Context: an optimization exercise on an open-source flow, tuned for small area. The choices shown serve that exercise and are no tape-out recipe. Function was checked by simulation only, so behaviour that the tests miss may differ from the original. Some runs may be left out. An edit can pass the tests and still lose a function that they never use. Power figures rest on the tool's default switching activity, not on a simulated workload.

==> flow/design.v <==
module rst_synch(RST_n, clk, rst_n);
input RST_n, clk;
output reg rst_n;
reg metastab;
always_ff @(negedge clk, negedge RST_n) begin
	if (!RST_n)
		metastab <= 1'b0;
	else
		metastab <= 1'b1;
end
always_ff @(negedge clk, negedge RST_n) begin
	if (!RST_n)
		rst_n <= 1'b0;
	else
		rst_n <= metastab;
end
endmodule
module SPI_mstr16(clk, rst_n, cmd, wrt, done, rd_data, SS_n, SCLK, MOSI, MISO);
    typedef enum reg [1:0] {IDLE, PORCH, ACTIVE, FINAL} state_t;
    state_t state, next_state;
    input clk, rst_n;
    input [15:0] cmd;
    input wrt;
    input MISO;
    output [15:0] rd_data;
    output MOSI, SCLK;
    output reg SS_n;
    output reg done;
    logic rst_cnt, smpl, shft, set_done, clr_done;  
    reg [4:0] rcv_cnt;
    reg [4:0] sclk_div;
    reg [15:0] shft_reg;
    reg MISO_smpl;
    assign SCLK = sclk_div[4];
    always_ff @(posedge clk, negedge rst_n)
        if(!rst_n)
            sclk_div <= 5'b00000;
        else if(rst_cnt)
            sclk_div <= 5'b10111;
        else
            sclk_div <= sclk_div + 1;
    always_ff @(posedge clk, negedge rst_n)
        if(!rst_n)
            MISO_smpl <= 1'b0;
        else if(smpl)
            MISO_smpl <= MISO;
        else
            MISO_smpl <= MISO_smpl;
    assign rd_data = shft_reg;
    assign MOSI = shft_reg[15];
    always_ff @(posedge clk, negedge rst_n)
        if(!rst_n)
            shft_reg <= 16'h0000;
        else if(wrt)
            shft_reg <= cmd;
        else if(shft)
            shft_reg <= {shft_reg[14:0], MISO_smpl};
        else
            shft_reg <= shft_reg;
    always_ff @(posedge clk, negedge rst_n)
        if(!rst_n)
            rcv_cnt <= 5'b00000;
        else if(rst_cnt)
            rcv_cnt <= 5'b00000;
        else if(smpl)
            rcv_cnt <= rcv_cnt + 1;
        else
            rcv_cnt <= rcv_cnt;
    always_ff @(posedge clk, negedge rst_n)
        if(!rst_n)
            SS_n <= 1'b1;
        else if(clr_done)
            SS_n <= 1'b0;
        else if(set_done)
            SS_n <= 1'b1;
    always_ff @(posedge clk, negedge rst_n)
        if(!rst_n)
            done <= 1'b0;
        else if(clr_done)
            done <= 1'b0;
        else if(set_done & SS_n)
            done <= 1'b1;
    always_ff @(posedge clk, negedge rst_n)
        if(!rst_n)
            state <= IDLE;
        else
            state <= next_state;
    always_comb begin
        next_state = ACTIVE;
        rst_cnt = 0;
        smpl = 0;
        shft = 0;
        set_done = 0;
        clr_done = 0;
        case(state)
            IDLE:  
                if(wrt) begin
                    rst_cnt = 1;
                    clr_done = 1;
                    next_state = PORCH;
                end else
                    next_state = IDLE;
            PORCH:  
                if(!(&sclk_div))  
                    next_state = PORCH;
            ACTIVE: 
                if(&sclk_div)  
                    shft = 1;  
                else if(&sclk_div[3:0])  
                    smpl = 1;  
                else if(rcv_cnt[4]) begin  
                    set_done = 1;  
                    next_state = FINAL;
                end
            FINAL:
                if(SS_n) begin  
                    shft = 1;  
                    set_done = 1;  
                    next_state = IDLE;
                end else
                    next_state = FINAL;
        endcase
    end
endmodule
module UART_rcv(clk, rst_n, RX, clr_rdy, rx_data, rdy);
    typedef enum reg [1:0] {IDLE, ACTIVE, SHIFT} state_t;
    state_t state, next_state;
    input clk, rst_n;
    input RX;
    input clr_rdy;
    output [7:0] rx_data;
    output reg rdy;
    reg RX_meta, RX_stab;
    reg [3:0] rx_counter;
    reg [11:0] baud_counter;
    reg [8:0] RX_DATA;
    reg shift, rst_rx_cnt, rst_baud_cnt, set_rdy, unset_rdy;
    always_ff @(posedge clk, negedge rst_n) begin
        if(!rst_n) begin
            RX_meta <= 1'b0;
            RX_stab <= 1'b0;
        end else begin
            RX_meta <= RX;
            RX_stab <= RX_meta;
        end
    end
    always_ff @(posedge clk, negedge rst_n) begin
        if(!rst_n)
            baud_counter <= 12'h000;
        else if(rst_baud_cnt && state == IDLE)
            baud_counter <= 12'd1302;
        else if(rst_baud_cnt && state == ACTIVE)
            baud_counter <= 12'h000;
        else if(state == ACTIVE)
            baud_counter <= baud_counter + 1;
    end
    always_ff @(posedge clk, negedge rst_n) begin
        if(!rst_n)
            rx_counter <= 4'h0;
        else if(rst_rx_cnt)
            rx_counter <= 4'h0;
        else if(shift)
            rx_counter <= rx_counter + 1;
    end
    always_ff @(posedge clk, negedge rst_n)
        if(!rst_n)
            RX_DATA = 9'h000;
        else if(shift)
            RX_DATA = {RX_stab, RX_DATA[8:1]};
    always_ff @(posedge clk, negedge rst_n) begin
        if(!rst_n)
            rdy <= 1'b0;
        else if(clr_rdy || unset_rdy)
            rdy <= 1'b0;
        else if(set_rdy)
            rdy <= 1'b1;
    end
    assign rx_data = RX_DATA[7:0];
    always_ff @(posedge clk, negedge rst_n) begin
        if(!rst_n)
            state <= IDLE;
        else
            state <= next_state;
    end
    always_comb begin
        shift = 0;
        rst_rx_cnt = 0;
        rst_baud_cnt = 0;
        next_state = ACTIVE;
        unset_rdy = 0;
        set_rdy = 0;
        case(state)
            IDLE: if(RX_stab == 1'b0) begin
				unset_rdy = 1;
                rst_rx_cnt = 1;
                rst_baud_cnt = 1;
            end else begin
                next_state = IDLE;
                set_rdy = 1;
            end
            ACTIVE: if(baud_counter == 2604) begin
				rst_baud_cnt = 1;
                shift = 1;
            end else if(rx_counter == 10) begin
				set_rdy = 1;
                next_state = IDLE;
            end
        endcase
    end
endmodule
module Auth_blk(clk, rst_n, RX, rider_off, pwr_up);
    typedef enum reg [1:0] {OFF, PWR1, PWR2} state_t;
    state_t state, next_state;
    input clk, rst_n;
    input RX, rider_off;
    output reg pwr_up;
    reg clr_rdy;
    wire rdy;
    wire [7:0] rx_data;
    UART_rcv rcv(.clk(clk), .rst_n(rst_n), .RX(RX), .clr_rdy(clr_rdy), .rx_data(rx_data), .rdy(rdy));
    always_ff @(posedge clk, negedge rst_n)
        if(!rst_n)
            state <= OFF;
        else
            state <= next_state;
    always_comb begin
        next_state = PWR1;
        pwr_up = 0;
        clr_rdy = 0;
        case(state)
            OFF:  
                if(rx_data == 8'h67 && rdy)
                    pwr_up = 1;
                else
                    next_state = OFF;
            PWR1:  
                if(rx_data == 8'h73 && rdy) begin
                    if(rider_off)  
                        next_state = OFF;
                    else begin  
                        next_state = PWR2;
                        pwr_up = 1;
                    end
                end else
                    pwr_up = 1;
            PWR2:
                if(rider_off)  
                    next_state = OFF;
                else if(rx_data == 8'h67 && rdy)  
                    pwr_up = 1;
                else begin
                    next_state = PWR2;
                    pwr_up = 1;
                end
        endcase
    end
endmodule
module inertial_integrator(clk, rst_n, vld, ptch_rt, AZ, ptch);
	input clk, rst_n;
	input vld;
	input [15:0] ptch_rt, AZ;
	output signed [15:0] ptch;
	reg [26:0] ptch_int;
	wire [15:0] ptch_rt_comp;
	wire signed [15:0] AZ_comp, ptch_acc;
	wire signed [26:0] fusion_ptch_offset;
	wire signed [25:0] ptch_acc_product;
	localparam PTCH_RT_OFFSET 	= 16'h03c2;
	localparam AZ_OFFSET 		= 16'hfe80;
	localparam FUDGE 			= 327;
	assign ptch_rt_comp = ptch_rt - PTCH_RT_OFFSET;
	assign AZ_comp = AZ - AZ_OFFSET;
	assign ptch_acc_product = AZ_comp * $signed(FUDGE);
	assign ptch_acc = {{3{ptch_acc_product[25]}}, ptch_acc_product[25:13]};
	assign fusion_ptch_offset = (ptch_acc > ptch) ? 1024 : -1024;
	always_ff @(posedge clk, negedge rst_n)
		if(!rst_n)
			ptch_int <= 0;
		else if(vld)
			ptch_int <= ptch_int - {{11{ptch_rt_comp[15]}}, ptch_rt_comp} +
						fusion_ptch_offset;
	assign ptch = ptch_int[26:11];
endmodule
module inert_intf(clk, rst_n, vld, ptch, SS_n, SCLK, MOSI, MISO, INT);
    typedef enum reg[3:0]{INIT1, INIT2, INIT3, INIT4, CHECK, READ1, READ2, READ3, READ4, VALID}state_t;
    state_t state, nxt_state;
    input clk, rst_n;
    output reg vld;
    output [15:0] ptch;
    output SS_n, SCLK, MOSI;
    input MISO;
    input INT;  
    reg [15:0] timer;  
    reg C_P_H, C_P_L, C_AZ_H, C_AZ_L;
    reg wrt;
    wire done;  
    wire [15:0] rd_data;
    reg [15:0] cmd;  
    SPI_mstr16 mstr(.clk(clk), .rst_n(rst_n),
                    .cmd(cmd), .wrt(wrt), .done(done), .rd_data(rd_data),
                    .SS_n(SS_n), .SCLK(SCLK), .MOSI(MOSI), .MISO(MISO));
    wire [15:0] ptch_rt, ptch, AZ;
    inertial_integrator integ(.clk(clk), .rst_n(rst_n),
                                .vld(vld), .ptch_rt(ptch_rt), .AZ(AZ), .ptch(ptch));
    reg INT_meta, INT_stab;
    always_ff @(posedge clk, negedge rst_n) begin
        if(!rst_n) begin
            INT_meta <= 1'b0;
            INT_stab <= 1'b0;
        end else begin
            INT_meta <= INT;
            INT_stab <= INT_meta;
        end
    end
    reg [7:0] AZ_h, AZ_l;
    always_ff @(posedge clk, negedge rst_n)
        if(!rst_n)
            AZ_h <= 8'h00;
        else if(C_AZ_H)
            AZ_h <= rd_data[7:0];
    always_ff @(posedge clk, negedge rst_n)
        if(!rst_n)
            AZ_l <= 8'h00;
        else if(C_AZ_L)
            AZ_l <= rd_data[7:0];
    assign AZ = {AZ_h, AZ_l};
    reg [7:0] ptch_h, ptch_l;
    always_ff @(posedge clk, negedge rst_n)
        if(!rst_n)
            ptch_h <= 8'h00;
        else if(C_P_H)
            ptch_h <= rd_data[7:0];
    always_ff @(posedge clk, negedge rst_n)
        if(!rst_n)
            ptch_l <= 8'h00;
        else if(C_P_L)
            ptch_l <= rd_data[7:0];
    assign ptch_rt = {ptch_h, ptch_l};
    always @(posedge clk, negedge rst_n)
        if(!rst_n)
            timer <= 16'h0000;
        else
            timer <= timer + 1'b1;
    always_ff @(posedge clk, negedge rst_n)
        if(!rst_n)
            state <= INIT1;
        else
            state <= nxt_state;
    always_comb begin
        nxt_state = INIT1;
        wrt = 1'b0;
        cmd = 16'h0D02;
        vld = 1'b0;
        C_P_H = 1'b0;
        C_P_L = 1'b0;
        C_AZ_H = 1'b0;
        C_AZ_L = 1'b0;
        case(state)
            INIT1:  
                if(&timer) begin
                    wrt = 1'b1;
                    nxt_state = INIT2;
                end
                else
                    nxt_state = INIT1;
            INIT2:
                begin
                    cmd = 16'h1053;
                    if(done) begin
                        wrt = 1'b1;
                        nxt_state = INIT3;
                    end
                    else begin
                        nxt_state = INIT2;
                    end
                end
            INIT3:
                begin
                    cmd = 16'h1150;
                    if(done) begin
                        wrt = 1'b1;
                        nxt_state = INIT4;
                    end
                    else
                        nxt_state = INIT3;
                end
            INIT4:
                begin
                    cmd = 16'h1460;
                    if(done) begin
                        wrt = 1'b1;
                        nxt_state = CHECK;
                    end
                    else
                        nxt_state = INIT4;
                end
            CHECK:  
                if(INT_stab == 1)
                    nxt_state = READ1;
                else
                    nxt_state = CHECK;
            READ1:  
                begin
                    cmd = 16'hA200;
                    if(done) begin
                        wrt = 1'b1;
                        nxt_state = READ2;
                    end
                    else
                        nxt_state = READ1;
                end
            READ2:  
                begin
                    cmd = 16'hA300;
                    if(done) begin
                        wrt = 1'b1;
                        C_P_L = 1'b1;
                        nxt_state = READ3;
                    end
                    else
                        nxt_state = READ2;
                end
            READ3:  
                begin
                    cmd = 16'hAC00;
                    if(done) begin
                        wrt = 1'b1;
                        C_P_H = 1'b1;
                        nxt_state = READ4;
                    end
                    else
                        nxt_state = READ3;
                end
            READ4:  
                begin
                    cmd = 16'hAD00;
                    if(done) begin
                        wrt = 1'b1;
                        C_AZ_L = 1'b1;
                        nxt_state = VALID;
                    end
                    else
                        nxt_state = READ4;
                end
            VALID:  
                begin
                    if(done) begin
                        C_AZ_H = 1'b1;
                        vld = 1'b1;
                        nxt_state = CHECK;
                    end
                    else
                        nxt_state = VALID;
                end
        endcase
    end
endmodule
module balance_cntrl(clk,rst_n,vld,ptch,ld_cell_diff,lft_spd,lft_rev,
                     rght_spd,rght_rev,rider_off, en_steer, pwr_up, too_fast);
  parameter fast_sim = 0;
  input clk,rst_n;
  input vld;                         
  input signed [15:0] ptch;          
  input signed [11:0] ld_cell_diff;  
  input rider_off;                   
  input en_steer;
  output [10:0] lft_spd;             
  output lft_rev;                    
  output [10:0] rght_spd;            
  output rght_rev;                   
  input pwr_up;						 
  output too_fast;					 
    reg signed [17:0] ptch_I_term;
    reg signed [9:0] ptch_err_tmp, prev_ptch_err;
    wire signed [6:0] ptch_D_sat;
    wire signed [9:0] ptch_err_sat, ptch_D_diff;
    wire signed [12:0] ptch_D_term;
    wire signed [14:0] ptch_P_term;
    wire signed [15:0] PID_cntrl, lft_shaped, rght_shaped;
    reg signed [15:0] lft_torque, rght_torque;
    wire [15:0] lft_torque_abs, rght_torque_abs, lft_shaped_abs, rght_shaped_abs;
    wire signed [17:0] ptch_err_sat_ext;
    wire signed [17:0] integral;
    wire ov;
  localparam P_COEFF = 5'h0E;
  localparam D_COEFF = 6'h14;                
  localparam LOW_TORQUE_BAND = 8'h46;    
  localparam GAIN_MULTIPLIER = 6'h0F;    
  localparam MIN_DUTY = 15'h03D4;        
    assign ptch_err_sat = ptch[15] ? &ptch[14:9] ? ptch[9:0]
                                                 : 10'h200
                                   : |ptch[14:9] ? 10'h1ff
                                                 : {1'b0, ptch[8:0]};
    assign ptch_P_term = ptch_err_sat * $signed(P_COEFF);
    always_ff @(posedge clk, negedge rst_n) begin
        if(!rst_n)
            ptch_I_term <= 18'h00000;
        else if(!pwr_up)  
            ptch_I_term <= 18'h00000;
        else if(rider_off)  
            ptch_I_term <= 18'h00000;
        else if(vld & ~ov)  
            ptch_I_term <= integral;
        else
            ptch_I_term <= ptch_I_term;  
    end
    assign ptch_err_sat_ext = { {8{ptch_err_sat[9]}}, ptch_err_sat };
    assign integral = ptch_err_sat_ext + ptch_I_term;
    assign ov = (ptch_err_sat_ext[17] & ptch_I_term[17] & ~integral[17]) | (~ptch_err_sat_ext[17] & ~ptch_I_term[17] & integral[17]);
    always_ff @(posedge clk, negedge rst_n) begin
        if(!rst_n) begin
            ptch_err_tmp <= 10'h000;
            prev_ptch_err <= 10'h000;
        end else if(vld) begin  
            ptch_err_tmp <= ptch_err_sat;
            prev_ptch_err <= ptch_err_tmp;
        end else begin  
            ptch_err_tmp <= ptch_err_tmp;
            prev_ptch_err <= prev_ptch_err;
        end
    end
    assign ptch_D_diff = ptch_err_sat - prev_ptch_err;
    assign ptch_D_sat = ptch_D_diff[9] ? &ptch_D_diff[8:6] ? ptch_D_diff[6:0]
                                                           : 7'h40
                                       : |ptch_D_diff[8:6] ? 7'h3f
                                                           : {1'b0, ptch_D_diff[5:0]};
    assign ptch_D_term = ptch_D_sat * $signed(D_COEFF);
    reg [15:0] ptch_P_term_16, ptch_I_term_16, ptch_D_term_16;
    always_ff @(posedge clk, negedge rst_n)
        if(!rst_n) begin
            ptch_P_term_16 <= 16'h0000;
            ptch_I_term_16 <= 16'h0000;
            ptch_D_term_16 <= 16'h0000;
        end else begin
            ptch_P_term_16 <= { ptch_P_term[14], ptch_P_term };  
            ptch_I_term_16 <= (fast_sim) ? ptch_I_term[17:2] : { {4{ptch_I_term[17]}}, ptch_I_term[17:6] };  
            ptch_D_term_16 <= { {3{ptch_D_term[12]}}, ptch_D_term };  
        end
    assign PID_cntrl = ptch_P_term_16 + ptch_I_term_16 + ptch_D_term_16;  
    always_ff @(posedge clk, negedge rst_n)
        if(!rst_n)
            lft_torque <= 16'h0000;
        else begin
            lft_torque <= (en_steer) ? PID_cntrl - { {7{ld_cell_diff[11]}}, ld_cell_diff[11:3] }
                                     : PID_cntrl;
        end
    always_ff @(posedge clk, negedge rst_n)
        if(!rst_n)
            rght_torque <= 16'h0000;
        else begin
            rght_torque <= (en_steer) ? PID_cntrl + { {7{ld_cell_diff[11]}}, ld_cell_diff[11:3] }
                                     : PID_cntrl;
        end
    assign lft_torque_abs = lft_torque[15] ? ~lft_torque + 1
                                           : lft_torque;
    assign rght_torque_abs = rght_torque[15] ? ~rght_torque + 1
                                             : rght_torque;
    assign lft_shaped = (lft_torque_abs >= LOW_TORQUE_BAND) ? (lft_torque[15]) ? lft_torque - MIN_DUTY
                                                                               : lft_torque + MIN_DUTY
                                                            : lft_torque * $signed(GAIN_MULTIPLIER);
    assign rght_shaped = (rght_torque_abs >= LOW_TORQUE_BAND) ? (rght_torque[15]) ? rght_torque - MIN_DUTY
                                                                                  : rght_torque + MIN_DUTY
                                                              : rght_torque * $signed(GAIN_MULTIPLIER);
    assign lft_shaped_abs = lft_shaped[15] ? ~lft_shaped + 1
                                           : lft_shaped;
    assign rght_shaped_abs = rght_shaped[15] ? ~rght_shaped + 1
                                             : rght_shaped;
    assign lft_rev = lft_shaped[15];
    assign rght_rev = rght_shaped[15];
    assign lft_spd = (|lft_shaped_abs[15:11] ? 11'h7ff : lft_shaped_abs[10:0]) & {11{pwr_up}};
    assign rght_spd = (|rght_shaped_abs[15:11] ? 11'h7ff : rght_shaped_abs[10:0]) & {11{pwr_up}};
    assign too_fast = (lft_spd > 1536) | (rght_spd > 1536);
endmodule
module steer_en(clk,rst_n, lft_ld, rght_ld, en_steer, rider_off, ld_cell_diff);
  input clk;		     
  input rst_n;		     
  input [11:0] lft_ld, rght_ld;     
  output reg en_steer;		 
  output reg rider_off;      
  output [11:0] ld_cell_diff;	 
  wire diff_gt_eigth;	 
  wire diff_gt_15_16;	 
  wire sum_gt_min;		 
  wire sum_lt_min;		 
  wire [11:0] intr_cell_diff;	 
  wire [12:0] ld_sum;			 
  wire tmr_full;				 
  reg [25:0] timer_cnt;			 
  reg clr_tmr;				 
  localparam MIN_RIDER_WEIGHT = 12'h200;	 
  localparam HYSTERESIS = 6'h20;			 
  parameter fast_sim = 0;					 
  typedef enum reg [1:0] {IDLE, WAIT, STEER_EN} state_t;
  state_t state, nxt_state;
  assign ld_sum = lft_ld + rght_ld;
  assign intr_cell_diff = (lft_ld > rght_ld) ? (lft_ld - rght_ld) : (rght_ld - lft_ld);
  assign ld_cell_diff = lft_ld - rght_ld;
  always_ff @(posedge clk, negedge rst_n)
    if(!rst_n)
	timer_cnt <= 26'h0000000;
    else if(clr_tmr)
	timer_cnt <= 26'h0000000;
    else
	timer_cnt <= timer_cnt + 1'b1;
	assign tmr_full = fast_sim ? &timer_cnt[14:0] : &timer_cnt;
	assign diff_gt_eigth = (intr_cell_diff > ((ld_sum) >> 3));
	assign diff_gt_15_16 = (intr_cell_diff > ((ld_sum)-((ld_sum) >> 4)));
	assign sum_gt_min = ((ld_sum) > (MIN_RIDER_WEIGHT + HYSTERESIS));
	assign sum_lt_min = ((ld_sum) < (MIN_RIDER_WEIGHT - HYSTERESIS));
	always_ff @(posedge clk, negedge rst_n)
	if(!rst_n)
		state <= IDLE;
	else
		state <= nxt_state;
always_comb begin
    en_steer = 1'b0;
    clr_tmr = 1'b0;
    nxt_state = IDLE;
    rider_off = 1'b0;
    case(state)
	IDLE:
	    if(sum_gt_min) begin
		nxt_state = WAIT;
		clr_tmr = 1'b1;
	    end
	    else begin
		nxt_state = IDLE;
		rider_off = 1'b1;
	    end
	WAIT:
	    if(!sum_gt_min) begin
		nxt_state = IDLE;
		rider_off = 1'b1;
	    end
	    else if(diff_gt_eigth) begin
		nxt_state = WAIT;
		clr_tmr = 1'b1;
	    end
	    else if(tmr_full) begin
		nxt_state = STEER_EN;
		en_steer = 1'b1;
	    end
	    else
		nxt_state = WAIT;
	STEER_EN:
	    if(sum_lt_min) begin
		nxt_state = IDLE;
		en_steer = 1'b0;
		rider_off = 1'b1;
	    end
	    else if(diff_gt_15_16) begin
		nxt_state = WAIT;
		clr_tmr = 1'b1;
		en_steer = 1'b0;
	    end
	    else if(!diff_gt_15_16) begin
		en_steer = 1'b1;
		nxt_state = STEER_EN;
	    end
	    else
		nxt_state = STEER_EN;
    endcase
end
endmodule
module PWM11(clk, rst_n, duty, PWM_sig);
input clk, rst_n;
input [10:0] duty;
output reg PWM_sig;
reg [10:0] cnt;
reg S, R;
assign S = cnt == 0;
assign R = cnt >= duty;
always_ff @(posedge clk, negedge rst_n) begin
    if(!rst_n)
        cnt <= 0;
    else
        cnt <= cnt + 1;
end
always_ff @(posedge clk, negedge rst_n) begin
    if(!rst_n)
        PWM_sig <= 0;
    else if(R)
        PWM_sig <= 0;
    else if(S)
        PWM_sig <= 1;
    else
        PWM_sig <= PWM_sig;
end
endmodule
module mtr_drv(clk, rst_n, lft_spd, lft_rev, PWM_rev_lft, PWM_frwrd_lft, rght_spd, rght_rev, PWM_rev_rght, PWM_frwrd_rght);
    input clk, rst_n;
    input [10:0] lft_spd, rght_spd;
    input lft_rev, rght_rev;
    output PWM_rev_lft, PWM_frwrd_lft;
    output PWM_rev_rght, PWM_frwrd_rght;
    reg lft_sig, rght_sig;
    PWM11 lft(.clk(clk), .rst_n(rst_n), .duty(lft_spd), .PWM_sig(lft_sig)),
            rght(.clk(clk), .rst_n(rst_n), .duty(rght_spd), .PWM_sig(rght_sig));
    assign PWM_rev_lft = lft_rev & lft_sig;
    assign PWM_frwrd_lft = ~lft_rev & lft_sig;
    assign PWM_rev_rght = rght_rev & rght_sig;
    assign PWM_frwrd_rght = ~rght_rev & rght_sig;
endmodule
module A2D_intf(clk, rst_n, nxt, lft_ld, rght_ld, batt, SS_n, SCLK, MOSI, MISO);
    localparam LFT_LD = 2'b00;
    localparam RGHT_LD = 2'b01;
    localparam BATT = 2'b10;
    typedef enum reg[1:0]{IDLE, WRITE, UPDATE, READ}state_t;
    state_t state, nxt_state;
    input clk, rst_n;
    input nxt;  
    output reg [11:0] lft_ld, rght_ld, batt;
    wire [2:0] channel; 
    input MISO;
    output MOSI, SCLK;
    output SS_n;
    reg wrt, update;  
    wire done;  
    wire [15:0] cmd, rd_data;
    reg [1:0] count;
    SPI_mstr16 master(.clk(clk), .rst_n(rst_n), .cmd(cmd),
                      .wrt(wrt), .done(done), .rd_data(rd_data),
                      .SS_n(SS_n), .SCLK(SCLK), .MOSI(MOSI), .MISO(MISO));
    always_ff @(posedge clk, negedge rst_n)
        if(!rst_n)
            count <= 2'b00;
        else if(update)
            count <= (count == 2'b10) ? 2'b00 : count + 1;
    assign channel = (count == LFT_LD) ? 3'b000 : (count == RGHT_LD) ? 3'b100 : 3'b101;
    assign cmd = {2'b00,channel,11'h000};
    always_ff @(posedge clk, negedge rst_n)
        if(!rst_n)
            lft_ld <= 12'h000;
        else if(update && count == LFT_LD)
            lft_ld <= rd_data[11:0];
    always_ff @(posedge clk, negedge rst_n)
        if(!rst_n)
            rght_ld <= 12'h000;
        else if(update && count == RGHT_LD)
            rght_ld <= rd_data[11:0];
    always_ff @(posedge clk, negedge rst_n)
        if(!rst_n)
            batt <= 12'h000;
        else if(update && count == BATT)
            batt <= rd_data[11:0];
    always_ff @(posedge clk, negedge rst_n)
        if (!rst_n)
            state <= IDLE;
        else
            state <= nxt_state;
    always_comb begin
        update = 1'b0;
        wrt = 1'b0;
        nxt_state = IDLE;
        case(state)
            IDLE:  
                if(nxt)begin
                    wrt = 1'b1;
                    nxt_state = WRITE;
                end
                else
                    nxt_state = IDLE;
            WRITE:  
                if(done)
                    nxt_state = UPDATE;
                else
                    nxt_state = WRITE;
            UPDATE: begin
                nxt_state = READ;
                wrt = 1'b1;
            end
            READ:  
                if(done) begin
                    nxt_state = IDLE;
                    update = 1'b1;
                end else
                    nxt_state = READ;
        endcase
    end
endmodule
module piezo(clk, rst_n, norm_mode, ovr_spd, batt_low, sound, sound_n);
    input clk, rst_n;  
    input norm_mode, ovr_spd, batt_low;
    output reg sound;
    output sound_n;
    assign sound_n = ~sound;
    wire S, R;
    wire S_norm, S_ovr, S_batt;
    wire R_norm, R_ovr, R_batt;
    reg [26:0] count;
    always_ff @(posedge clk, negedge rst_n)
        if(!rst_n)
            count <= 27'h0000000;
        else if(count == 27'h5f5e100)  
            count <= 27'h0000000;
        else
            count <= count + 1;
    assign S_norm = norm_mode & (count[26:22] == 5'b00001) & !count[16];
    assign R_norm = !norm_mode | (count[26:22] != 5'b00001) | count[16];
    assign S_ovr = ovr_spd & !count[13] & count[19];
    assign R_ovr = !ovr_spd | count[13];
    assign S_batt = batt_low & !count[15] & (count[26:25] == 2'b00) & (count[23:22] == 2'b01);
    assign R_batt = !batt_low | count[15];
    assign S = (S_norm & !ovr_spd & !batt_low) | (S_ovr & !((count[26:25] == 2'b00) & (count[23:22] == 2'b01) & batt_low)) | S_batt;
	assign R = R_norm & R_ovr & R_batt;
    always_ff @(posedge clk, negedge rst_n) begin
        if(!rst_n)
            sound <= 0;
        else if(R)
            sound <= 0;
        else if(S)
            sound <= 1;
        else
            sound <= sound;
    end
endmodule
module Segway(clk,RST_n,LED,INERT_SS_n,INERT_MOSI,
              INERT_SCLK,INERT_MISO,A2D_SS_n,A2D_MOSI,A2D_SCLK,
              A2D_MISO,PWM_rev_rght,PWM_frwrd_rght,PWM_rev_lft,
              PWM_frwrd_lft,piezo_n,piezo,INT,RX);
    input clk,RST_n;
    input INERT_MISO;                      
    input A2D_MISO;                        
    input INT;                             
    input RX;                              
    output [7:0] LED;                      
    output A2D_SS_n, INERT_SS_n;           
    output A2D_MOSI, INERT_MOSI;           
    output A2D_SCLK, INERT_SCLK;           
    output PWM_rev_rght, PWM_frwrd_rght;   
    output PWM_rev_lft, PWM_frwrd_lft;     
    output piezo_n,piezo;                  
    localparam fast_sim = 1;   
    wire rst_n;                            
    wire pwr_up;                           
    wire [11:0] lft_ld, rght_ld, batt;     
    wire [15:0] ptch;                      
    wire vld;                              
    wire en_steer;                         
    wire rider_off;                        
    wire [11:0] ld_cell_diff;              
    wire [10:0] lft_spd, rght_spd;         
    wire lft_rev, rght_rev;                
    assign LED = 8'h00;                    
    wire too_fast;                         
    Auth_blk iAUTH(.clk(clk), .rst_n(rst_n),
                    .RX(RX), .rider_off(rider_off),                                              
                    .pwr_up(pwr_up));                                                            
    inert_intf iININT(.clk(clk), .rst_n(rst_n),
                    .INT(INT),                                                                   
                    .vld(vld), .ptch(ptch),                                                      
                    .SS_n(INERT_SS_n), .SCLK(INERT_SCLK), .MOSI(INERT_MOSI), .MISO(INERT_MISO)); 
    balance_cntrl #(.fast_sim(fast_sim)) iBAL(.clk(clk), .rst_n(rst_n),
                    .vld(vld), .ptch(ptch), .rider_off(rider_off),                               
                    .en_steer(en_steer), .pwr_up(pwr_up), .ld_cell_diff(ld_cell_diff),           
                    .too_fast(too_fast), .lft_spd(lft_spd), .lft_rev(lft_rev),                   
                    .rght_spd(rght_spd), .rght_rev(rght_rev));                                   
    steer_en #(.fast_sim(fast_sim)) iSTEER(.clk(clk), .rst_n(rst_n),
                    .lft_ld(lft_ld), .rght_ld(rght_ld),                                          
                    .en_steer(en_steer), .rider_off(rider_off),                                  
                    .ld_cell_diff(ld_cell_diff));                                                
    mtr_drv iMTR(.clk(clk), .rst_n(rst_n),
                .lft_spd(lft_spd), .lft_rev(lft_rev),                                            
                .rght_spd(rght_spd), .rght_rev(rght_rev),                                        
                .PWM_rev_lft(PWM_rev_lft), .PWM_frwrd_lft(PWM_frwrd_lft),                        
                .PWM_rev_rght(PWM_rev_rght), .PWM_frwrd_rght(PWM_frwrd_rght));                   
    A2D_intf iA2DINT(.clk(clk), .rst_n(rst_n),
                    .nxt(vld),                                                                   
                    .lft_ld(lft_ld), .rght_ld(rght_ld), .batt(batt),                             
                    .SS_n(A2D_SS_n), .SCLK(A2D_SCLK), .MOSI(A2D_MOSI), .MISO(A2D_MISO));         
    piezo iSPKR(.clk(clk), .rst_n(rst_n),
                .norm_mode(pwr_up), .ovr_spd(too_fast), .batt_low(batt <= 15'h800),             
                .sound(piezo), .sound_n(piezo_n));											    
    rst_synch iRST(.clk(clk),.RST_n(RST_n),.rst_n(rst_n));
endmodule
==> flow/run.sh <==
#!/bin/bash
# synth_recipe.tcl (not shown) runs the flow's synth.tcl, then flattens the netlist and writes it again
# the make line also repeats each setting of config.mk as NAME=value (left out here)
make -C /OpenROAD-flow-scripts/flow DESIGN_CONFIG=/design/flow/config.mk WORK_HOME=/design/flow/orfs CLKGATE_MAP_FILE= SYNTH_SCRIPT=/design/flow/synth_recipe.tcl finish
==> flow/config.mk <==
export PLATFORM = sky130hd
export DESIGN_NAME = Segway
export DESIGN_NICKNAME = Segway
export VERILOG_FILES = /design/flow/design.v
export SDC_FILE = /design/flow/constraint.sdc
export NUM_CORES = 4
export LEC_CHECK = 0
export CAP_MARGIN = 20
export CORE_MARGIN = 2
export CORE_UTILIZATION = 40
export SLEW_MARGIN = 20
==> flow/constraint.sdc <==
create_clock -name core_clock -period 12.0 [get_ports {clk}]
set_input_delay 2.4000 -clock core_clock [delete_from_list [all_inputs] [get_ports {clk}]]
set_output_delay 2.4000 -clock core_clock [all_outputs]
set_load 0.01 [all_outputs]
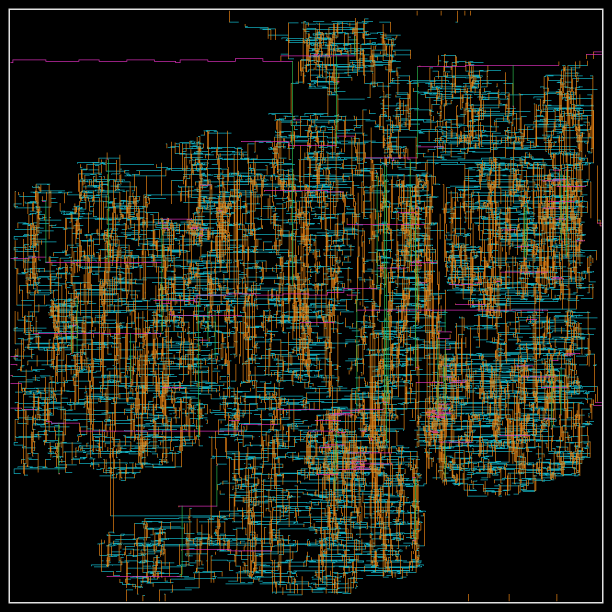
run_1/wires.png
(2 px per um)
colour	layer	wire length
cyan	metal 1	33.4 mm
orange	metal 2	34.5 mm
green	metal 4	1570 um
magenta	metal 3	1800 um

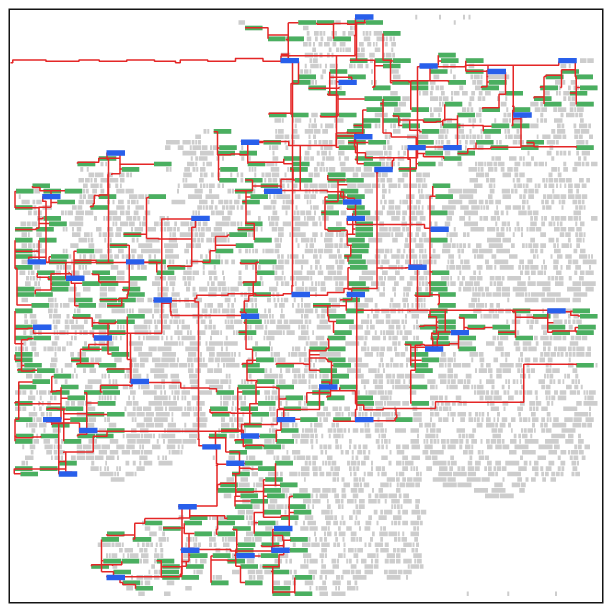
run_1/clk_routes.png
(2 px per um)
[green] flip-flops | count: 395
[red] clock wires | length: 5990 um
[blue] clock drivers | count: 48
routed clock nets	49

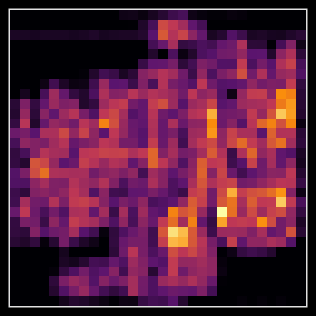
run_1/metal_density.png
(1 px per um) 30 x 30 tiles, from black (low) to pale yellow (high), scaled to the fullest tile. Values are wire area over tile area, all layers added.
mean over tiles	0.13
fullest tile	0.47
emptiest ninth of the die	top left

==> impl.org, run 1 <==
** Die
- The floorplan step defined a die boundary enclosing 87600 um2.
- Area of the core :: 84900 um2
- The initial utilization of the core area, before any placement, comes to 0.402.
- Top-level port count :: 26
- The floorplan step set the die width to 296 um.
- Number of rows created at floorplan :: 107

** Yosys
- After technology mapping, the gate count stands at ~3.7k.
- Area share of the largest cell type after synthesis :: 0.287
- Counting flops with a built-in enable in the synthesized netlist gives 0.
- Counting flops and latches in the post-synthesis netlist gives between 300 and 400.
- Dominant combinational cell family by area after synthesis :: adder cells
- Sequential element share of the synthesized area :: 0.290
- Synthesized area :: between 30000 and 40000 um2
- Ranking of synthesized cells by area :: dfrtp_1, ha_1, fa_1, xnor2_1, inv_1
- Each instance of the synthesized netlist takes up on average 9.30 um2.
- Of the total synthesized cell area, the portion taken by AND, OR, NAND and NOR gates is 0.147.
- Synthesis instantiated 94 different standard cells from the library.
- Post-synth top cells :: ha_1, dfrtp_1, inv_1, nand2_1, nor2_1
- Of the total synthesized cell area, the portion taken by XOR and XNOR cells is 0.0835.
- In the post-synthesis netlist, the cell with the most instances is ha_1.
- Syn. warnings :: 13
- Post-synthesis async set-or-reset flop share :: 1.00
- Adder and majority gate portion of the synthesized area :: 0.239
- Measured against the total synthesized area, the mux share comes to 0.0503.
- The largest total area in the synthesized netlist belongs to dfrtp_1.

** Setup path
- Counting both buffers and inverters, the worst setup path holds a total of 5.
- Critical path's most frequent cell :: ha_1
- The critical path starts at iININT.AZ_l[7]$_DFFE_PN0P_.
- In this run the worst path has a maximum fanout of 14.
- On the worst path, the slowest cell contributes a delay of 540 ps.
- The worst setup path is captured at a register.
- In this run the critical register-to-register path is launched from iININT.AZ_l[7]$_DFFE_PN0P_.
- Endpoint of the worst register-to-register path :: iININT.integ.ptch_int[26]$_DFFE_PN0P_
- Critical path's top delay family :: compound AO/OA/AOI/OAI gates
- In this run the register-to-register setup slack is roughly 1000 ps.
- Length in cells of the worst reg-to-reg path :: 44
- The worst setup path is of the reg -> reg kind.
- Data on the critical path is required at its endpoint by ~12000 ps.
- End of the critical path :: iININT.integ.ptch_int[26]$_DFFE_PN0P_
- Worst setup SP type :: register
- The critical path runs through a total of 44 cells.

** STA
- Summed over all failing endpoints, the final setup total negative slack is 0 ps.
- # setup viols final :: 0
- At the pin with the least slew margin, the transition time is approximately 1100 ps.
- Subtracting the final worst setup slack from the clock period gives 10960 ps.
- Setup repair after global routing left no endpoint under its margin.
- Between clock sinks in the finished design, the worst skew comes to 28.7 ps.
- Final period utilization :: 0.913
- The count of final hold-check violations came to 0.
- Number of max-slew violations in the final report :: 0
- Measured against its own limit, the worst slew margin works out to 0.287.

** Finish
- Layout Cells excl Fill :: between 4k and 5k
- Leaving out fill and tap cells, the most frequent cell in the layout is ha_1.
- Highest-count cells in the layout ignoring fill and taps :: ha_1, dfrtp_1, inv_1
- Ant diodes :: 0
- Largest registers in the final layout :: iININT.integ.ptch_int: 27 flops, iSPKR.count: 27 flops, iBAL.ptch_I_term: 18 flops
- Of the cells placed in the final design, the portion with a size suffix greater than 1 is 0.0627.
- Final design utilization :: 0.439
- Fin nets :: 4238

** GRT
- Most heavily used metal layer in global routing :: met2
- Largest net degree at the start of global routing :: 172
- For met2 alone, demand over resource in global routing was 0.294.
- The total overflow left after global routing is 0.
- The first global-routing pass estimated 122000 um of wire.
- For met1 alone, demand over resource in global routing was 0.216.
- Global routing usage summed across all routing layers :: 0.166
- Met3 Resource Use GR :: 0.0181
- Via count of the first global-routing pass :: 25.0k
- Antenna violations before repair :: 0

** Flow run
- The tool flagged a number of max-cap violations equal to 0.

** Clocking
- Once the clock tree was built, the setup fixing pass inserted 0 buffers.
- Number of H-tree levels :: 2
- Clock tree root driver cell :: clkbuf_16
- Clock slew seen by the registers of the worst setup and hold paths :: 50 ps
- CTS max path bufs :: 3
- Clock sink total :: 395
- The clock reaches the later pin of the worst-skew pair after 600 ps.
- TritonCTS clock tree :: done
- Hold repair after CTS inserted 0 buffers.
- Total CTS buffers :: 48
- After clock tree synthesis, the repair step resized 0 gates.

** Placed design
- Count of buffers from port buffering :: 17
- Counting tap cells, the placed design contains a total of 4759 instances.
- The congestion estimate from routability-driven global placement came to around 0.87.

** Routing
- First DRT Iteration DRCs :: 1097
- Post-detailed-route count of antenna-violating nets :: 0
- Met2 wire length :: about 35000 um
- Residual DRC count :: 0
- Number of iterations in the first detailed-routing pass :: 5
- Via density per instance :: 5.14
- The routed design has 71300 um of wire.
- In this run the top signal layer used is met4.
- Length of routed wiring on met1 :: 33400 um
- Vias :: between 20k and 25k
- Average wire length per cell after detail routing :: 14.7 um

** Power
- The analysis attributes to cell leakage a power of 18.5 nW.
- Total power of the final layout :: 2.93 mW
- In this run the power density over the cells is a little under 80 nW/um2.
- IR drop worst, VDD :: 0.104 mV

** Worst hold path
- Counting instances, the worst hold path has a depth of 0.
- Worst min-delay path class :: reg -> reg
- Startpoint of the tightest hold check path :: iRST.metastab$_DFF_NN0_
- The path with the worst hold slack has its endpoint at iRST.rst_n$_DFF_NN0_.

** Run status
- Run status :: no timing/DRC/antenna violations
[run 1: power by group]
group | switching [mW] | total [mW] | internal, mW
clock network | 0.591 | 1.51 | 0.919
registers | 0.0154 | 1.36 | 1.35
logic | 0.0405 | 0.0593 | 0.0188
total | 0.647 | 2.93 | 2.28
[run 1: worst reg2reg max path: cells and delay by family (launching register included)]
family / cells / cell delay (ps)
simple gates: 8 / 790
fa+ha+maj: 10 / 3760
flops: 1 / 450
buf+inv: 5 / 740
xor+xnor: 4 / 950
compound gates: 17 / 4150
[run 1: area by class of cell]
type,count,area [um2],share of cell area
Inverter,338,1270,0.0340
Timing Repair Buffer,42,403,0.0108
Sequential cell,395,9890,0.265
Tap cell,1144,1430,0.0384
Clock inverter,16,235,0.00631
Clock buffer,71,1440,0.0386
Multi-Input combinational cell,2841,22600,0.607
[run 1: through the flow]
stage / hold WS (ps) / setup WS [ps] / instance area [um2]
final: 310 / 1040 / 37300
after global routing: 308 / 83.4 / 37300
after CTS: 308 / 987 / 37200
after detailed placement: 308 / 1020 / 35500
after global placement: 300 / 1120 / 35500
after floorplan: 292 / -5910 / 34100
==> run 2: a larger rewrite; changed files in full <==
==> flow/design.v <==
module rst_synch(RST_n, clk, rst_n);
input RST_n, clk;
output reg rst_n;
reg metastab;
always_ff @(negedge clk, negedge RST_n) begin
	if (!RST_n)
		metastab <= 1'b0;
	else
		metastab <= 1'b1;
end
always_ff @(negedge clk, negedge RST_n) begin
	if (!RST_n)
		rst_n <= 1'b0;
	else
		rst_n <= metastab;
end
endmodule
module rca #(parameter W = 8) (input [W-1:0] a, input [W-1:0] b, input ci,
                               output [W-1:0] s, output co);
    wire [W:0] c;
    assign c[0] = ci;
    genvar i;
    generate
        for (i = 0; i < W; i = i + 1) begin : g
            wire p = a[i] ^ b[i];
            assign s[i] = p ^ c[i];
            assign c[i+1] = (a[i] & b[i]) | (p & c[i]);
        end
    endgenerate
    assign co = c[W];
endmodule
module inc #(parameter W = 8) (input [W-1:0] a, input ci, output [W-1:0] s, output co);
    wire [W:0] c;
    assign c[0] = ci;
    genvar i;
    generate
        for (i = 0; i < W; i = i + 1) begin : g
            assign s[i] = a[i] ^ c[i];
            assign c[i+1] = a[i] & c[i];
        end
    endgenerate
    assign co = c[W];
endmodule
module ltc #(parameter W = 8) (input [W-1:0] a, input [W-1:0] b, input ci, output lt);
    wire [W:0] c;
    assign c[0] = ci;
    genvar i;
    generate
        for (i = 0; i < W; i = i + 1) begin : g
            assign c[i+1] = (~a[i] & b[i]) | (~a[i] & c[i]) | (b[i] & c[i]);
        end
    endgenerate
    assign lt = c[W];
endmodule
module SPI_mstr16 #(parameter RW = 8) (
    input  clk, rst_n,
    input  wrt,
    input  MISO,
    output SCLK,
    output SS_n,
    output done,
    output busy,
    output reg rx0,             
    output reg [RW-1:0] rd,     
    output reg [3:0] mosi_idx   
);
    reg [4:0] sclk_div;
    reg [4:0] c;
    assign SCLK = sclk_div[4];
    assign done = (c == 5'd0);
    assign busy = ~done;
    wire smpl = (sclk_div == 5'd15) && (c != 5'd0);
    wire [4:0] sclk_inc, c_inc;
    inc #(5) u_s(.a(sclk_div), .ci(1'b1), .s(sclk_inc), .co());
    inc #(5) u_c(.a(c), .ci(1'b1), .s(c_inc), .co());
    wire fin  = (c == 5'd17) && (sclk_div == 5'd17);
    assign SS_n = done | fin;
    always_ff @(posedge clk, negedge rst_n)
        if (!rst_n)
            sclk_div <= 5'd0;
        else if (wrt)
            sclk_div <= 5'b10111;
        else
            sclk_div <= sclk_inc;
    always_ff @(posedge clk, negedge rst_n)
        if (!rst_n)
            c <= 5'd0;
        else if (wrt)
            c <= 5'd1;
        else if (smpl)
            c <= c_inc;
        else if (fin)
            c <= 5'd0;
    always_ff @(posedge clk, negedge rst_n)
        if (!rst_n)
            rx0 <= 1'b0;
        else if (smpl && c == 5'd1)
            rx0 <= MISO;
    always_ff @(posedge clk)
        if (smpl)
            rd <= {rd[RW-2:0], MISO};
    always_comb begin
        if (!sclk_div[4] || c == 5'd1)
            mosi_idx = 4'd15 - (c[3:0] - 4'd1);
        else
            mosi_idx = 4'd15 - (c[3:0] - 4'd2);
    end
endmodule
module UART_rcv(clk, rst_n, RX, is_g, is_s);
    input clk, rst_n;
    input RX;
    output is_g, is_s;
    reg RX_meta, RX_stab;
    reg active;
    reg [3:0] rx_counter;
    reg [11:0] baud_counter;
    reg mg, ms;
    always_ff @(posedge clk, negedge rst_n)
        if (!rst_n) begin
            RX_meta <= 1'b0;
            RX_stab <= 1'b0;
        end else begin
            RX_meta <= RX;
            RX_stab <= RX_meta;
        end
    wire [11:0] baud_inc;
    wire [3:0] rx_inc;
    inc #(12) u_b(.a(baud_counter), .ci(1'b1), .s(baud_inc), .co());
    inc #(4) u_r(.a(rx_counter), .ci(1'b1), .s(rx_inc), .co());
    wire start = ~active & ~RX_stab;
    wire shift = active & (baud_counter == 12'd2604);
    wire fin   = active & ~shift & (rx_counter == 4'd10);
    always_ff @(posedge clk, negedge rst_n)
        if (!rst_n)
            active <= 1'b0;
        else if (start)
            active <= 1'b1;
        else if (fin)
            active <= 1'b0;
    always_ff @(posedge clk, negedge rst_n)
        if (!rst_n)
            baud_counter <= 12'h000;
        else if (start)
            baud_counter <= 12'd1302;
        else if (shift)
            baud_counter <= 12'h000;
        else if (active)
            baud_counter <= baud_inc;
    always_ff @(posedge clk, negedge rst_n)
        if (!rst_n)
            rx_counter <= 4'h0;
        else if (start)
            rx_counter <= 4'h0;
        else if (shift)
            rx_counter <= rx_inc;
    reg pg, ps;
    always_comb begin
        pg = 1'b1; ps = 1'b1;
        case (rx_counter)
            4'd1: begin pg = 1'b1; ps = 1'b1; end
            4'd2: begin pg = 1'b1; ps = 1'b1; end
            4'd3: begin pg = 1'b1; ps = 1'b0; end
            4'd4: begin pg = 1'b0; ps = 1'b0; end
            4'd5: begin pg = 1'b0; ps = 1'b1; end
            4'd6: begin pg = 1'b1; ps = 1'b1; end
            4'd7: begin pg = 1'b1; ps = 1'b1; end
            4'd8: begin pg = 1'b0; ps = 1'b0; end
            default: begin pg = RX_stab; ps = RX_stab; end    
        endcase
    end
    always_ff @(posedge clk, negedge rst_n)
        if (!rst_n) begin
            mg <= 1'b0;
            ms <= 1'b0;
        end else if (start) begin
            mg <= 1'b1;
            ms <= 1'b1;
        end else if (shift) begin
            mg <= mg & (RX_stab == pg);
            ms <= ms & (RX_stab == ps);
        end
    assign is_g = ~active & mg;
    assign is_s = ~active & ms;
endmodule
module Auth_blk(clk, rst_n, RX, rider_off, pwr_up);
    input clk, rst_n;
    input RX, rider_off;
    output reg pwr_up;
    localparam [1:0] OFF = 2'd0, PWR1 = 2'd1, PWR2 = 2'd2;
    reg [1:0] state, next_state;
    wire g, s;
    UART_rcv rcv(.clk(clk), .rst_n(rst_n), .RX(RX), .is_g(g), .is_s(s));
    always_ff @(posedge clk, negedge rst_n)
        if (!rst_n)
            state <= OFF;
        else
            state <= next_state;
    always_comb begin
        next_state = PWR1;
        pwr_up = 1'b0;
        case (state)
            OFF:
                if (g) pwr_up = 1'b1;
                else next_state = OFF;
            PWR1:
                if (s) begin
                    if (rider_off) next_state = OFF;
                    else begin next_state = PWR2; pwr_up = 1'b1; end
                end else
                    pwr_up = 1'b1;
            PWR2:
                if (rider_off) next_state = OFF;
                else if (g) pwr_up = 1'b1;
                else begin next_state = PWR2; pwr_up = 1'b1; end
            default: ;
        endcase
    end
endmodule
module inertial_integrator(clk, rst_n, upd, ld_fus, ptch_rt, AZ, ptch);
    input clk, rst_n;
    input upd, ld_fus;
    input [15:0] ptch_rt, AZ;
    output [15:0] ptch;
    reg [26:0] ptch_int;
    reg fus;
    wire lt;
    wire [26:0] nxt;
    integ_comb u_c(.ptch_int(ptch_int), .ptch_rt(ptch_rt), .AZ(AZ), .fus(fus), .lt(lt), .nxt(nxt));
    always_ff @(posedge clk)
        if (ld_fus)
            fus <= lt;
    always_ff @(posedge clk, negedge rst_n)
        if (!rst_n)
            ptch_int <= 27'd0;
        else if (upd)
            ptch_int <= nxt;
    assign ptch = ptch_int[26:11];
endmodule
module integ_comb(input [26:0] ptch_int, input [15:0] ptch_rt, input [15:0] AZ, input fus,
                  output lt, output [26:0] nxt);
    wire [15:0] ptch = ptch_int[26:11];
    wire [8:0] azc_hi;
    wire [15:0] X;
    rca #(9) u_az3(.a(AZ[15:7]), .b(9'd3), .ci(1'b0), .s(azc_hi), .co());
    assign X = {azc_hi, AZ[6:0]};
    wire [18:0] Xe = {{3{X[15]}}, X};
    wire [18:0] X5, X7;
    rca #(19) u_x5b(.a({Xe[16:0], 2'b00}), .b(Xe), .ci(1'b0), .s(X5), .co());
    rca #(19) u_x7(.a({Xe[15:0], 3'b000}), .b(~Xe), .ci(1'b1), .s(X7), .co());
    wire [25:0] prod;
    rca #(26) u_pr(.a({X5[18], X5, 6'b0}), .b({{7{X7[18]}}, X7}), .ci(1'b0), .s(prod), .co());
    wire [15:0] acc = {{3{prod[25]}}, prod[25:13]};
    ltc #(16) u_cmp(.a({~ptch[15], ptch[14:0]}), .b({~acc[15], acc[14:0]}), .ci(1'b0), .lt(lt));
    wire [15:0] R;
    rca #(16) u_r(.a(ptch_rt), .b(16'hFC3E), .ci(1'b0), .s(R), .co());
    wire [26:0] B = ~{{11{R[15]}}, R};
    wire [16:0] T_hi;
    rca #(17) u_t(.a(B[26:10]), .b({17{~fus}}), .ci(fus), .s(T_hi), .co());
    rca #(27) u_n(.a(ptch_int), .b({T_hi, B[9:0]}), .ci(1'b1), .s(nxt), .co());
endmodule
module inert_intf(clk, rst_n, tmr_full, vld, vld_d, ptch, SS_n, SCLK, MOSI, MISO, INT);
    input clk, rst_n;
    input tmr_full;           
    output vld;               
    output reg vld_d;         
    output [15:0] ptch;       
    output SS_n, SCLK, MOSI;
    input MISO;
    input INT;
    localparam [3:0] INIT1 = 4'd0, INIT2 = 4'd1, INIT3 = 4'd2, INIT4 = 4'd3,
                     CHECK = 4'd4, READ1 = 4'd5, READ2 = 4'd6, READ3 = 4'd7,
                     READ4 = 4'd8, VALID = 4'd9;
    reg [3:0] state, nxt_state;
    wire done, busy, rx0;
    wire [7:0] rd;
    wire [3:0] idx;
    reg wrt;
    SPI_mstr16 #(.RW(8)) mstr(.clk(clk), .rst_n(rst_n), .wrt(wrt), .MISO(MISO),
                    .SCLK(SCLK), .SS_n(SS_n), .done(done), .busy(busy),
                    .rx0(rx0), .rd(rd), .mosi_idx(idx));
    reg [15:0] cmd;
    always_comb
        case (state)
            INIT2:   cmd = 16'h0D02;
            INIT3:   cmd = 16'h1053;
            INIT4:   cmd = 16'h1150;
            READ2:   cmd = 16'hA200;
            READ3:   cmd = 16'hA300;
            READ4:   cmd = 16'hAC00;
            VALID:   cmd = 16'hAD00;
            default: cmd = 16'h1460;    
        endcase
    assign MOSI = busy ? cmd[idx] : rx0;
    reg INT_meta, INT_stab;
    always_ff @(posedge clk, negedge rst_n)
        if (!rst_n) begin
            INT_meta <= 1'b0;
            INT_stab <= 1'b0;
        end else begin
            INT_meta <= INT;
            INT_stab <= INT_meta;
        end
    always_ff @(posedge clk, negedge rst_n)
        if (!rst_n)
            vld_d <= 1'b0;
        else
            vld_d <= vld;
    always_ff @(posedge clk, negedge rst_n)
        if (!rst_n)
            state <= INIT1;
        else
            state <= nxt_state;
    always_comb begin
        nxt_state = state;
        wrt = 1'b0;
        case (state)
            INIT1: if (tmr_full) begin wrt = 1'b1; nxt_state = INIT2; end
            INIT2: if (done) begin wrt = 1'b1; nxt_state = INIT3; end
            INIT3: if (done) begin wrt = 1'b1; nxt_state = INIT4; end
            INIT4: if (done) begin wrt = 1'b1; nxt_state = CHECK; end
            CHECK: if (INT_stab) nxt_state = READ1;
            READ1: if (done) begin wrt = 1'b1; nxt_state = READ2; end
            READ2: if (done) begin wrt = 1'b1; nxt_state = READ3; end
            READ3: if (done) begin wrt = 1'b1; nxt_state = READ4; end
            READ4: if (done) begin wrt = 1'b1; nxt_state = VALID; end
            VALID: if (done) nxt_state = CHECK;
            default: nxt_state = INIT1;
        endcase
    end
    assign vld = (state == VALID) && done;
    reg [7:0] ptch_h, ptch_l, AZ_h;
    always_ff @(posedge clk) begin
        if (state == READ2 && done) ptch_l <= rd;
        if (state == READ3 && done) ptch_h <= rd;
    end
    always_ff @(posedge clk, negedge rst_n)
        if (!rst_n)
            AZ_h <= 8'h00;
        else if (vld_d)
            AZ_h <= rd;
    inertial_integrator integ(.clk(clk), .rst_n(rst_n), .upd(vld_d),
                              .ld_fus(state == READ4 && done),
                              .ptch_rt({ptch_h, ptch_l}), .AZ({AZ_h, rd}), .ptch(ptch));
endmodule
module balance_cntrl(clk, rst_n, vld, ptch, ld_cell_diff, lft_spd, lft_rev,
                     rght_spd, rght_rev, rider_off, en_steer, pwr_up, too_fast);
    input clk, rst_n;
    input vld;                         
    input [15:0] ptch;                 
    input [8:0] ld_cell_diff;          
    input rider_off;
    input en_steer;
    input pwr_up;
    output [10:0] lft_spd, rght_spd;
    output lft_rev, rght_rev;
    output too_fast;
    reg [17:0] ptch_I_term;
    reg [9:0] ptch_err_tmp, prev_ptch_err;
    reg clr_d;
    reg [10:0] lspd, rspd;
    reg lrev, rrev;
    wire [9:0] e;
    wire [17:0] integral;
    wire ov;
    wire [10:0] lspd_n, rspd_n;
    wire lrev_n, rrev_n;
    bal_comb u_c(.ptch(ptch), .ptch_I_term(ptch_I_term), .prev_ptch_err(prev_ptch_err),
                 .steer_d(en_steer), .diff_d(ld_cell_diff), .pwr_up(1'b1),
                 .e(e), .integral(integral), .ov(ov),
                 .lft_spd(lspd_n), .lft_rev(lrev_n), .rght_spd(rspd_n), .rght_rev(rrev_n),
                 .too_fast());
    always_ff @(posedge clk, negedge rst_n)
        if (!rst_n) begin
            lspd <= 11'd0;
            rspd <= 11'd0;
            lrev <= 1'b0;
            rrev <= 1'b0;
        end else begin
            lspd <= lspd_n;
            rspd <= rspd_n;
            lrev <= lrev_n;
            rrev <= rrev_n;
        end
    assign lft_spd = lspd & {11{pwr_up}};
    assign rght_spd = rspd & {11{pwr_up}};
    assign lft_rev = lrev;
    assign rght_rev = rrev;
    assign too_fast = pwr_up & ((lspd > 11'd1536) | (rspd > 11'd1536));
    always_ff @(posedge clk, negedge rst_n)
        if (!rst_n)
            clr_d <= 1'b0;
        else
            clr_d <= ~pwr_up | rider_off;
    always_ff @(posedge clk, negedge rst_n)
        if (!rst_n)
            ptch_I_term <= 18'h00000;
        else if (clr_d)
            ptch_I_term <= 18'h00000;
        else if (vld & ~ov)
            ptch_I_term <= integral;
    always_ff @(posedge clk, negedge rst_n)
        if (!rst_n) begin
            ptch_err_tmp <= 10'h000;
            prev_ptch_err <= 10'h000;
        end else if (vld) begin
            ptch_err_tmp <= e;
            prev_ptch_err <= ptch_err_tmp;
        end
endmodule
module bal_comb(input [15:0] ptch, input [17:0] ptch_I_term, input [9:0] prev_ptch_err,
                input steer_d, input [8:0] diff_d, input pwr_up,
                output [9:0] e, output [17:0] integral, output ov,
                output [10:0] lft_spd, output lft_rev, output [10:0] rght_spd, output rght_rev,
                output too_fast);
    assign e = ptch[15] ? (&ptch[14:9] ? ptch[9:0] : 10'h200)
                        : (|ptch[14:9] ? 10'h1ff : {1'b0, ptch[8:0]});
    rca #(18) u_i(.a({{8{e[9]}}, e}), .b(ptch_I_term), .ci(1'b0), .s(integral), .co());
    assign ov = (e[9] & ptch_I_term[17] & ~integral[17]) |
                (~e[9] & ~ptch_I_term[17] & integral[17]);
    wire [9:0] dd;
    rca #(10) u_d(.a(e), .b(~prev_ptch_err), .ci(1'b1), .s(dd), .co());
    wire [6:0] ds = dd[9] ? (&dd[8:6] ? dd[6:0] : 7'h40)
                          : (|dd[8:6] ? 7'h3f : {1'b0, dd[5:0]});
    wire [12:0] ee = {{3{e[9]}}, e};
    wire [12:0] e7;
    rca #(13) u_e7(.a({ee[9:0], 3'b000}), .b(~ee), .ci(1'b1), .s(e7), .co());
    wire [9:0] dse = {{3{ds[6]}}, ds};
    wire [9:0] d5;
    rca #(10) u_d5(.a({dse[7:0], 2'b00}), .b(dse), .ci(1'b0), .s(d5), .co());
    wire [14:0] pd;
    rca #(15) u_pd(.a({{2{e7[12]}}, e7}), .b({{4{d5[9]}}, d5, 1'b0}), .ci(1'b0), .s(pd), .co());
    wire [15:0] pid;
    rca #(16) u_pid(.a({pd, 1'b0}), .b(ptch_I_term[17:2]), .ci(1'b0), .s(pid), .co());
    wire [15:0] steer = steer_d ? {{7{diff_d[8]}}, diff_d} : 16'h0000;
    wire [15:0] lft_torque, rght_torque;
    rca #(16) u_l(.a(pid), .b(~steer), .ci(1'b1), .s(lft_torque), .co());
    rca #(16) u_r(.a(pid), .b(steer), .ci(1'b0), .s(rght_torque), .co());
    shape sl(.t(lft_torque), .pwr_up(pwr_up), .spd(lft_spd), .rev(lft_rev));
    shape sr(.t(rght_torque), .pwr_up(pwr_up), .spd(rght_spd), .rev(rght_rev));
    assign too_fast = (lft_spd > 11'd1536) | (rght_spd > 11'd1536);
endmodule
module shape(input [15:0] t, input pwr_up, output [10:0] spd, output rev);
    wire neg = t[15];
    wire [15:0] x = t ^ {16{neg}};            
    wire lowt = ~|x[15:7] & ((x[6:0] < 7'd69) | ((x[6:0] == 7'd69) & ~neg));
    wire hit  = |x[15:11] | (x[10:0] > 11'd1067) | ((x[10:0] == 11'd1067) & neg);
    wire [10:0] big;
    rca #(11) u_b(.a(x[10:0]), .b(11'd980), .ci(neg), .s(big), .co());
    wire [6:0] a7;
    inc #(7) u_a(.a(x[6:0]), .ci(neg), .s(a7), .co());
    wire [10:0] m15;
    rca #(11) u_m(.a({a7, 4'b0000}), .b(~{4'b0000, a7}), .ci(1'b1), .s(m15), .co());
    assign spd = (hit ? 11'h7ff : (lowt ? m15 : big)) & {11{pwr_up}};
    assign rev = neg ? (t >= 16'd33748) : (t >= 16'd31788);
endmodule
module steer_en(clk, rst_n, lft_ld, rght_ld, en_steer, rider_off, ld_cell_diff);
    input clk, rst_n;
    input [11:0] lft_ld, rght_ld;
    output reg en_steer;
    output reg rider_off;
    output [8:0] ld_cell_diff;       
    localparam [1:0] IDLE = 2'd0, WAIT = 2'd1, STEER_EN = 2'd2;
    reg [1:0] state, nxt_state;
    reg [14:0] timer_cnt;
    reg clr_tmr;
    wire diff_gt_eigth, diff_gt_15_16, sum_gt_min, sum_lt_min;
    steer_comb u_c(.lft_ld(lft_ld), .rght_ld(rght_ld), .ld_cell_diff(ld_cell_diff),
                   .diff_gt_eigth(diff_gt_eigth), .diff_gt_15_16(diff_gt_15_16),
                   .sum_gt_min(sum_gt_min), .sum_lt_min(sum_lt_min));
    wire tmr_full = &timer_cnt;
    wire [14:0] tmr_inc;
    inc #(15) u_t(.a(timer_cnt), .ci(1'b1), .s(tmr_inc), .co());
    always_ff @(posedge clk)
        timer_cnt <= clr_tmr ? 15'd0 : tmr_inc;
    always_ff @(posedge clk, negedge rst_n)
        if (!rst_n)
            state <= IDLE;
        else
            state <= nxt_state;
    always_comb begin
        en_steer = 1'b0;
        clr_tmr = 1'b0;
        rider_off = 1'b0;
        nxt_state = IDLE;
        case (state)
            IDLE:
                if (sum_gt_min) begin
                    nxt_state = WAIT;
                    clr_tmr = 1'b1;
                end else
                    rider_off = 1'b1;
            WAIT:
                if (!sum_gt_min)
                    rider_off = 1'b1;
                else if (diff_gt_eigth) begin
                    nxt_state = WAIT;
                    clr_tmr = 1'b1;
                end else if (tmr_full) begin
                    nxt_state = STEER_EN;
                    en_steer = 1'b1;
                end else
                    nxt_state = WAIT;
            STEER_EN:
                if (sum_lt_min)
                    rider_off = 1'b1;
                else if (diff_gt_15_16) begin
                    nxt_state = WAIT;
                    clr_tmr = 1'b1;
                end else begin
                    en_steer = 1'b1;
                    nxt_state = STEER_EN;
                end
            default: ;
        endcase
    end
endmodule
module steer_comb(input [11:0] lft_ld, input [11:0] rght_ld, output [8:0] ld_cell_diff,
                  output diff_gt_eigth, output diff_gt_15_16, output sum_gt_min, output sum_lt_min);
    wire [12:0] ld_sum;
    rca #(12) u_s(.a(lft_ld), .b(rght_ld), .ci(1'b0), .s(ld_sum[11:0]), .co(ld_sum[12]));
    wire [11:0] d;
    wire ge;                                    
    rca #(12) u_d(.a(lft_ld), .b(~rght_ld), .ci(1'b1), .s(d), .co(ge));
    assign ld_cell_diff = d[11:3];
    wire neg = ~ge;
    wire [11:0] x = d ^ {12{neg}};
    wire gt8;
    ltc #(12) u_c8(.a({2'b00, ld_sum[12:3]}), .b(x), .ci(neg), .lt(gt8));
    assign diff_gt_eigth = gt8;
    wire [11:0] mn = neg ? lft_ld : rght_ld;
    wire le16;
    ltc #(9) u_c16(.a({mn[7:0], 1'b1}), .b(ld_sum[12:4]), .ci(1'b1), .lt(le16));
    assign diff_gt_15_16 = ~|mn[11:8] & le16;
    assign sum_gt_min = ld_sum > 13'h220;
    assign sum_lt_min = ld_sum < 13'h1e0;
endmodule
module PWM11(clk, rst_n, cnt, duty, PWM_sig);
    input clk, rst_n;
    input [10:0] cnt;
    input [10:0] duty;
    output reg PWM_sig;
    wire R;    
    wire lt;
    ltc #(11) u_c(.a(cnt), .b(duty), .ci(1'b0), .lt(lt));
    assign R = ~lt;
    always_ff @(posedge clk, negedge rst_n)
        if (!rst_n)
            PWM_sig <= 1'b0;
        else if (R)
            PWM_sig <= 1'b0;
        else if (cnt == 11'd0)
            PWM_sig <= 1'b1;
endmodule
module mtr_drv(clk, rst_n, lft_spd, lft_rev, PWM_rev_lft, PWM_frwrd_lft, rght_spd, rght_rev, PWM_rev_rght, PWM_frwrd_rght);
    input clk, rst_n;
    input [10:0] lft_spd, rght_spd;
    input lft_rev, rght_rev;
    output PWM_rev_lft, PWM_frwrd_lft;
    output PWM_rev_rght, PWM_frwrd_rght;
    reg [10:0] cnt;
    wire lft_sig, rght_sig;
    wire [10:0] cnt_inc;
    inc #(11) u_i(.a(cnt), .ci(1'b1), .s(cnt_inc), .co());
    always_ff @(posedge clk, negedge rst_n)
        if (!rst_n)
            cnt <= 11'd0;
        else
            cnt <= cnt_inc;
    PWM11 lft(.clk(clk), .rst_n(rst_n), .cnt(cnt), .duty(lft_spd), .PWM_sig(lft_sig));
    PWM11 rght(.clk(clk), .rst_n(rst_n), .cnt(cnt), .duty(rght_spd), .PWM_sig(rght_sig));
    assign PWM_rev_lft = lft_rev & lft_sig;
    assign PWM_frwrd_lft = ~lft_rev & lft_sig;
    assign PWM_rev_rght = rght_rev & rght_sig;
    assign PWM_frwrd_rght = ~rght_rev & rght_sig;
endmodule
module A2D_intf(clk, rst_n, nxt, lft_ld, rght_ld, batt_low, SS_n, SCLK, MOSI, MISO);
    input clk, rst_n;
    input nxt;
    output reg [11:0] lft_ld, rght_ld;
    output reg batt_low;
    input MISO;
    output MOSI, SCLK, SS_n;
    localparam [1:0] IDLE = 2'd0, WRITE = 2'd1, UPDATE = 2'd2, READ = 2'd3;
    reg [1:0] state, nxt_state;
    reg [1:0] count;
    reg wrt, update;
    wire done, busy, rx0;
    wire [11:0] rd;
    wire [3:0] idx;
    SPI_mstr16 #(.RW(12)) master(.clk(clk), .rst_n(rst_n), .wrt(wrt), .MISO(MISO),
                    .SCLK(SCLK), .SS_n(SS_n), .done(done), .busy(busy),
                    .rx0(rx0), .rd(rd), .mosi_idx(idx));
    assign MOSI = busy ? ((idx == 4'd13) & (count != 2'd0)) | ((idx == 4'd11) & (count == 2'd2))
                       : rx0;
    always_ff @(posedge clk, negedge rst_n)
        if (!rst_n)
            count <= 2'b00;
        else if (update)
            count <= (count == 2'b10) ? 2'b00 : count + 2'd1;
    always_ff @(posedge clk, negedge rst_n)
        if (!rst_n)
            lft_ld <= 12'h000;
        else if (update && count == 2'd0)
            lft_ld <= rd;
    always_ff @(posedge clk, negedge rst_n)
        if (!rst_n)
            rght_ld <= 12'h000;
        else if (update && count == 2'd1)
            rght_ld <= rd;
    always_ff @(posedge clk, negedge rst_n)
        if (!rst_n)
            batt_low <= 1'b1;
        else if (update && count[1])
            batt_low <= (rd <= 12'h800);
    always_ff @(posedge clk, negedge rst_n)
        if (!rst_n)
            state <= IDLE;
        else
            state <= nxt_state;
    always_comb begin
        update = 1'b0;
        wrt = 1'b0;
        nxt_state = state;
        case (state)
            IDLE:   if (nxt) begin wrt = 1'b1; nxt_state = WRITE; end
            WRITE:  if (done) nxt_state = UPDATE;
            UPDATE: begin wrt = 1'b1; nxt_state = READ; end
            READ:   if (done) begin update = 1'b1; nxt_state = IDLE; end
        endcase
    end
endmodule
module piezo(clk, rst_n, norm_mode, ovr_spd, batt_low, sound, sound_n, tmr_full);
    input clk, rst_n;
    input norm_mode, ovr_spd, batt_low;
    output reg sound;
    output sound_n;
    output tmr_full;
    reg [26:0] count;
    assign sound_n = ~sound;
    assign tmr_full = &count[15:0];
    wire [26:0] count_inc;
    inc #(27) u_i(.a(count), .ci(1'b1), .s(count_inc), .co());
    always_ff @(posedge clk, negedge rst_n)
        if (!rst_n)
            count <= 27'h0000000;
        else if (count == 27'h5f5e100)
            count <= 27'h0000000;
        else
            count <= count_inc;
    wire S_norm = norm_mode & (count[26:22] == 5'b00001) & !count[16];
    wire R_norm = !norm_mode | (count[26:22] != 5'b00001) | count[16];
    wire S_ovr  = ovr_spd & !count[13] & count[19];
    wire R_ovr  = !ovr_spd | count[13];
    wire batt_win = (count[26:25] == 2'b00) & (count[23:22] == 2'b01);
    wire S_batt = batt_low & !count[15] & batt_win;
    wire R_batt = !batt_low | count[15];
    wire S = (S_norm & !ovr_spd & !batt_low) | (S_ovr & !(batt_win & batt_low)) | S_batt;
    wire R = R_norm & R_ovr & R_batt;
    always_ff @(posedge clk, negedge rst_n)
        if (!rst_n)
            sound <= 1'b0;
        else if (R)
            sound <= 1'b0;
        else if (S)
            sound <= 1'b1;
endmodule
module Segway(clk,RST_n,LED,INERT_SS_n,INERT_MOSI,
              INERT_SCLK,INERT_MISO,A2D_SS_n,A2D_MOSI,A2D_SCLK,
              A2D_MISO,PWM_rev_rght,PWM_frwrd_rght,PWM_rev_lft,
              PWM_frwrd_lft,piezo_n,piezo,INT,RX);
    input clk,RST_n;
    input INERT_MISO;
    input A2D_MISO;
    input INT;
    input RX;
    output [7:0] LED;
    output A2D_SS_n, INERT_SS_n;
    output A2D_MOSI, INERT_MOSI;
    output A2D_SCLK, INERT_SCLK;
    output PWM_rev_rght, PWM_frwrd_rght;
    output PWM_rev_lft, PWM_frwrd_lft;
    output piezo_n,piezo;
    wire rst_n;
    wire pwr_up;
    wire [11:0] lft_ld, rght_ld;
    wire batt_low;
    wire [15:0] ptch;                      
    wire vld, vld_d;
    wire tmr_full;
    wire en_steer, rider_off;
    wire [8:0] ld_cell_diff;
    wire [10:0] lft_spd, rght_spd;
    wire lft_rev, rght_rev;
    wire too_fast;
    assign LED = 8'h00;
    Auth_blk iAUTH(.clk(clk), .rst_n(rst_n), .RX(RX), .rider_off(rider_off), .pwr_up(pwr_up));
    inert_intf iININT(.clk(clk), .rst_n(rst_n), .tmr_full(tmr_full), .INT(INT),
                      .vld(vld), .vld_d(vld_d), .ptch(ptch),
                      .SS_n(INERT_SS_n), .SCLK(INERT_SCLK), .MOSI(INERT_MOSI), .MISO(INERT_MISO));
    balance_cntrl iBAL(.clk(clk), .rst_n(rst_n), .vld(vld_d), .ptch(ptch), .rider_off(rider_off),
                       .en_steer(en_steer), .pwr_up(pwr_up), .ld_cell_diff(ld_cell_diff),
                       .too_fast(too_fast), .lft_spd(lft_spd), .lft_rev(lft_rev),
                       .rght_spd(rght_spd), .rght_rev(rght_rev));
    steer_en iSTEER(.clk(clk), .rst_n(rst_n), .lft_ld(lft_ld), .rght_ld(rght_ld),
                    .en_steer(en_steer), .rider_off(rider_off), .ld_cell_diff(ld_cell_diff));
    mtr_drv iMTR(.clk(clk), .rst_n(rst_n), .lft_spd(lft_spd), .lft_rev(lft_rev),
                 .rght_spd(rght_spd), .rght_rev(rght_rev),
                 .PWM_rev_lft(PWM_rev_lft), .PWM_frwrd_lft(PWM_frwrd_lft),
                 .PWM_rev_rght(PWM_rev_rght), .PWM_frwrd_rght(PWM_frwrd_rght));
    A2D_intf iA2DINT(.clk(clk), .rst_n(rst_n), .nxt(vld),
                     .lft_ld(lft_ld), .rght_ld(rght_ld), .batt_low(batt_low),
                     .SS_n(A2D_SS_n), .SCLK(A2D_SCLK), .MOSI(A2D_MOSI), .MISO(A2D_MISO));
    piezo iSPKR(.clk(clk), .rst_n(rst_n), .norm_mode(pwr_up), .ovr_spd(too_fast), .batt_low(batt_low),
                .sound(piezo), .sound_n(piezo_n), .tmr_full(tmr_full));
    rst_synch iRST(.clk(clk), .RST_n(RST_n), .rst_n(rst_n));
endmodule
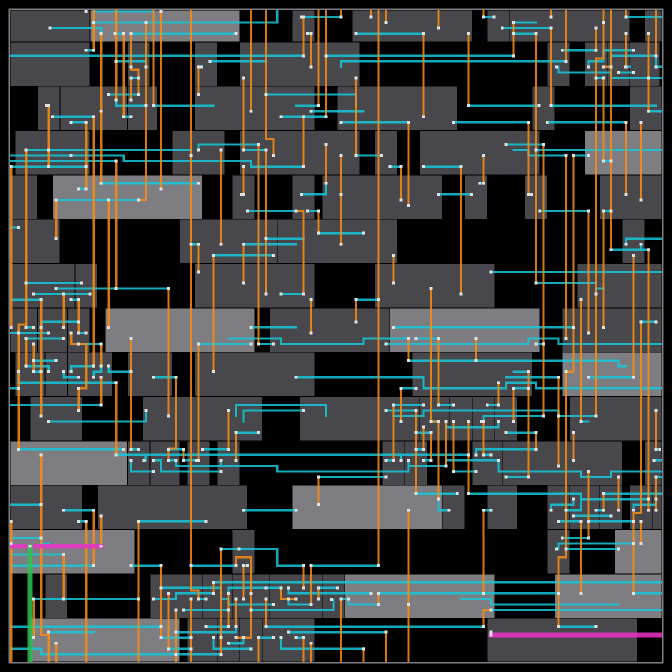
run_2/detail.png
Window x 94 to 134, y 49 to 89 um. Cells in grey, sequential cells in the stronger grey; small squares are vias.
colour	layer
magenta	metal 3
green	metal 4
cyan	metal 1
orange	metal 2
cells with their middle in the window	97
netlist names of flops here include	iBAL.ptch_I_term (7), iSPKR.count (2)
most frequent	inv_1 (19), fa_1 (18), nor2_1 (13)
sequential cells in the window	12

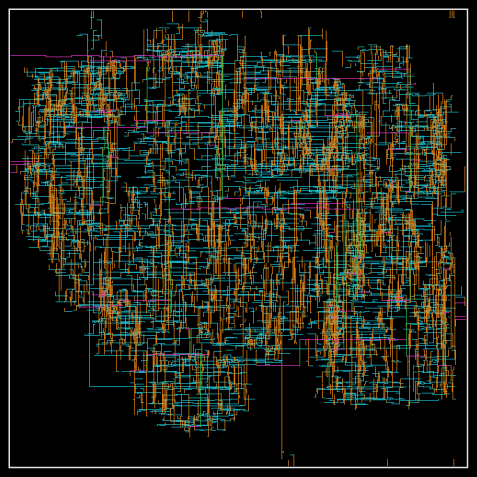
run_2/wires.png
(2 px per um)
colour	layer	wire length
cyan	metal 1	18200 um
green	metal 4	992 um
magenta	metal 3	879 um
orange	metal 2	19400 um

==> impl.org, run 2 <==
** Finish
- The count of nets after finishing came to 2384 (-44%).
- Final design utilization :: 0.484 (+0.0448)
- The count of flip-flops and latches was 276 (-30%).
- Most common cell after layout, fill and taps aside :: inv_1
- The fraction of standard cell area in multi-input logic is 0.525 (-0.0816).
- Count of multi-input gates :: 1230 (-57%)
- The number of non-filler instances in the completed layout is 2697 (-44%).
- The sequential cell area share is 0.290 (+0.0250).
- Layout inverter count without the clock tree :: 286 (-15%)
- The largest registers in the layout are iININT.integ.ptch_int: 27 flops, iSPKR.count: 27 flops, iBAL.ptch_I_term: 18 flops.
- Ranked by total area, the top cell class in this layout is multi-input gates.
- The share of final layout cell area taken by non-clock buffers came to 0.0600 (+0.0492).
- Highest-count cells in the layout ignoring fill and taps :: inv_1, dfrtp_1, ha_1
- Fraction of layout instances using a drive strength above 1 :: 0.228 (+0.165)
- ClkCell Share :: 0.0452 (+0.000310)
- The multi-input logic area was 12700 um2 (-44%).

** Yosys
- Synth unique cells :: 84 (-11%)
- In the synthesized netlist, the cells that appear most often are inv_1, dfrtp_1, fa_1, ha_1, nand2_1.
- Among all cell types in the netlist, the one instantiated most often is inv_1.
- Ranking of synthesized cells by area :: dfrtp_1, fa_1, ha_1, edfxtp_1, inv_1
- The register bit total from synthesis came to 276 (-30%).
- Mean instance size in the synthesized netlist :: 10.9 um2 (+18%)
- The register area share after synthesis was 0.348 (+0.0583).
- The adder-cell area share of the yosys netlist is 0.319 (+0.0800).
- The number of synthesis warnings was 13 (unchanged).
- Synthesized area :: 20100 um2 (-41%)
- The proportion of register bits with asynchronous set or reset after synthesis is 0.812 (-0.188).
- Share of synthesized area spent on multiplexers :: 0.0599 (+0.00955)
- The post-synthesis simple-gate area fraction is 0.0998 (-0.0471).
- Post-synth EDFFs :: 37 (+37)
- Post-synthesis cell count :: 1842 (-50%)
- After synthesis, the largest family of logic cells by area is adder cells.
- Area leader, netlist :: dfrtp_1
- The xor and xnor fraction of the mapped netlist area came to 0.0244 (-0.0591).

** GRT
- Met3 Resource Use GR :: 0.0206 (+0.00245)
- The via count of the first global-routing pass came to 14.1k (-44%).
- The global-route track usage on met1 is 0.209 (-0.00647).
- First-pass GRT wire length :: 69400 um (-43%)
- The initial antenna violation count was 0 (unchanged).
- The met2 global-route usage is 0.270 (-0.0238).
- The pin count of the biggest net entering global routing is 160 (-7.0%).
- The global routing stage identified its most utilized layer as met2.

** Routing
- Vias :: 13.3k (-47%)
- The wire length the detailed router placed on met1 was 18200 um (-46%).
- The highest layer touched by signal routing is met4.
- Met2 wire length :: 19400 um (-44%)
- The total detailed-routing wirelength was 39400 um (-45%).
- The post-route DRC violation count is 0 (unchanged).
- Average wire length per cell after detail routing :: 14.6 um (-0.53%)
- The residual antenna-violating net count after detailed routing is 0 (unchanged).
- The average vias per placed instance came to 4.93 (-4.1%).
- Number of iterations in the first detailed-routing pass :: 5 (unchanged)

** Clocking
- CTS placed an instance of clkbuf_16 at the clock tree root.
- The clock tree buffer depth was 3 (unchanged).
- The post-CTS setup repair buffer count was 12 (+12).
- The clock transition at the register clock pins on the worst setup and hold paths after CTS was 50 ps (about the same).
- Cts hold-fix bufs :: 0 (unchanged)
- TritonCTS clock tree :: done
- Clock sink total :: 276 (-30%)
- Clock latency on the worst-skew pair :: 550 ps (-50 ps)
- Number of H-tree levels :: 2 (unchanged)

** STA
- Remaining max-slew budget at the tightest pin :: 0.326 (+0.0385)
- RSZ-0062 raised after global routing :: true
- The aggregate negative setup slack came to -42250 ps (-42250 ps).
- The minimum period implied by the final worst setup slack is 14850 ps (+3890 ps).
- Final period utilization :: 1.24 (+0.324)
- The count of final hold-check violations came to 0 (unchanged).
- Number of max-slew violations in the final report :: 0 (unchanged)
- Hold Slack :: 300 ps (-9.96 ps)
- Final worst-path setup slack :: -2850 ps (-3890 ps)
- The total of endpoints with negative setup slack in the final report was 24 (+24).
- Slew at the pin with the worst max-slew slack :: 1000 ps (-61.5 ps)

** Setup path
- Largest stage delay on the critical path :: 410 ps (-130 ps)
- Slack of the worst reg-to-reg path :: -2850 ps (-3890 ps)
- STA classifies the critical path endpoint as a register.
- In this run the critical register-to-register path is launched from iA2DINT.lft_ld[0]$_DFFE_PN0P_.
- End of the critical path :: iBAL.lspd[10]$_DFF_PN0_
- The setup path with the least slack is of type reg -> reg.
- In this run the worst setup path begins at iA2DINT.lft_ld[0]$_DFFE_PN0P_.
- The required time of the critical path is 12420 ps (-50 ps).
- Length in cells of the worst reg-to-reg path :: 62 (+41%)
- Among the stages of the critical path, the cell type that occurs most often is fa_2.
- The worst setup path is launched from a register.

** Worst hold path
- The worst hold path stage count is 0 (unchanged).
- The worst hold path terminates at iRST.rst_n$_DFF_NN0_.
- Startpoint of the tightest hold check path :: iRST.metastab$_DFF_NN0_

** Die
- Area of the core :: 50000 um2 (-41%)
- Initial core utilization :: 0.403 (+0.00155)
- The number of top-level design ports came to 26 (unchanged).
- Width of the die :: 228 um (-23%)
- Number of tap cells inserted :: 672 (-41%)
- The row count was 82 (-23%).

** Placed design
- The total of buffers placed on input and output ports was 17 (unchanged).
- Pre-CTS setup slack :: -3200 ps (-4220 ps)
- DP Area :: 22500 um2 (-37%)

** Run status
- Layout check fault list :: setup timing
- Run status :: finished with violations

** Power
- The worst ir drop on vdd is 0.0803 mV (-23%).
- Total power of the final layout :: 2.03 mW (-31%)
- The leakage component of the power was 11.1 nW (-40%).

** Flow run
- Count of maximum capacitance violations :: 0 (unchanged)
[run 2: cell count changes in the layout (fill, tap and decap cells not counted), moves of 139 or more]
cell | previous run | this run
ha_1 | 426 | 161
xnor2_1 | 217 | 23
nand2_1 | 281 | 96
dfrtp_1 | 391 | 220
nor2_1 | 258 | 91
a21oi_1 | 221 | 82
[run 2: logic make-up after synthesis]
group                    after synthesis
adder cells (fa/ha/maj)              400
flip-flops                           276
AND/OR/NAND/NOR                      399
multiplexers                         110
XOR/XNOR                              54
other                                  2
buffers and inverters                343
AO/OA/AOI/OAI                        258
[run 2: where the power goes]
part / internal (mW) / total [mW] / leakage [nW] / switching [mW]
Sequential: 0.960 / 0.972 / 3.49 / 0.0118
Combinational: 0.0202 / 0.0512 / 7.10 / 0.0310
Clock: 0.591 / 1.00 / 0.540 / 0.413
Total: 1.57 / 2.03 / 11.1 / 0.456
[run 2: critical path, delay by kind of cell, from the launching register on]
kind | cells | cell delay, ps
xor gates and xnor gates | 4 | 760
and+or+nand+nor | 6 | 640
muxes | 1 | 320
DFF | 1 | 400
buffers and inverters | 9 | 700
AOI/OAI and AO/OA | 7 | 860
adders and majority gates | 35 | 11070
run_2/metal_density.png
(1.5 px per um) 23 x 23 tiles, from black (low) to pale yellow (high), scaled to the fullest tile. Values are wire area over tile area, all layers added.
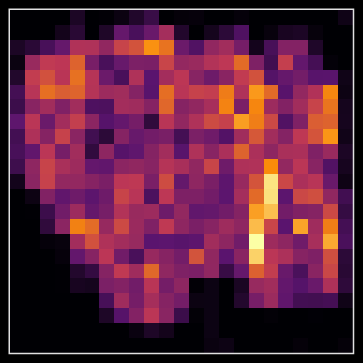

==> run 3, diff against run 2 <==
--- a/flow/design.v
+++ b/flow/design.v
@@ -62,2 +62,3 @@
     output busy,
+    output fin,                 
     output reg rx0,             
@@ -75,3 +76,3 @@
     inc #(5) u_c(.a(c), .ci(1'b1), .s(c_inc), .co());
-    wire fin  = (c == 5'd17) && (sclk_div == 5'd17);
+    assign fin = (c == 5'd17) && (sclk_div == 5'd17);
     assign SS_n = done | fin;
@@ -115,3 +116,3 @@
     reg [3:0] rx_counter;
-    reg [11:0] baud_counter;
+    reg [11:0] baud_counter;      
     reg mg, ms;
@@ -125,8 +126,9 @@
         end
-    wire [11:0] baud_inc;
+    localparam [11:0] LFSR_1302 = 12'h72d, LFSR_2604 = 12'h7ee;
+    wire [11:0] baud_inc = {baud_counter[10:0],
+                            ~(baud_counter[11] ^ baud_counter[10] ^ baud_counter[9] ^ baud_counter[3])};
     wire [3:0] rx_inc;
-    inc #(12) u_b(.a(baud_counter), .ci(1'b1), .s(baud_inc), .co());
     inc #(4) u_r(.a(rx_counter), .ci(1'b1), .s(rx_inc), .co());
     wire start = ~active & ~RX_stab;
-    wire shift = active & (baud_counter == 12'd2604);
+    wire shift = active & (baud_counter == LFSR_2604);
     wire fin   = active & ~shift & (rx_counter == 4'd10);
@@ -139,7 +141,5 @@
             active <= 1'b0;
-    always_ff @(posedge clk, negedge rst_n)
-        if (!rst_n)
-            baud_counter <= 12'h000;
-        else if (start)
-            baud_counter <= 12'd1302;
+    always_ff @(posedge clk)
+        if (start)
+            baud_counter <= LFSR_1302;
         else if (shift)
@@ -148,6 +148,4 @@
             baud_counter <= baud_inc;
-    always_ff @(posedge clk, negedge rst_n)
-        if (!rst_n)
-            rx_counter <= 4'h0;
-        else if (start)
+    always_ff @(posedge clk)
+        if (start)
             rx_counter <= 4'h0;
@@ -260,3 +258,3 @@
 endmodule
-module inert_intf(clk, rst_n, tmr_full, vld, vld_d, ptch, SS_n, SCLK, MOSI, MISO, INT);
+module inert_intf(clk, rst_n, tmr_full, vld, ptch, SS_n, SCLK, MOSI, MISO, INT);
     input clk, rst_n;
@@ -264,4 +262,3 @@
     output vld;               
-    output reg vld_d;         
-    output [15:0] ptch;       
+    output [15:0] ptch;
     output SS_n, SCLK, MOSI;
@@ -278,3 +275,3 @@
     SPI_mstr16 #(.RW(8)) mstr(.clk(clk), .rst_n(rst_n), .wrt(wrt), .MISO(MISO),
-                    .SCLK(SCLK), .SS_n(SS_n), .done(done), .busy(busy),
+                    .SCLK(SCLK), .SS_n(SS_n), .done(done), .busy(busy), .fin(),
                     .rx0(rx0), .rd(rd), .mosi_idx(idx));
@@ -304,7 +301,2 @@
         if (!rst_n)
-            vld_d <= 1'b0;
-        else
-            vld_d <= vld;
-    always_ff @(posedge clk, negedge rst_n)
-        if (!rst_n)
             state <= INIT1;
@@ -338,5 +330,5 @@
             AZ_h <= 8'h00;
-        else if (vld_d)
+        else if (vld)
             AZ_h <= rd;
-    inertial_integrator integ(.clk(clk), .rst_n(rst_n), .upd(vld_d),
+    inertial_integrator integ(.clk(clk), .rst_n(rst_n), .upd(vld),
                               .ld_fus(state == READ4 && done),
@@ -347,4 +339,4 @@
     input clk, rst_n;
-    input vld;                         
-    input [15:0] ptch;                 
+    input vld;
+    input [15:0] ptch;
     input [8:0] ld_cell_diff;          
@@ -358,3 +350,3 @@
     reg [9:0] ptch_err_tmp, prev_ptch_err;
-    reg clr_d;
+    reg [15:0] pid_q;
     reg [10:0] lspd, rspd;
@@ -364,21 +356,16 @@
     wire ov;
+    wire [15:0] pid;
+    pid_comb u_p(.ptch(ptch), .ptch_I_term(ptch_I_term), .prev_ptch_err(prev_ptch_err),
+                 .e(e), .integral(integral), .ov(ov), .pid(pid));
     wire [10:0] lspd_n, rspd_n;
     wire lrev_n, rrev_n;
-    bal_comb u_c(.ptch(ptch), .ptch_I_term(ptch_I_term), .prev_ptch_err(prev_ptch_err),
-                 .steer_d(en_steer), .diff_d(ld_cell_diff), .pwr_up(1'b1),
-                 .e(e), .integral(integral), .ov(ov),
-                 .lft_spd(lspd_n), .lft_rev(lrev_n), .rght_spd(rspd_n), .rght_rev(rrev_n),
-                 .too_fast());
-    always_ff @(posedge clk, negedge rst_n)
-        if (!rst_n) begin
-            lspd <= 11'd0;
-            rspd <= 11'd0;
-            lrev <= 1'b0;
-            rrev <= 1'b0;
-        end else begin
-            lspd <= lspd_n;
-            rspd <= rspd_n;
-            lrev <= lrev_n;
-            rrev <= rrev_n;
-        end
+    trq_comb u_t(.pid(pid_q), .steer(en_steer), .diff(ld_cell_diff),
+                 .lft_spd(lspd_n), .lft_rev(lrev_n), .rght_spd(rspd_n), .rght_rev(rrev_n));
+    always_ff @(posedge clk) begin
+        pid_q <= pid;
+        lspd <= lspd_n;
+        rspd <= rspd_n;
+        lrev <= lrev_n;
+        rrev <= rrev_n;
+    end
     assign lft_spd = lspd & {11{pwr_up}};
@@ -388,11 +375,4 @@
     assign too_fast = pwr_up & ((lspd > 11'd1536) | (rspd > 11'd1536));
-    always_ff @(posedge clk, negedge rst_n)
-        if (!rst_n)
-            clr_d <= 1'b0;
-        else
-            clr_d <= ~pwr_up | rider_off;
-    always_ff @(posedge clk, negedge rst_n)
-        if (!rst_n)
-            ptch_I_term <= 18'h00000;
-        else if (clr_d)
+    always_ff @(posedge clk)
+        if (~pwr_up | rider_off)
             ptch_I_term <= 18'h00000;
@@ -409,7 +389,4 @@
 endmodule
-module bal_comb(input [15:0] ptch, input [17:0] ptch_I_term, input [9:0] prev_ptch_err,
-                input steer_d, input [8:0] diff_d, input pwr_up,
-                output [9:0] e, output [17:0] integral, output ov,
-                output [10:0] lft_spd, output lft_rev, output [10:0] rght_spd, output rght_rev,
-                output too_fast);
+module pid_comb(input [15:0] ptch, input [17:0] ptch_I_term, input [9:0] prev_ptch_err,
+                output [9:0] e, output [17:0] integral, output ov, output [15:0] pid);
     assign e = ptch[15] ? (&ptch[14:9] ? ptch[9:0] : 10'h200)
@@ -431,13 +408,14 @@
     rca #(15) u_pd(.a({{2{e7[12]}}, e7}), .b({{4{d5[9]}}, d5, 1'b0}), .ci(1'b0), .s(pd), .co());
-    wire [15:0] pid;
     rca #(16) u_pid(.a({pd, 1'b0}), .b(ptch_I_term[17:2]), .ci(1'b0), .s(pid), .co());
-    wire [15:0] steer = steer_d ? {{7{diff_d[8]}}, diff_d} : 16'h0000;
+endmodule
+module trq_comb(input [15:0] pid, input steer, input [8:0] diff,
+                output [10:0] lft_spd, output lft_rev, output [10:0] rght_spd, output rght_rev);
+    wire [15:0] s = steer ? {{7{diff[8]}}, diff} : 16'h0000;
     wire [15:0] lft_torque, rght_torque;
-    rca #(16) u_l(.a(pid), .b(~steer), .ci(1'b1), .s(lft_torque), .co());
-    rca #(16) u_r(.a(pid), .b(steer), .ci(1'b0), .s(rght_torque), .co());
-    shape sl(.t(lft_torque), .pwr_up(pwr_up), .spd(lft_spd), .rev(lft_rev));
-    shape sr(.t(rght_torque), .pwr_up(pwr_up), .spd(rght_spd), .rev(rght_rev));
-    assign too_fast = (lft_spd > 11'd1536) | (rght_spd > 11'd1536);
+    rca #(16) u_l(.a(pid), .b(~s), .ci(1'b1), .s(lft_torque), .co());
+    rca #(16) u_r(.a(pid), .b(s), .ci(1'b0), .s(rght_torque), .co());
+    shape sl(.t(lft_torque), .spd(lft_spd), .rev(lft_rev));
+    shape sr(.t(rght_torque), .spd(rght_spd), .rev(rght_rev));
 endmodule
-module shape(input [15:0] t, input pwr_up, output [10:0] spd, output rev);
+module shape(input [15:0] t, output [10:0] spd, output rev);
     wire neg = t[15];
@@ -452,24 +430,40 @@
     rca #(11) u_m(.a({a7, 4'b0000}), .b(~{4'b0000, a7}), .ci(1'b1), .s(m15), .co());
-    assign spd = (hit ? 11'h7ff : (lowt ? m15 : big)) & {11{pwr_up}};
+    assign spd = hit ? 11'h7ff : (lowt ? m15 : big);
     assign rev = neg ? (t >= 16'd33748) : (t >= 16'd31788);
 endmodule
-module steer_en(clk, rst_n, lft_ld, rght_ld, en_steer, rider_off, ld_cell_diff);
+module steer_en(clk, rst_n, lft_e, rght_e, en_steer, rider_off, ld_cell_diff);
     input clk, rst_n;
-    input [11:0] lft_ld, rght_ld;
+    input [11:0] lft_e, rght_e;
     output reg en_steer;
     output reg rider_off;
-    output [8:0] ld_cell_diff;       
+    output reg [8:0] ld_cell_diff;   
     localparam [1:0] IDLE = 2'd0, WAIT = 2'd1, STEER_EN = 2'd2;
     reg [1:0] state, nxt_state;
-    reg [14:0] timer_cnt;
+    reg [15:0] timer_cnt;         
     reg clr_tmr;
-    wire diff_gt_eigth, diff_gt_15_16, sum_gt_min, sum_lt_min;
-    steer_comb u_c(.lft_ld(lft_ld), .rght_ld(rght_ld), .ld_cell_diff(ld_cell_diff),
-                   .diff_gt_eigth(diff_gt_eigth), .diff_gt_15_16(diff_gt_15_16),
-                   .sum_gt_min(sum_gt_min), .sum_lt_min(sum_lt_min));
-    wire tmr_full = &timer_cnt;
-    wire [14:0] tmr_inc;
-    inc #(15) u_t(.a(timer_cnt), .ci(1'b1), .s(tmr_inc), .co());
+    wire gt8_n, gt16_n, sgt_n, slt_n;
+    wire [8:0] diff_n;
+    steer_comb u_c(.lft_ld(lft_e), .rght_ld(rght_e), .ld_cell_diff(diff_n),
+                   .diff_gt_eigth(gt8_n), .diff_gt_15_16(gt16_n),
+                   .sum_gt_min(sgt_n), .sum_lt_min(slt_n));
+    reg diff_gt_eigth, diff_gt_15_16, sum_gt_min, sum_lt_min;
+    always_ff @(posedge clk, negedge rst_n)
+        if (!rst_n) begin
+            diff_gt_eigth <= 1'b0;    
+            diff_gt_15_16 <= 1'b0;
+            sum_gt_min <= 1'b0;
+            sum_lt_min <= 1'b1;
+        end else begin
+            diff_gt_eigth <= gt8_n;
+            diff_gt_15_16 <= gt16_n;
+            sum_gt_min <= sgt_n;
+            sum_lt_min <= slt_n;
+        end
     always_ff @(posedge clk)
-        timer_cnt <= clr_tmr ? 15'd0 : tmr_inc;
+        ld_cell_diff <= diff_n;
+    wire tmr_full = (timer_cnt == 16'hd577);
+    wire [15:0] tmr_inc = {timer_cnt[14:0],
+                           ~(timer_cnt[15] ^ timer_cnt[14] ^ timer_cnt[12] ^ timer_cnt[3])};
+    always_ff @(posedge clk)
+        timer_cnt <= clr_tmr ? 16'd0 : tmr_inc;
     always_ff @(posedge clk, negedge rst_n)
@@ -575,6 +569,6 @@
 endmodule
-module A2D_intf(clk, rst_n, nxt, lft_ld, rght_ld, batt_low, SS_n, SCLK, MOSI, MISO);
+module A2D_intf(clk, rst_n, nxt, lft_e, rght_e, batt_low, SS_n, SCLK, MOSI, MISO);
     input clk, rst_n;
     input nxt;
-    output reg [11:0] lft_ld, rght_ld;
+    output reg [11:0] lft_e, rght_e;
     output reg batt_low;
@@ -586,3 +580,3 @@
     reg wrt, update;
-    wire done, busy, rx0;
+    wire done, busy, fin, rx0;
     wire [11:0] rd;
@@ -590,3 +584,3 @@
     SPI_mstr16 #(.RW(12)) master(.clk(clk), .rst_n(rst_n), .wrt(wrt), .MISO(MISO),
-                    .SCLK(SCLK), .SS_n(SS_n), .done(done), .busy(busy),
+                    .SCLK(SCLK), .SS_n(SS_n), .done(done), .busy(busy), .fin(fin),
                     .rx0(rx0), .rd(rd), .mosi_idx(idx));
@@ -601,10 +595,10 @@
         if (!rst_n)
-            lft_ld <= 12'h000;
-        else if (update && count == 2'd0)
-            lft_ld <= rd;
+            lft_e <= 12'h000;
+        else if (state == READ && fin && count == 2'd0)
+            lft_e <= rd;
     always_ff @(posedge clk, negedge rst_n)
         if (!rst_n)
-            rght_ld <= 12'h000;
-        else if (update && count == 2'd1)
-            rght_ld <= rd;
+            rght_e <= 12'h000;
+        else if (state == READ && fin && count == 2'd1)
+            rght_e <= rd;
     always_ff @(posedge clk, negedge rst_n)
@@ -684,6 +678,6 @@
     wire pwr_up;
-    wire [11:0] lft_ld, rght_ld;
+    wire [11:0] lft_e, rght_e;            
     wire batt_low;
-    wire [15:0] ptch;                      
-    wire vld, vld_d;
+    wire [15:0] ptch;
+    wire vld;
     wire tmr_full;
@@ -697,5 +691,5 @@
     inert_intf iININT(.clk(clk), .rst_n(rst_n), .tmr_full(tmr_full), .INT(INT),
-                      .vld(vld), .vld_d(vld_d), .ptch(ptch),
+                      .vld(vld), .ptch(ptch),
                       .SS_n(INERT_SS_n), .SCLK(INERT_SCLK), .MOSI(INERT_MOSI), .MISO(INERT_MISO));
-    balance_cntrl iBAL(.clk(clk), .rst_n(rst_n), .vld(vld_d), .ptch(ptch), .rider_off(rider_off),
+    balance_cntrl iBAL(.clk(clk), .rst_n(rst_n), .vld(vld), .ptch(ptch), .rider_off(rider_off),
                        .en_steer(en_steer), .pwr_up(pwr_up), .ld_cell_diff(ld_cell_diff),
@@ -703,3 +697,3 @@
                        .rght_spd(rght_spd), .rght_rev(rght_rev));
-    steer_en iSTEER(.clk(clk), .rst_n(rst_n), .lft_ld(lft_ld), .rght_ld(rght_ld),
+    steer_en iSTEER(.clk(clk), .rst_n(rst_n), .lft_e(lft_e), .rght_e(rght_e),
                     .en_steer(en_steer), .rider_off(rider_off), .ld_cell_diff(ld_cell_diff));
@@ -710,3 +704,3 @@
     A2D_intf iA2DINT(.clk(clk), .rst_n(rst_n), .nxt(vld),
-                     .lft_ld(lft_ld), .rght_ld(rght_ld), .batt_low(batt_low),
+                     .lft_e(lft_e), .rght_e(rght_e), .batt_low(batt_low),
                      .SS_n(A2D_SS_n), .SCLK(A2D_SCLK), .MOSI(A2D_MOSI), .MISO(A2D_MISO));
--- a/flow/config.mk
+++ b/flow/config.mk
@@ -9,3 +9,3 @@
 export CORE_MARGIN = 2
-export CORE_UTILIZATION = 40
+export CORE_UTILIZATION = 60
 export SLEW_MARGIN = 20
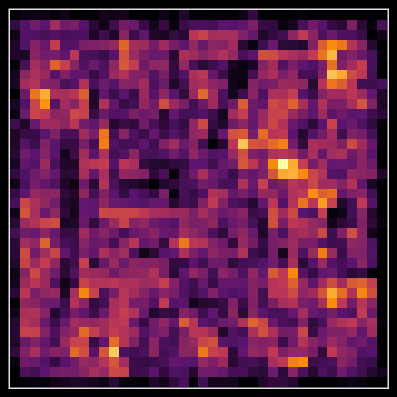
run_3/metal_density.png
(2 px per um) 38 x 38 tiles, from black (low) to pale yellow (high), scaled to the fullest tile. Values are wire area over tile area, all layers added.
fullest tile	0.58
nearly empty tiles	5.3%
tiles over half the peak	11%
mean over tiles	0.17
global routing usage summed across all routing layers: 0.234
DRT Wirelength: 39500 um

==> impl.org, run 3 <==
** Setup path
- Critical path's top delay family :: adder cells
- In this run the critical register-to-register path is launched from iININT.integ.ptch_int[22]$_DFFE_PN0P_.
- Worst setup path start :: iININT.integ.ptch_int[22]$_DFFE_PN0P_
- Classification of the worst setup path :: reg -> reg
- The endpoint identified for the worst register-to-register timing path is iBAL.pid_q[15]$_DFF_P_.
- The cell that appears most often on the critical path is fa_1.
- The required time of the critical path was 12430 ps (about the same).
- Slack of the worst reg-to-reg path :: 540 ps (+3390 ps)
- STA classifies the critical path endpoint as a register.
- The biggest cell delay along the critical path came to 480 ps (+70 ps).
- The total buffers and inverters traversed by the critical path is 4 (-5).
- The worst setup path is launched from a register.
- Length in cells of the worst reg-to-reg path :: 33 (-47%)

** Placed design
- After detailed placement, the design holds a cell count of ~2.4k.
- Pre-CTS setup slack :: 354 ps (+3550 ps)
- Count of buffers from port buffering :: 17 (unchanged)
- The area after detailed placement was 21100 um2 (-6.1%).

** Routing
- The post-route DRC violation count is 0 (unchanged).
- The highest metal layer carrying signal wires in the routed design is met4.
- The residual antenna-violating net count after detailed routing is 0 (unchanged).
- The total vias in the final route came to 13.6k (+2.3%).
- The met2 wire length was 20100 um (+3.7%).
- Via density per instance :: 5.46 (+11%)
- The average routed wire per standard cell is 15.8 um (+8.4%).
- Length of routed wiring on met1 :: 17300 um (-4.6%)
- The iteration count of the initial detailed-routing pass came to 6 (+1).

** Yosys
- Sequential element share of the synthesized area :: 0.357 (+0.00830)
- Synthesized area :: 20500 um2 (+1.6%)
- Library cell with the highest instance count after synthesis :: inv_1
- The post-synthesis simple-gate area fraction came to 0.135 (+0.0349).
- Area leader, netlist :: dfrtp_1
- FF+latch count, synth :: 304 (+10%)
- Post-synth EDFFs :: 37 (unchanged)
- Post-synth top cells :: inv_1, nand2_1, fa_1, ha_1, dfrtp_1
- The cell count after synthesis was 1996 (+8.4%).
- Syn. warnings :: 13 (unchanged)
- After synthesis, the largest family of logic cells by area is adder cells.
- Synth Area in XOR/XNOR :: 0.0266 (+0.00219)
- Most used DFF post-synth :: dfrtp_1
- The proportion of register bits with asynchronous set or reset after synthesis came to 0.553 (-0.259).
- The number of different library cells in the post-synthesis netlist was 93 (+11%).
- The average cell area after synthesis is 10.3 um2 (-6.2%).
- Adder and majority gate portion of the synthesized area :: 0.294 (-0.0250)
- Ranked by total cell area, the synthesized netlist is headed by dfrtp_1, fa_1, ha_1, dfxtp_1, edfxtp_1.
- The multiplexer share of the synthesized area came to 0.0250 (-0.0349).

** STA
- Final period utilization :: 0.955 (-0.283)
- The minimum period implied by the final worst setup slack is 11460 ps (-3390 ps).
- For the final database, setup skew stands at 27.4 ps.
- The count of final hold-check violations came to 0 (unchanged).
- The slew at the pin with the worst max-slew slack was 1010 ps (+1.75 ps).
- The number of max-slew violations in the final report is 0 (unchanged).
- Hold Slack :: 306 ps (+5.44 ps)
- The total of endpoints with negative setup slack in the final report was 0 (-100%).
- The worst-case headroom to the max-slew limit came to 0.324 (-0.00160).
- The final worst-path setup slack was 540 ps (+3390 ps).

** GRT
- Met3 Resource Use GR :: 0.0311 (+0.0105)
- Antenna violations before repair :: 0 (unchanged)
- Via count of the first global-routing pass :: 14.3k (+1.2%)
- The wire length of the first global-routing pass came to 67900 um (-2.1%).
- The global-route track usage on met1 is 0.298 (+0.0885).
- The pin count of the biggest net entering global routing is 167 (+4.4%).
- Met2 GRT Util :: 0.414 (+0.144)
- Most heavily used metal layer in global routing :: met2

** Die
- Width of the die :: 189 um (-17%)
- The initial core utilization was 0.610 (+0.207).
- The number of top-level design ports was 26 (unchanged).
- Area of the core :: 33500 um2 (-33%)
- The row count was 67 (-18%).

** Worst hold path
- The worst hold path stage count was 0 (unchanged).
- In this run the most critical hold path is launched from iRST.metastab$_DFF_NN0_.
- Capture endpoint of the worst hold path :: iRST.rst_n$_DFF_NN0_
- Worst min-delay path class :: reg -> reg

** Finish
- The core occupancy in the finished layout came to 0.668 (+0.184).
- The number of non-filler instances in the completed layout came to 2493 (-7.6%).
- Highest-count cells in the layout ignoring fill and taps :: inv_1, nand2_1, fa_1
- The count of nets after finishing was 2381 (-0.13%).
- Once layout is done, the placed cells without fillers occupy 22400 um2.
- Fraction of layout instances using a drive strength above 1 :: 0.0689 (-0.159)
- Largest registers in the final layout :: iININT.integ.ptch_int: 27 flops, iSPKR.count: 27 flops, iBAL.ptch_I_term: 18 flops
- The library cell used most frequently in the layout, excluding fill and tap cells, is inv_1.

** Clocking
- The number of sinks driven by the clock tree was 304 (+10%).
- Cts hold-fix bufs :: 0 (unchanged)
- Total CTS buffers :: 35
- The clock transition at the register clock pins on the worst setup and hold paths after CTS is 60 ps (about the same).
- The post-CTS setup repair buffer count came to 0 (-12).
- TritonCTS built the clock tree.
- The clock tree buffer depth was 3 (unchanged).
- Clock tree root driver cell :: clkbuf_16
- The worst-skew pair later-pin latency was 550 ps (about the same).
- Number of H-tree levels :: 2 (unchanged)

** Flow run
- The count of max-cap constraint violations is 0 (unchanged).

** Power
- P_leak :: 10.1 nW (-9.7%)
- Total power of the final layout :: 2.26 mW (+12%)
- The worst ir drop on vdd came to 0.115 mV (+43%).

** Run status
- Run status :: no timing/DRC/antenna violations
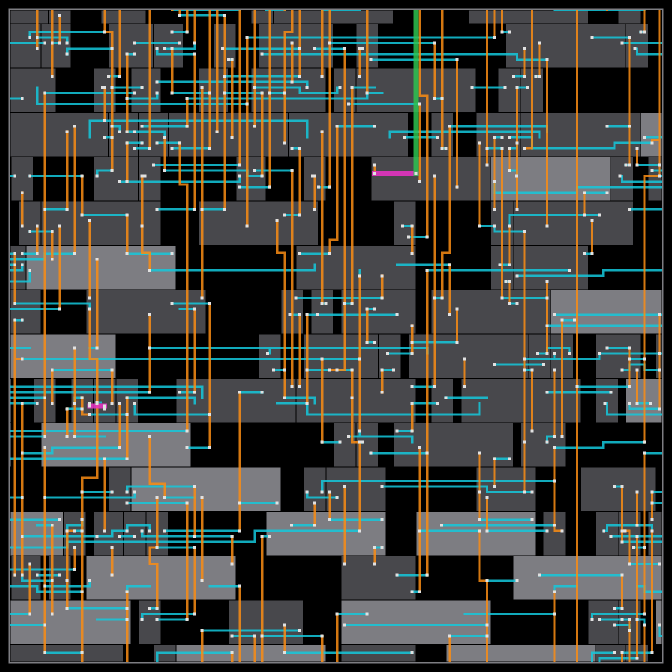
run_3/detail.png
Window x 74 to 114, y 37 to 77 um. Cells in grey, sequential cells in the stronger grey; small squares are vias.
colour	layer
orange	metal 2
cyan	metal 1
green	metal 4
magenta	metal 3
sequential cells in the window	12
most frequent	inv_1 (24), fa_1 (18), nand2_1 (14)
cells with their middle in the window	99
netlist names of flops here include	iBAL.ptch_I_term (4), iBAL.prev_ptch_err (3), iBAL.ptch_err_tmp (3)

[run 3: changes by cell type after synthesis, moves of 43 or more]
cell / delta
mux2_2: -53
nand2_1: +112
dfxtp_1: +84
o21ai_0: +62
nor2b_1: +43
dfrtp_1: -57
[run 3: how the worst max path moves through the flow]
stage | end | slack (ps) | cells past startpoint
finish | iBAL.pid_q[15]$_DFF_P_ | 540 | 33
global route | iBAL.pid_q[15]$_DFF_P_ | -20 | 35
CTS | iBAL.pid_q[15]$_DFF_P_ | 350 | 34
detailed placement | iBAL.pid_q[15]$_DFF_P_ | 350 | 34
global placement | iBAL.pid_q[15]$_DFF_P_ | 550 | 34
floorplan | iBAL.pid_q[15]$_DFF_P_ | 330 | 32
[run 3: power breakdown]
group | switching, mW | internal (mW) | leakage [nW]
clock network | 0.440 | 0.662 | 0.584
logic | 0.0391 | 0.0348 | 6.06
registers | 0.0247 | 1.06 | 3.41
[run 3: final cells by class]
cell class,instances,area (um2),area share
Multi-Input combinational cell,1353,11900,0.532
Sequential cell,304,7300,0.326
Inverter,287,1080,0.0482
Clock buffer,44,962,0.0430
Tap cell,448,561,0.0250
Timing Repair Buffer,38,344,0.0154
Clock inverter,19,229,0.0102
==> run 4, diff against run 3 <==
--- a/flow/config.mk
+++ b/flow/config.mk
@@ -10,2 +10,3 @@
 export CORE_UTILIZATION = 60
+export CTS_BUF_LIST = sky130_fd_sc_hd__clkbuf_4
 export SLEW_MARGIN = 20
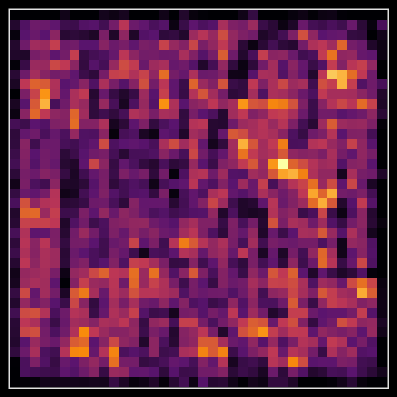
run_4/metal_density.png
(2 px per um) 38 x 38 tiles, from black (low) to pale yellow (high), scaled to the fullest tile. Values are wire area over tile area, all layers added.
mean over tiles	0.18
fullest tile	0.58
nearly empty tiles	4.4%
tiles over half the peak	13%

==> impl.org, run 4 <==
** Power
- IR drop worst, VDD :: 0.107 mV (-6.6%)
- The power share of the combinational group was 0.034 (about the same).
- Switching power of the nets :: 0.509 mW (+1.0%)
- Switching share of total power :: 0.237 (+0.0141)
- P_leak :: 10.2 nW (+0.97%)
- The combinational gate power is 0.0739 mW (about the same).
- The largest part of the power goes to registers.
- The flip-flop and latch power is 1.09 mW (about the same).
- Design internal power :: 1.64 mW (-6.7%)
- The clock network power share came to 0.461 (-0.026).

** Setup path
- Length in cells of the worst reg-to-reg path :: 33 (unchanged)
- Critical path's top delay family :: adder cells
- The required time of the critical path was 12630 ps (+200 ps).
- Endpoint of the worst register-to-register path :: iBAL.pid_q[15]$_DFF_P_
- Worst setup SP type :: register
- The most numerous cell type found on the critical path is fa_1.
- Cell depth of the worst setup path :: 33 (unchanged)
- The biggest cell delay along the critical path came to 480 ps (about the same).
- End of the critical path :: iBAL.pid_q[15]$_DFF_P_
- Kind of capture point of the worst setup path :: register

** Yosys
- Area leader, netlist :: dfrtp_1
- The average cell area after synthesis is 10.3 um2 (unchanged).
- In the post-synthesis netlist, the biggest area contributors are dfrtp_1, fa_1, ha_1, dfxtp_1, edfxtp_1.
- The number of synthesis warnings came to 13 (unchanged).
- Sequential element share of the synthesized area :: 0.357 (unchanged)
- FF+latch count, synth :: 304 (unchanged)
- Post-synthesis cell count :: 1996 (unchanged)

** Finish
- The post-route standard cell area excluding fillers is 22300 um2 (-0.21%).
- Largest registers in the final layout :: iININT.integ.ptch_int: 27 flops, iSPKR.count: 27 flops, iBAL.ptch_I_term: 18 flops
- The count of nets after finishing was 2430 (+2.1%).
- Final design utilization :: 0.666 (-0.00142)
- Fraction of layout instances using a drive strength above 1 :: 0.101 (+0.0321)

** Routing
- Residual DRC count :: 0 (unchanged)
- The iteration count of the initial detailed-routing pass is 5 (-1).
- The total vias in the final route came to 13.9k (+2.4%).

** Clocking
- The clock transition at the register clock pins on the worst setup and hold paths after CTS came to 70 ps (about the same).
- Clock latency on the worst-skew pair :: 760 ps (+210 ps)
- Total CTS buffers :: 83 (+140%)
- The number of hold buffers added after CTS was 0 (unchanged).
- TritonCTS built the clock tree.
- The number of H-tree levels is 3 (+1).

** GRT
- The global-route usage over all layers was 0.238 (+0.00393).
- Largest net degree at the start of global routing :: 167 (unchanged)
- Via count of the first global-routing pass :: 14.7k (+2.8%)
- The initial antenna violation count came to 1 (+1).

** Placed design
- DP Area :: 21100 um2 (unchanged)
- Placed instance count :: 2428 (unchanged)

** STA
- The worst-case clock skew was 116 ps (+88.1 ps).
- Final number of hold-violating endpoints :: 0 (unchanged)
- Time the final worst path needs with I/O delays and setup :: 11420 ps (-37.6 ps)
- The final-layout worst hold slack came to 304 ps (-1.73 ps).
- Number of max-slew violations in the final report :: 0 (unchanged)
- The total of endpoints with negative setup slack in the final report is 0 (unchanged).

** Worst hold path
- The path with the worst hold slack has its endpoint at iRST.rst_n$_DFF_NN0_.
- The startpoint identified for the worst hold timing path is iRST.metastab$_DFF_NN0_.
- Number of cells on the worst hold path :: 0 (unchanged)

** Run status
- The flow ran to the end and the layout has no timing, DRC or antenna violations.

** Flow run
- The count of max-cap constraint violations came to 0 (unchanged).
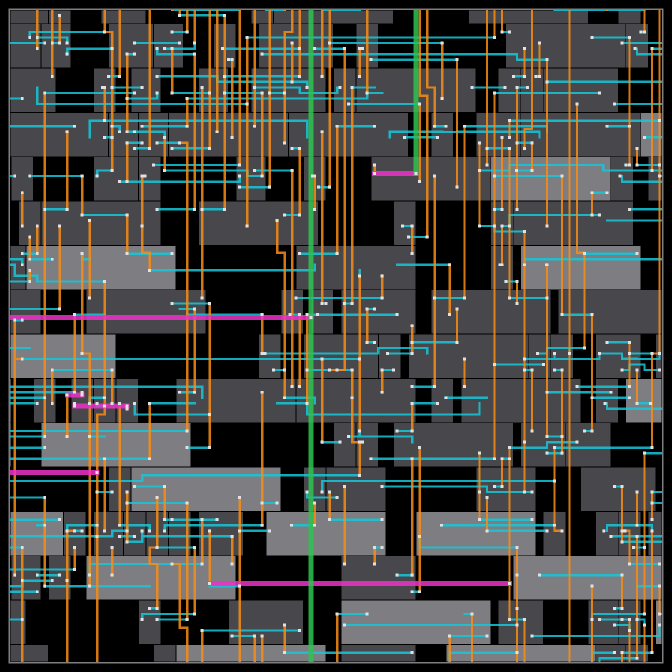
run_4/detail.png
Window x 74 to 114, y 37 to 77 um. Cells in grey, sequential cells in the stronger grey; small squares are vias.

run 4: cell counts after synthesis:
No cell type changed its count.
run 4: kinds of logic after synthesis:
logic type	Yosys count	share of synthesized area
DFF	304	0.357
other	2	0.000367
AOI/OAI and AO/OA	313	0.0973
muxes	48	0.0250
and+or+nand+nor	555	0.135
adders and majority gates	368	0.294
buffers and inverters	346	0.0658
xor gates and xnor gates	60	0.0266
run 4: per-layer routing:
layer  vias up  part of all wire  track usage  wire length (um)
met3        80             0.036       0.0430              1420
met2       260              0.51        0.414             20200
li1       6811                 -            -                 -
met1      6776              0.43        0.298             17300
met5         -                 0            0                 0
met4         0             0.024       0.0844               970
run 4: final cells by class:
cell class | instances | area, um2
Multi-Input combinational cell | 1353 | 11900
Fill cell | 2700 | 11200
Sequential cell | 304 | 7300
Inverter | 287 | 1080
Clock buffer | 118 | 886
Tap cell | 448 | 561
Timing Repair Buffer | 39 | 348
Clock inverter | 37 | 254
Antenna cell | 1 | 2.50
run 4: timing repair:
action | 4_1_cts | 5_1_grt
setup buffers | 0 | 3
resized for setup | 0 | 11
setup endpoints to repair | 0 | 7
==> run 5, diff against run 4 <==
--- a/flow/config.mk
+++ b/flow/config.mk
@@ -9,4 +9,3 @@
 export CORE_MARGIN = 2
-export CORE_UTILIZATION = 60
-export CTS_BUF_LIST = sky130_fd_sc_hd__clkbuf_4
+export CORE_UTILIZATION = 40
 export SLEW_MARGIN = 20
==> impl.org, run 5 <==
** Run status
- Run status :: no timing/DRC/antenna violations

** Yosys
- The number of synthesis warnings is 13 (unchanged).
- The register bit total from synthesis was 304 (unchanged).
- Synth Area in XOR/XNOR :: 0.0266 (unchanged)
- The register area share after synthesis was 0.357 (unchanged).
- Yosys attributes the largest share of cell area to dfrtp_1, fa_1, ha_1, dfxtp_1, edfxtp_1.
- Post-synthesis cell count :: 1996 (unchanged)
- Mean instance size in the synthesized netlist :: 10.3 um2 (unchanged)
- The largest total area in the synthesized netlist belongs to dfrtp_1.
- The multiplexer share of the synthesized area was 0.0250 (unchanged).
- The share of the synthesized area in compound gates (AO/OA/AOI/OAI) is 0.0973 (unchanged).
- Synth Area in Simple Gates :: 0.135 (unchanged)

** GRT
- In this run the most used layer during global routing was met2.
- Via count of the first global-routing pass :: 14.0k (-4.3%)
- The global-route usage over all layers was 0.155 (-0.0822).
- The global-route track usage on met1 is 0.202 (-0.0954).
- The pin count of the biggest net entering global routing came to 167 (unchanged).
- Antenna violations before repair :: 0 (-1)
- Met3 Resource Use GR :: 0.0216 (-0.0214)

** Setup path
- Kind of capture point of the worst setup path :: register
- The startpoint identified for the worst register-to-register timing path is iININT.integ.ptch_int[23]$_DFFE_PN0P_.
- Critical path's top delay family :: adder cells
- Signal arrival time at the worst endpoint :: about 12000 ps
- The worst setup path is launched from a register.
- Length in cells of the worst reg-to-reg path :: 34 (+3.0%)
- The required time of the critical path was 12430 ps (-200 ps).
- Endpoint of the worst register-to-register path :: iBAL.pid_q[15]$_DFF_P_
- Cell depth of the worst setup path :: 34 (+3.0%)

** Placed design
- The area after detailed placement is 21400 um2 (+1.4%).
- The instance count after placement with tap cells included came to 2654 (+9.3%).

** Die
- The well-tap cell count was 672 (+50%).

** Clocking
- The number of hold buffers added after CTS was 0 (unchanged).
- The number of buffers added by the clock tree synthesis step was 37 (-55%).
- The worst-skew pair later-pin latency is 560 ps (-200 ps).
- The number of H-tree levels was 2 (-1).

** Routing
- Residual DRC count :: 0 (unchanged)
- Length of routed wiring on met1 :: 18100 um (+4.8%)
- Routed length on met3 :: 1100 um (-23%)
- The iteration count of the initial detailed-routing pass is 5 (unchanged).
- The met2 wire length is 19300 um (-4.6%).
- Routed signal wires occupy layers up through met4.

** Finish
- Fin nets :: 2389 (-1.7%)
- The count of flip-flops and latches came to 304 (unchanged).
- Total of plain and repair buffers excluding clock buffers :: 44 (+13%)
- Layout inverter count without the clock tree :: 287 (unchanged)
- Combined flip-flop and latch cell area :: 7300 um2 (about the same)
- Share of final layout cell area taken by non-clock buffers :: 0.0171 (+0.00157)
- Fraction of layout instances using a drive strength above 1 :: 0.0710 (-0.0300)
- The number of filler cells placed in the layout is 4669 (+73%).
- Multi-input combinational cell area :: 11900 um2 (+0.14%)
- The core occupancy in the finished layout is 0.451 (-0.216).
- Among all cell classes, the greatest summed area belongs to multi-input gates.
- Post-route cell area :: 22700 um2 (+1.6%)
- Count of clock-net buffers in the final layout :: 53 (-55%)
- The sequential cell area share is 0.321 (-0.00524).
- In the final layout, the registers with the most flip-flops are iININT.integ.ptch_int: 27 flops, iSPKR.count: 27 flops, iBAL.ptch_I_term: 18 flops.
- Count of multi-input gates :: 1353 (unchanged)
- Multi-input logic portion of the cell area :: 0.525 (-0.00775)
- The fraction of area in clock buffers and inverters came to 0.0514 (+0.000348).

** STA
- Time the final worst path needs with I/O delays and setup :: 11420 ps (-2.24 ps)
- The total of endpoints with negative setup slack in the final report is 0 (unchanged).
- The worst-case clock skew came to 22.4 ps (-93.2 ps).
- Final number of hold-violating endpoints :: 0 (unchanged)
- The final-layout worst hold slack is 301 ps (-2.89 ps).

** Power
- The leakage component of the power was 10.1 nW (-0.88%).
- The worst ir drop on vdd was 0.104 mV (-3.3%).

** Flow run
- The count of max-cap constraint violations is 0 (unchanged).

** Worst hold path
- In this run the most critical hold path is launched from iRST.metastab$_DFF_NN0_.
- The path with the worst hold slack has its endpoint at iRST.rst_n$_DFF_NN0_.
## run 5: worst max path at each step
stage / startpoint / end / slack (ps)
detailed placement: iININT.integ.ptch_int[22]$_DFFE_PN0P_ / iBAL.pid_q[15]$_DFF_P_ / 250
global placement: iSTEER.timer_cnt[14]$_SDFF_PP0_ / iBAL.rspd[10]$_SDFF_PP1_ / 460
floorplan: iININT.integ.ptch_int[22]$_DFFE_PN0P_ / iBAL.pid_q[15]$_DFF_P_ / 330
finish: iININT.integ.ptch_int[23]$_DFFE_PN0P_ / iBAL.pid_q[15]$_DFF_P_ / 580
CTS: iININT.integ.ptch_int[22]$_DFFE_PN0P_ / iBAL.pid_q[15]$_DFF_P_ / 220
global route: iSTEER.state[0]$_DFF_PN0_ / iBAL.rspd[10]$_SDFF_PP1_ / 10
## run 5: where the power goes
part | switching, mW | internal [mW]
Clock | 0.438 | 0.642
Combinational | 0.0405 | 0.0351
Sequential | 0.0206 | 1.06
Total | 0.499 | 1.74
## run 5: what timing repair did
item,CTS,global route
gates resized for setup,0,19
setup endpoints to repair,0,8
endpoints found under the hold margin,0,0
setup buffers,0,6
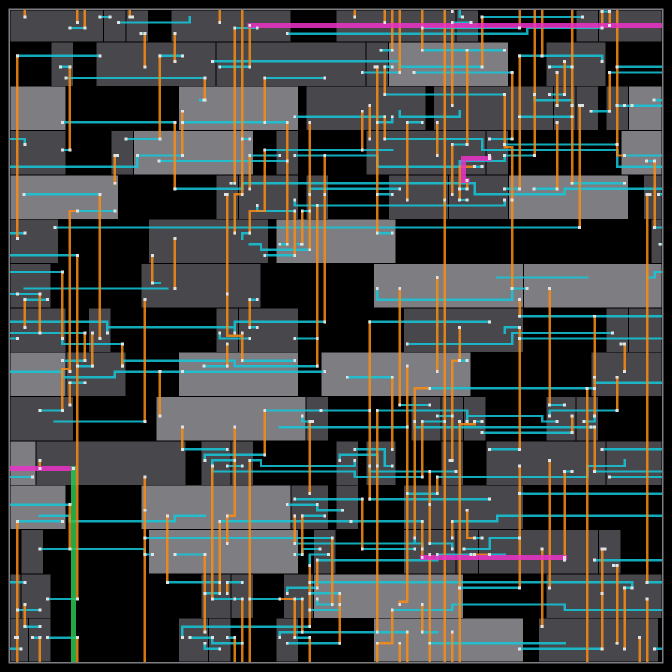
run_5/detail.png
Window x 95 to 135, y 49 to 89 um. Cells in grey, sequential cells in the stronger grey; small squares are vias.
colour	layer
magenta	metal 3
green	metal 4
orange	metal 2
cyan	metal 1
netlist names of flops here include	iBAL.ptch_I_term (6), iA2DINT.lft_e (4), iA2DINT.rght_e (4)
cells with their middle in the window	86
most frequent	inv_1 (19), fa_1 (17), dfrtp_1 (8)
sequential cells in the window	15

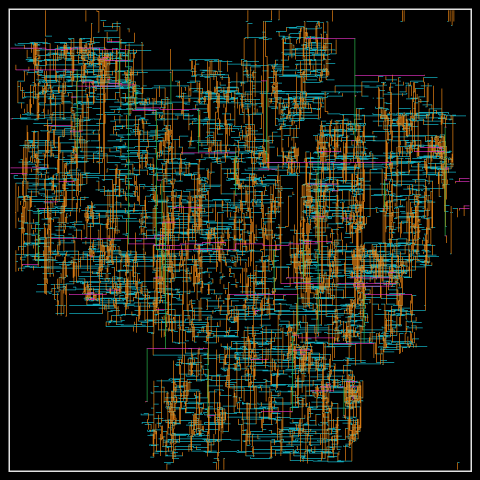
run_5/wires.png
(2 px per um)
colour	layer	wire length
green	metal 4	880 um
cyan	metal 1	18100 um
magenta	metal 3	1100 um
orange	metal 2	19300 um
vias: 13.6k
average wire length per cell after detail routing: 14.4 um

run_5/metal_density.png
(1.5 px per um) 23 x 23 tiles, from black (low) to pale yellow (high), scaled to the fullest tile. Values are wire area over tile area, all layers added.
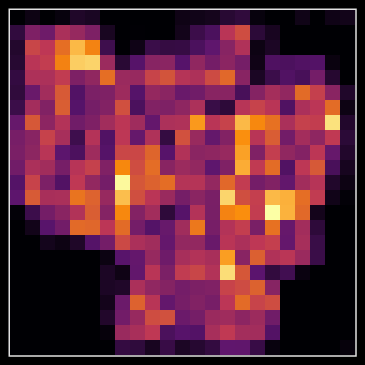

==> run 6, diff against run 5 <==
--- a/flow/design.v
+++ b/flow/design.v
@@ -65,15 +65,19 @@
     output reg [RW-1:0] rd,     
-    output reg [3:0] mosi_idx   
+    output [3:0] mosi_idx       
 );
     reg [4:0] sclk_div;
-    reg [4:0] c;
+    reg [3:0] q;
+    reg bsy;
     assign SCLK = sclk_div[4];
-    assign done = (c == 5'd0);
-    assign busy = ~done;
-    wire smpl = (sclk_div == 5'd15) && (c != 5'd0);
-    wire [4:0] sclk_inc, c_inc;
+    assign busy = bsy;
+    assign done = ~bsy;
+    wire smpl = bsy && (sclk_div == 5'd15);
+    wire shft = bsy && (sclk_div == 5'd31);
+    assign fin = bsy && (q == 4'd15) && (sclk_div == 5'd17);
+    wire porch = (q == 4'd15) && sclk_div[4] && (sclk_div[3] || (&sclk_div[2:0]));
+    assign SS_n = ~bsy | fin;
+    wire [4:0] sclk_inc;
+    wire [3:0] q_inc;
     inc #(5) u_s(.a(sclk_div), .ci(1'b1), .s(sclk_inc), .co());
-    inc #(5) u_c(.a(c), .ci(1'b1), .s(c_inc), .co());
-    assign fin = (c == 5'd17) && (sclk_div == 5'd17);
-    assign SS_n = done | fin;
+    inc #(4) u_q(.a(q), .ci(1'b1), .s(q_inc), .co());
     always_ff @(posedge clk, negedge rst_n)
@@ -87,9 +91,12 @@
         if (!rst_n)
-            c <= 5'd0;
+            bsy <= 1'b0;
         else if (wrt)
-            c <= 5'd1;
-        else if (smpl)
-            c <= c_inc;
+            bsy <= 1'b1;
         else if (fin)
-            c <= 5'd0;
+            bsy <= 1'b0;
+    always_ff @(posedge clk)
+        if (wrt)
+            q <= 4'd15;
+        else if (shft)
+            q <= q_inc;
     always_ff @(posedge clk, negedge rst_n)
@@ -97,3 +104,3 @@
             rx0 <= 1'b0;
-        else if (smpl && c == 5'd1)
+        else if (smpl && q == 4'd0)
             rx0 <= MISO;
@@ -102,8 +109,3 @@
             rd <= {rd[RW-2:0], MISO};
-    always_comb begin
-        if (!sclk_div[4] || c == 5'd1)
-            mosi_idx = 4'd15 - (c[3:0] - 4'd1);
-        else
-            mosi_idx = 4'd15 - (c[3:0] - 4'd2);
-    end
+    assign mosi_idx = porch ? 4'd15 : ~q;
 endmodule
@@ -424,9 +426,9 @@
     wire hit  = |x[15:11] | (x[10:0] > 11'd1067) | ((x[10:0] == 11'd1067) & neg);
-    wire [10:0] big;
-    rca #(11) u_b(.a(x[10:0]), .b(11'd980), .ci(neg), .s(big), .co());
     wire [6:0] a7;
     inc #(7) u_a(.a(x[6:0]), .ci(neg), .s(a7), .co());
-    wire [10:0] m15;
-    rca #(11) u_m(.a({a7, 4'b0000}), .b(~{4'b0000, a7}), .ci(1'b1), .s(m15), .co());
-    assign spd = hit ? 11'h7ff : (lowt ? m15 : big);
+    wire [10:0] A = lowt ? {a7, 4'b0000} : x[10:0];
+    wire [10:0] B = lowt ? ~{4'b0000, a7} : 11'd980;
+    wire [10:0] m;
+    rca #(11) u_m(.a(A), .b(B), .ci(lowt | neg), .s(m), .co());
+    assign spd = hit ? 11'h7ff : m;
     assign rev = neg ? (t >= 16'd33748) : (t >= 16'd31788);
--- a/flow/config.mk
+++ b/flow/config.mk
@@ -9,3 +9,6 @@
 export CORE_MARGIN = 2
-export CORE_UTILIZATION = 40
+export CORE_UTILIZATION = 60
+export CTS_BUF_LIST = sky130_fd_sc_hd__clkbuf_16
+export CTS_CLUSTER_DIAMETER = 100
+export CTS_CLUSTER_SIZE = 24
 export SLEW_MARGIN = 20
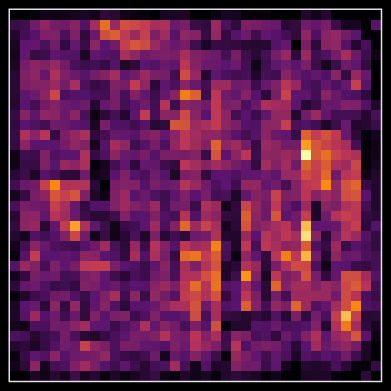
run_6/metal_density.png
(2 px per um) 37 x 37 tiles, from black (low) to pale yellow (high), scaled to the fullest tile. Values are wire area over tile area, all layers added.
tiles over half the peak	8.8%
densest ninth of the die	right middle
nearly empty tiles	3.3%

==> impl.org, run 6 <==
** Run status
- Run status :: no timing/DRC/antenna violations

** GRT
- The initial antenna violation count was 0 (unchanged).
- The global-route usage over all layers was 0.230 (+0.0743).
- The pin count of the biggest net entering global routing was 159 (-4.8%).
- Met1 global-route usage :: 0.302 (+0.0997)

** Routing
- The average routed wire per standard cell was 15.6 um (+8.3%).
- The post-route DRC violation count was 0 (unchanged).
- Top routing layer in use :: met4
- Met2 wire length :: 19000 um (-1.6%)
- Vias :: 12.8k (-6.0%)

** Power
- Leading power group :: registers
- The internal portion of total power was 1.37 mW (-21%).
- The clock network power share is 0.343 (-0.140).
- The net switching power of the design was 0.413 mW (-17%).
- The flip-flop and latch power is 1.09 mW (about the same).
- The leakage component of the power is 9.66 nW (-3.9%).

** Finish
- The largest registers in the layout are iININT.integ.ptch_int: 27 flops, iSPKR.count: 27 flops, iBAL.ptch_I_term: 18 flops.
- Final design utilization :: 0.662 (+0.211)
- The share of layout cells above drive strength 1 is 0.0989 (+0.0279).
- Multi-input combinational cell area :: 11600 um2 (-3.1%)
- Fin nets :: 2264 (-5.2%)

** STA
- Clk_skew :: 17.1 ps (-5.25 ps)
- The final-layout worst hold slack was 307 ps (+6.14 ps).
- The count of final hold-check violations was 0 (unchanged).
- The total of endpoints with negative setup slack in the final report came to 0 (unchanged).

** Clocking
- Number of H-tree levels :: 1 (-1)
- Clock latency on the worst-skew pair :: 510 ps (-50 ps)

** Setup path
- The startpoint identified for the worst register-to-register timing path is iSTEER.diff_gt_eigth$_DFF_PN0_.
- The required time of the critical path came to 12400 ps (-30 ps).
- Kind of capture point of the worst setup path :: register
- The arrival time reported for the critical path endpoint came to 12190 ps (+340 ps).
- Broken down by cell family, the worst path's largest delay share belongs to adder cells.
- The most critical setup path has its startpoint at iSTEER.diff_gt_eigth$_DFF_PN0_.
- Length in cells of the worst reg-to-reg path :: 43 (+26%)
- Cell depth of the worst setup path :: 43 (+26%)
- End of the critical path :: iBAL.lspd[10]$_SDFF_PP1_

** Placed design
- The area after detailed placement came to 20600 um2 (-3.7%).
- The instance count after placement with tap cells included was 2335 (-12%).

** Yosys
- Post-synthesis cell count :: 1894 (-5.1%)

** Flow run
- Count of maximum capacitance violations :: 0 (unchanged)
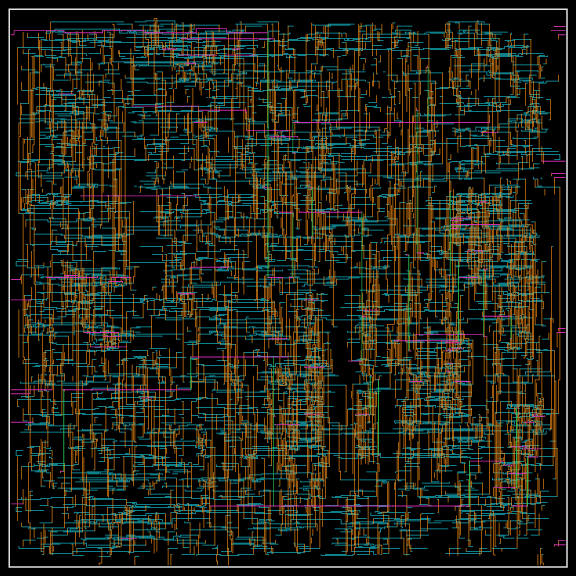
run_6/wires.png
(3 px per um)
colour	layer	wire length
orange	metal 2	19000 um
green	metal 4	543 um
magenta	metal 3	926 um
cyan	metal 1	16600 um

## run 6: cell count changes in the layout (fill, tap and decap cells not counted), moves of 21 or more
| cell | delta |
|---|---|
| fa_1 | -25 |
| o21ai_0 | -25 |
| ha_1 | -30 |
| clkbuf_16 | -21 |
| fa_2 | +27 |
| buf_4 | +22 |
## run 6: cells by family (layout without fill, tap and decap cells)
logic type,count (synthesis),after routing,share of synthesized area
AND/OR/NAND/NOR,498,498,0.123
adder cells (fa/ha/maj),355,355,0.296
buffers and inverters,341,371,0.0671
flip-flops,304,304,0.368
AO/OA/AOI/OAI,284,284,0.0912
multiplexers,60,60,0.0324
XOR/XNOR,50,50,0.0222
other,2,9,0.000380
## run 6: layout make-up
| type | instances | area share |
|---|---|---|
| well taps | 442 | 0.0258 |
| inverters | 274 | 0.0479 |
| clock buffers | 17 | 0.0198 |
| clock inverters | 12 | 0.00338 |
| repair buffers | 68 | 0.0266 |
| flip-flops and latches | 304 | 0.338 |
| multi-input cells | 1256 | 0.538 |
## run 6: timing repair
item | 4_1_cts | 5_1_grt
setup buffers | 0 | 8
pin swaps | 10 | 8
gates resized for setup | 13 | 48
setup endpoints to repair | 2 | 7
hold buffers | 0 | 0

==> notes/layouts.md <==
Pictures saved along the way, in no particular order.

Routed clock nets over the placement.
image #1
(2 px per um)
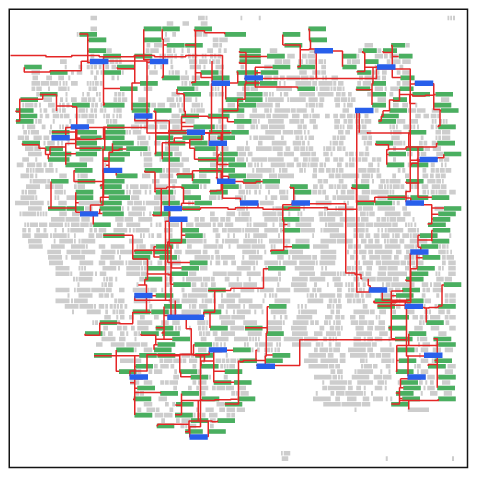
image #2
(3 px per um)
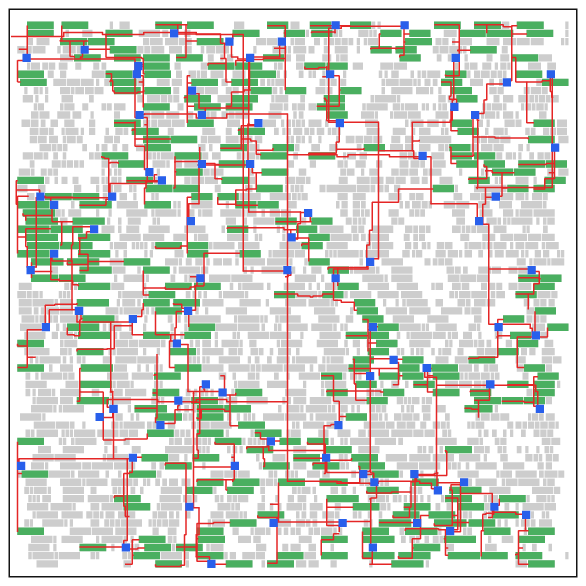
image #3
(3 px per um)
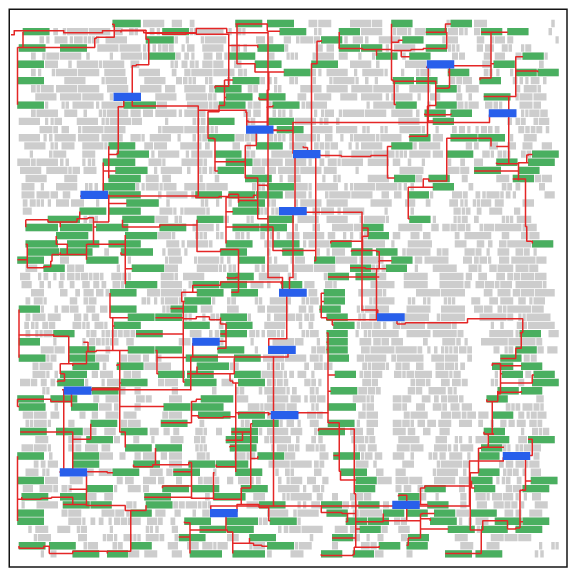
image #4
(2 px per um)
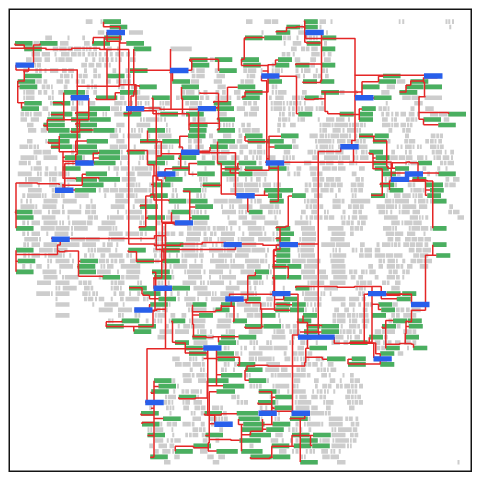
image #1 -> run 2
image #4 -> run 5
image #2 -> run 4
image #3 -> run 6

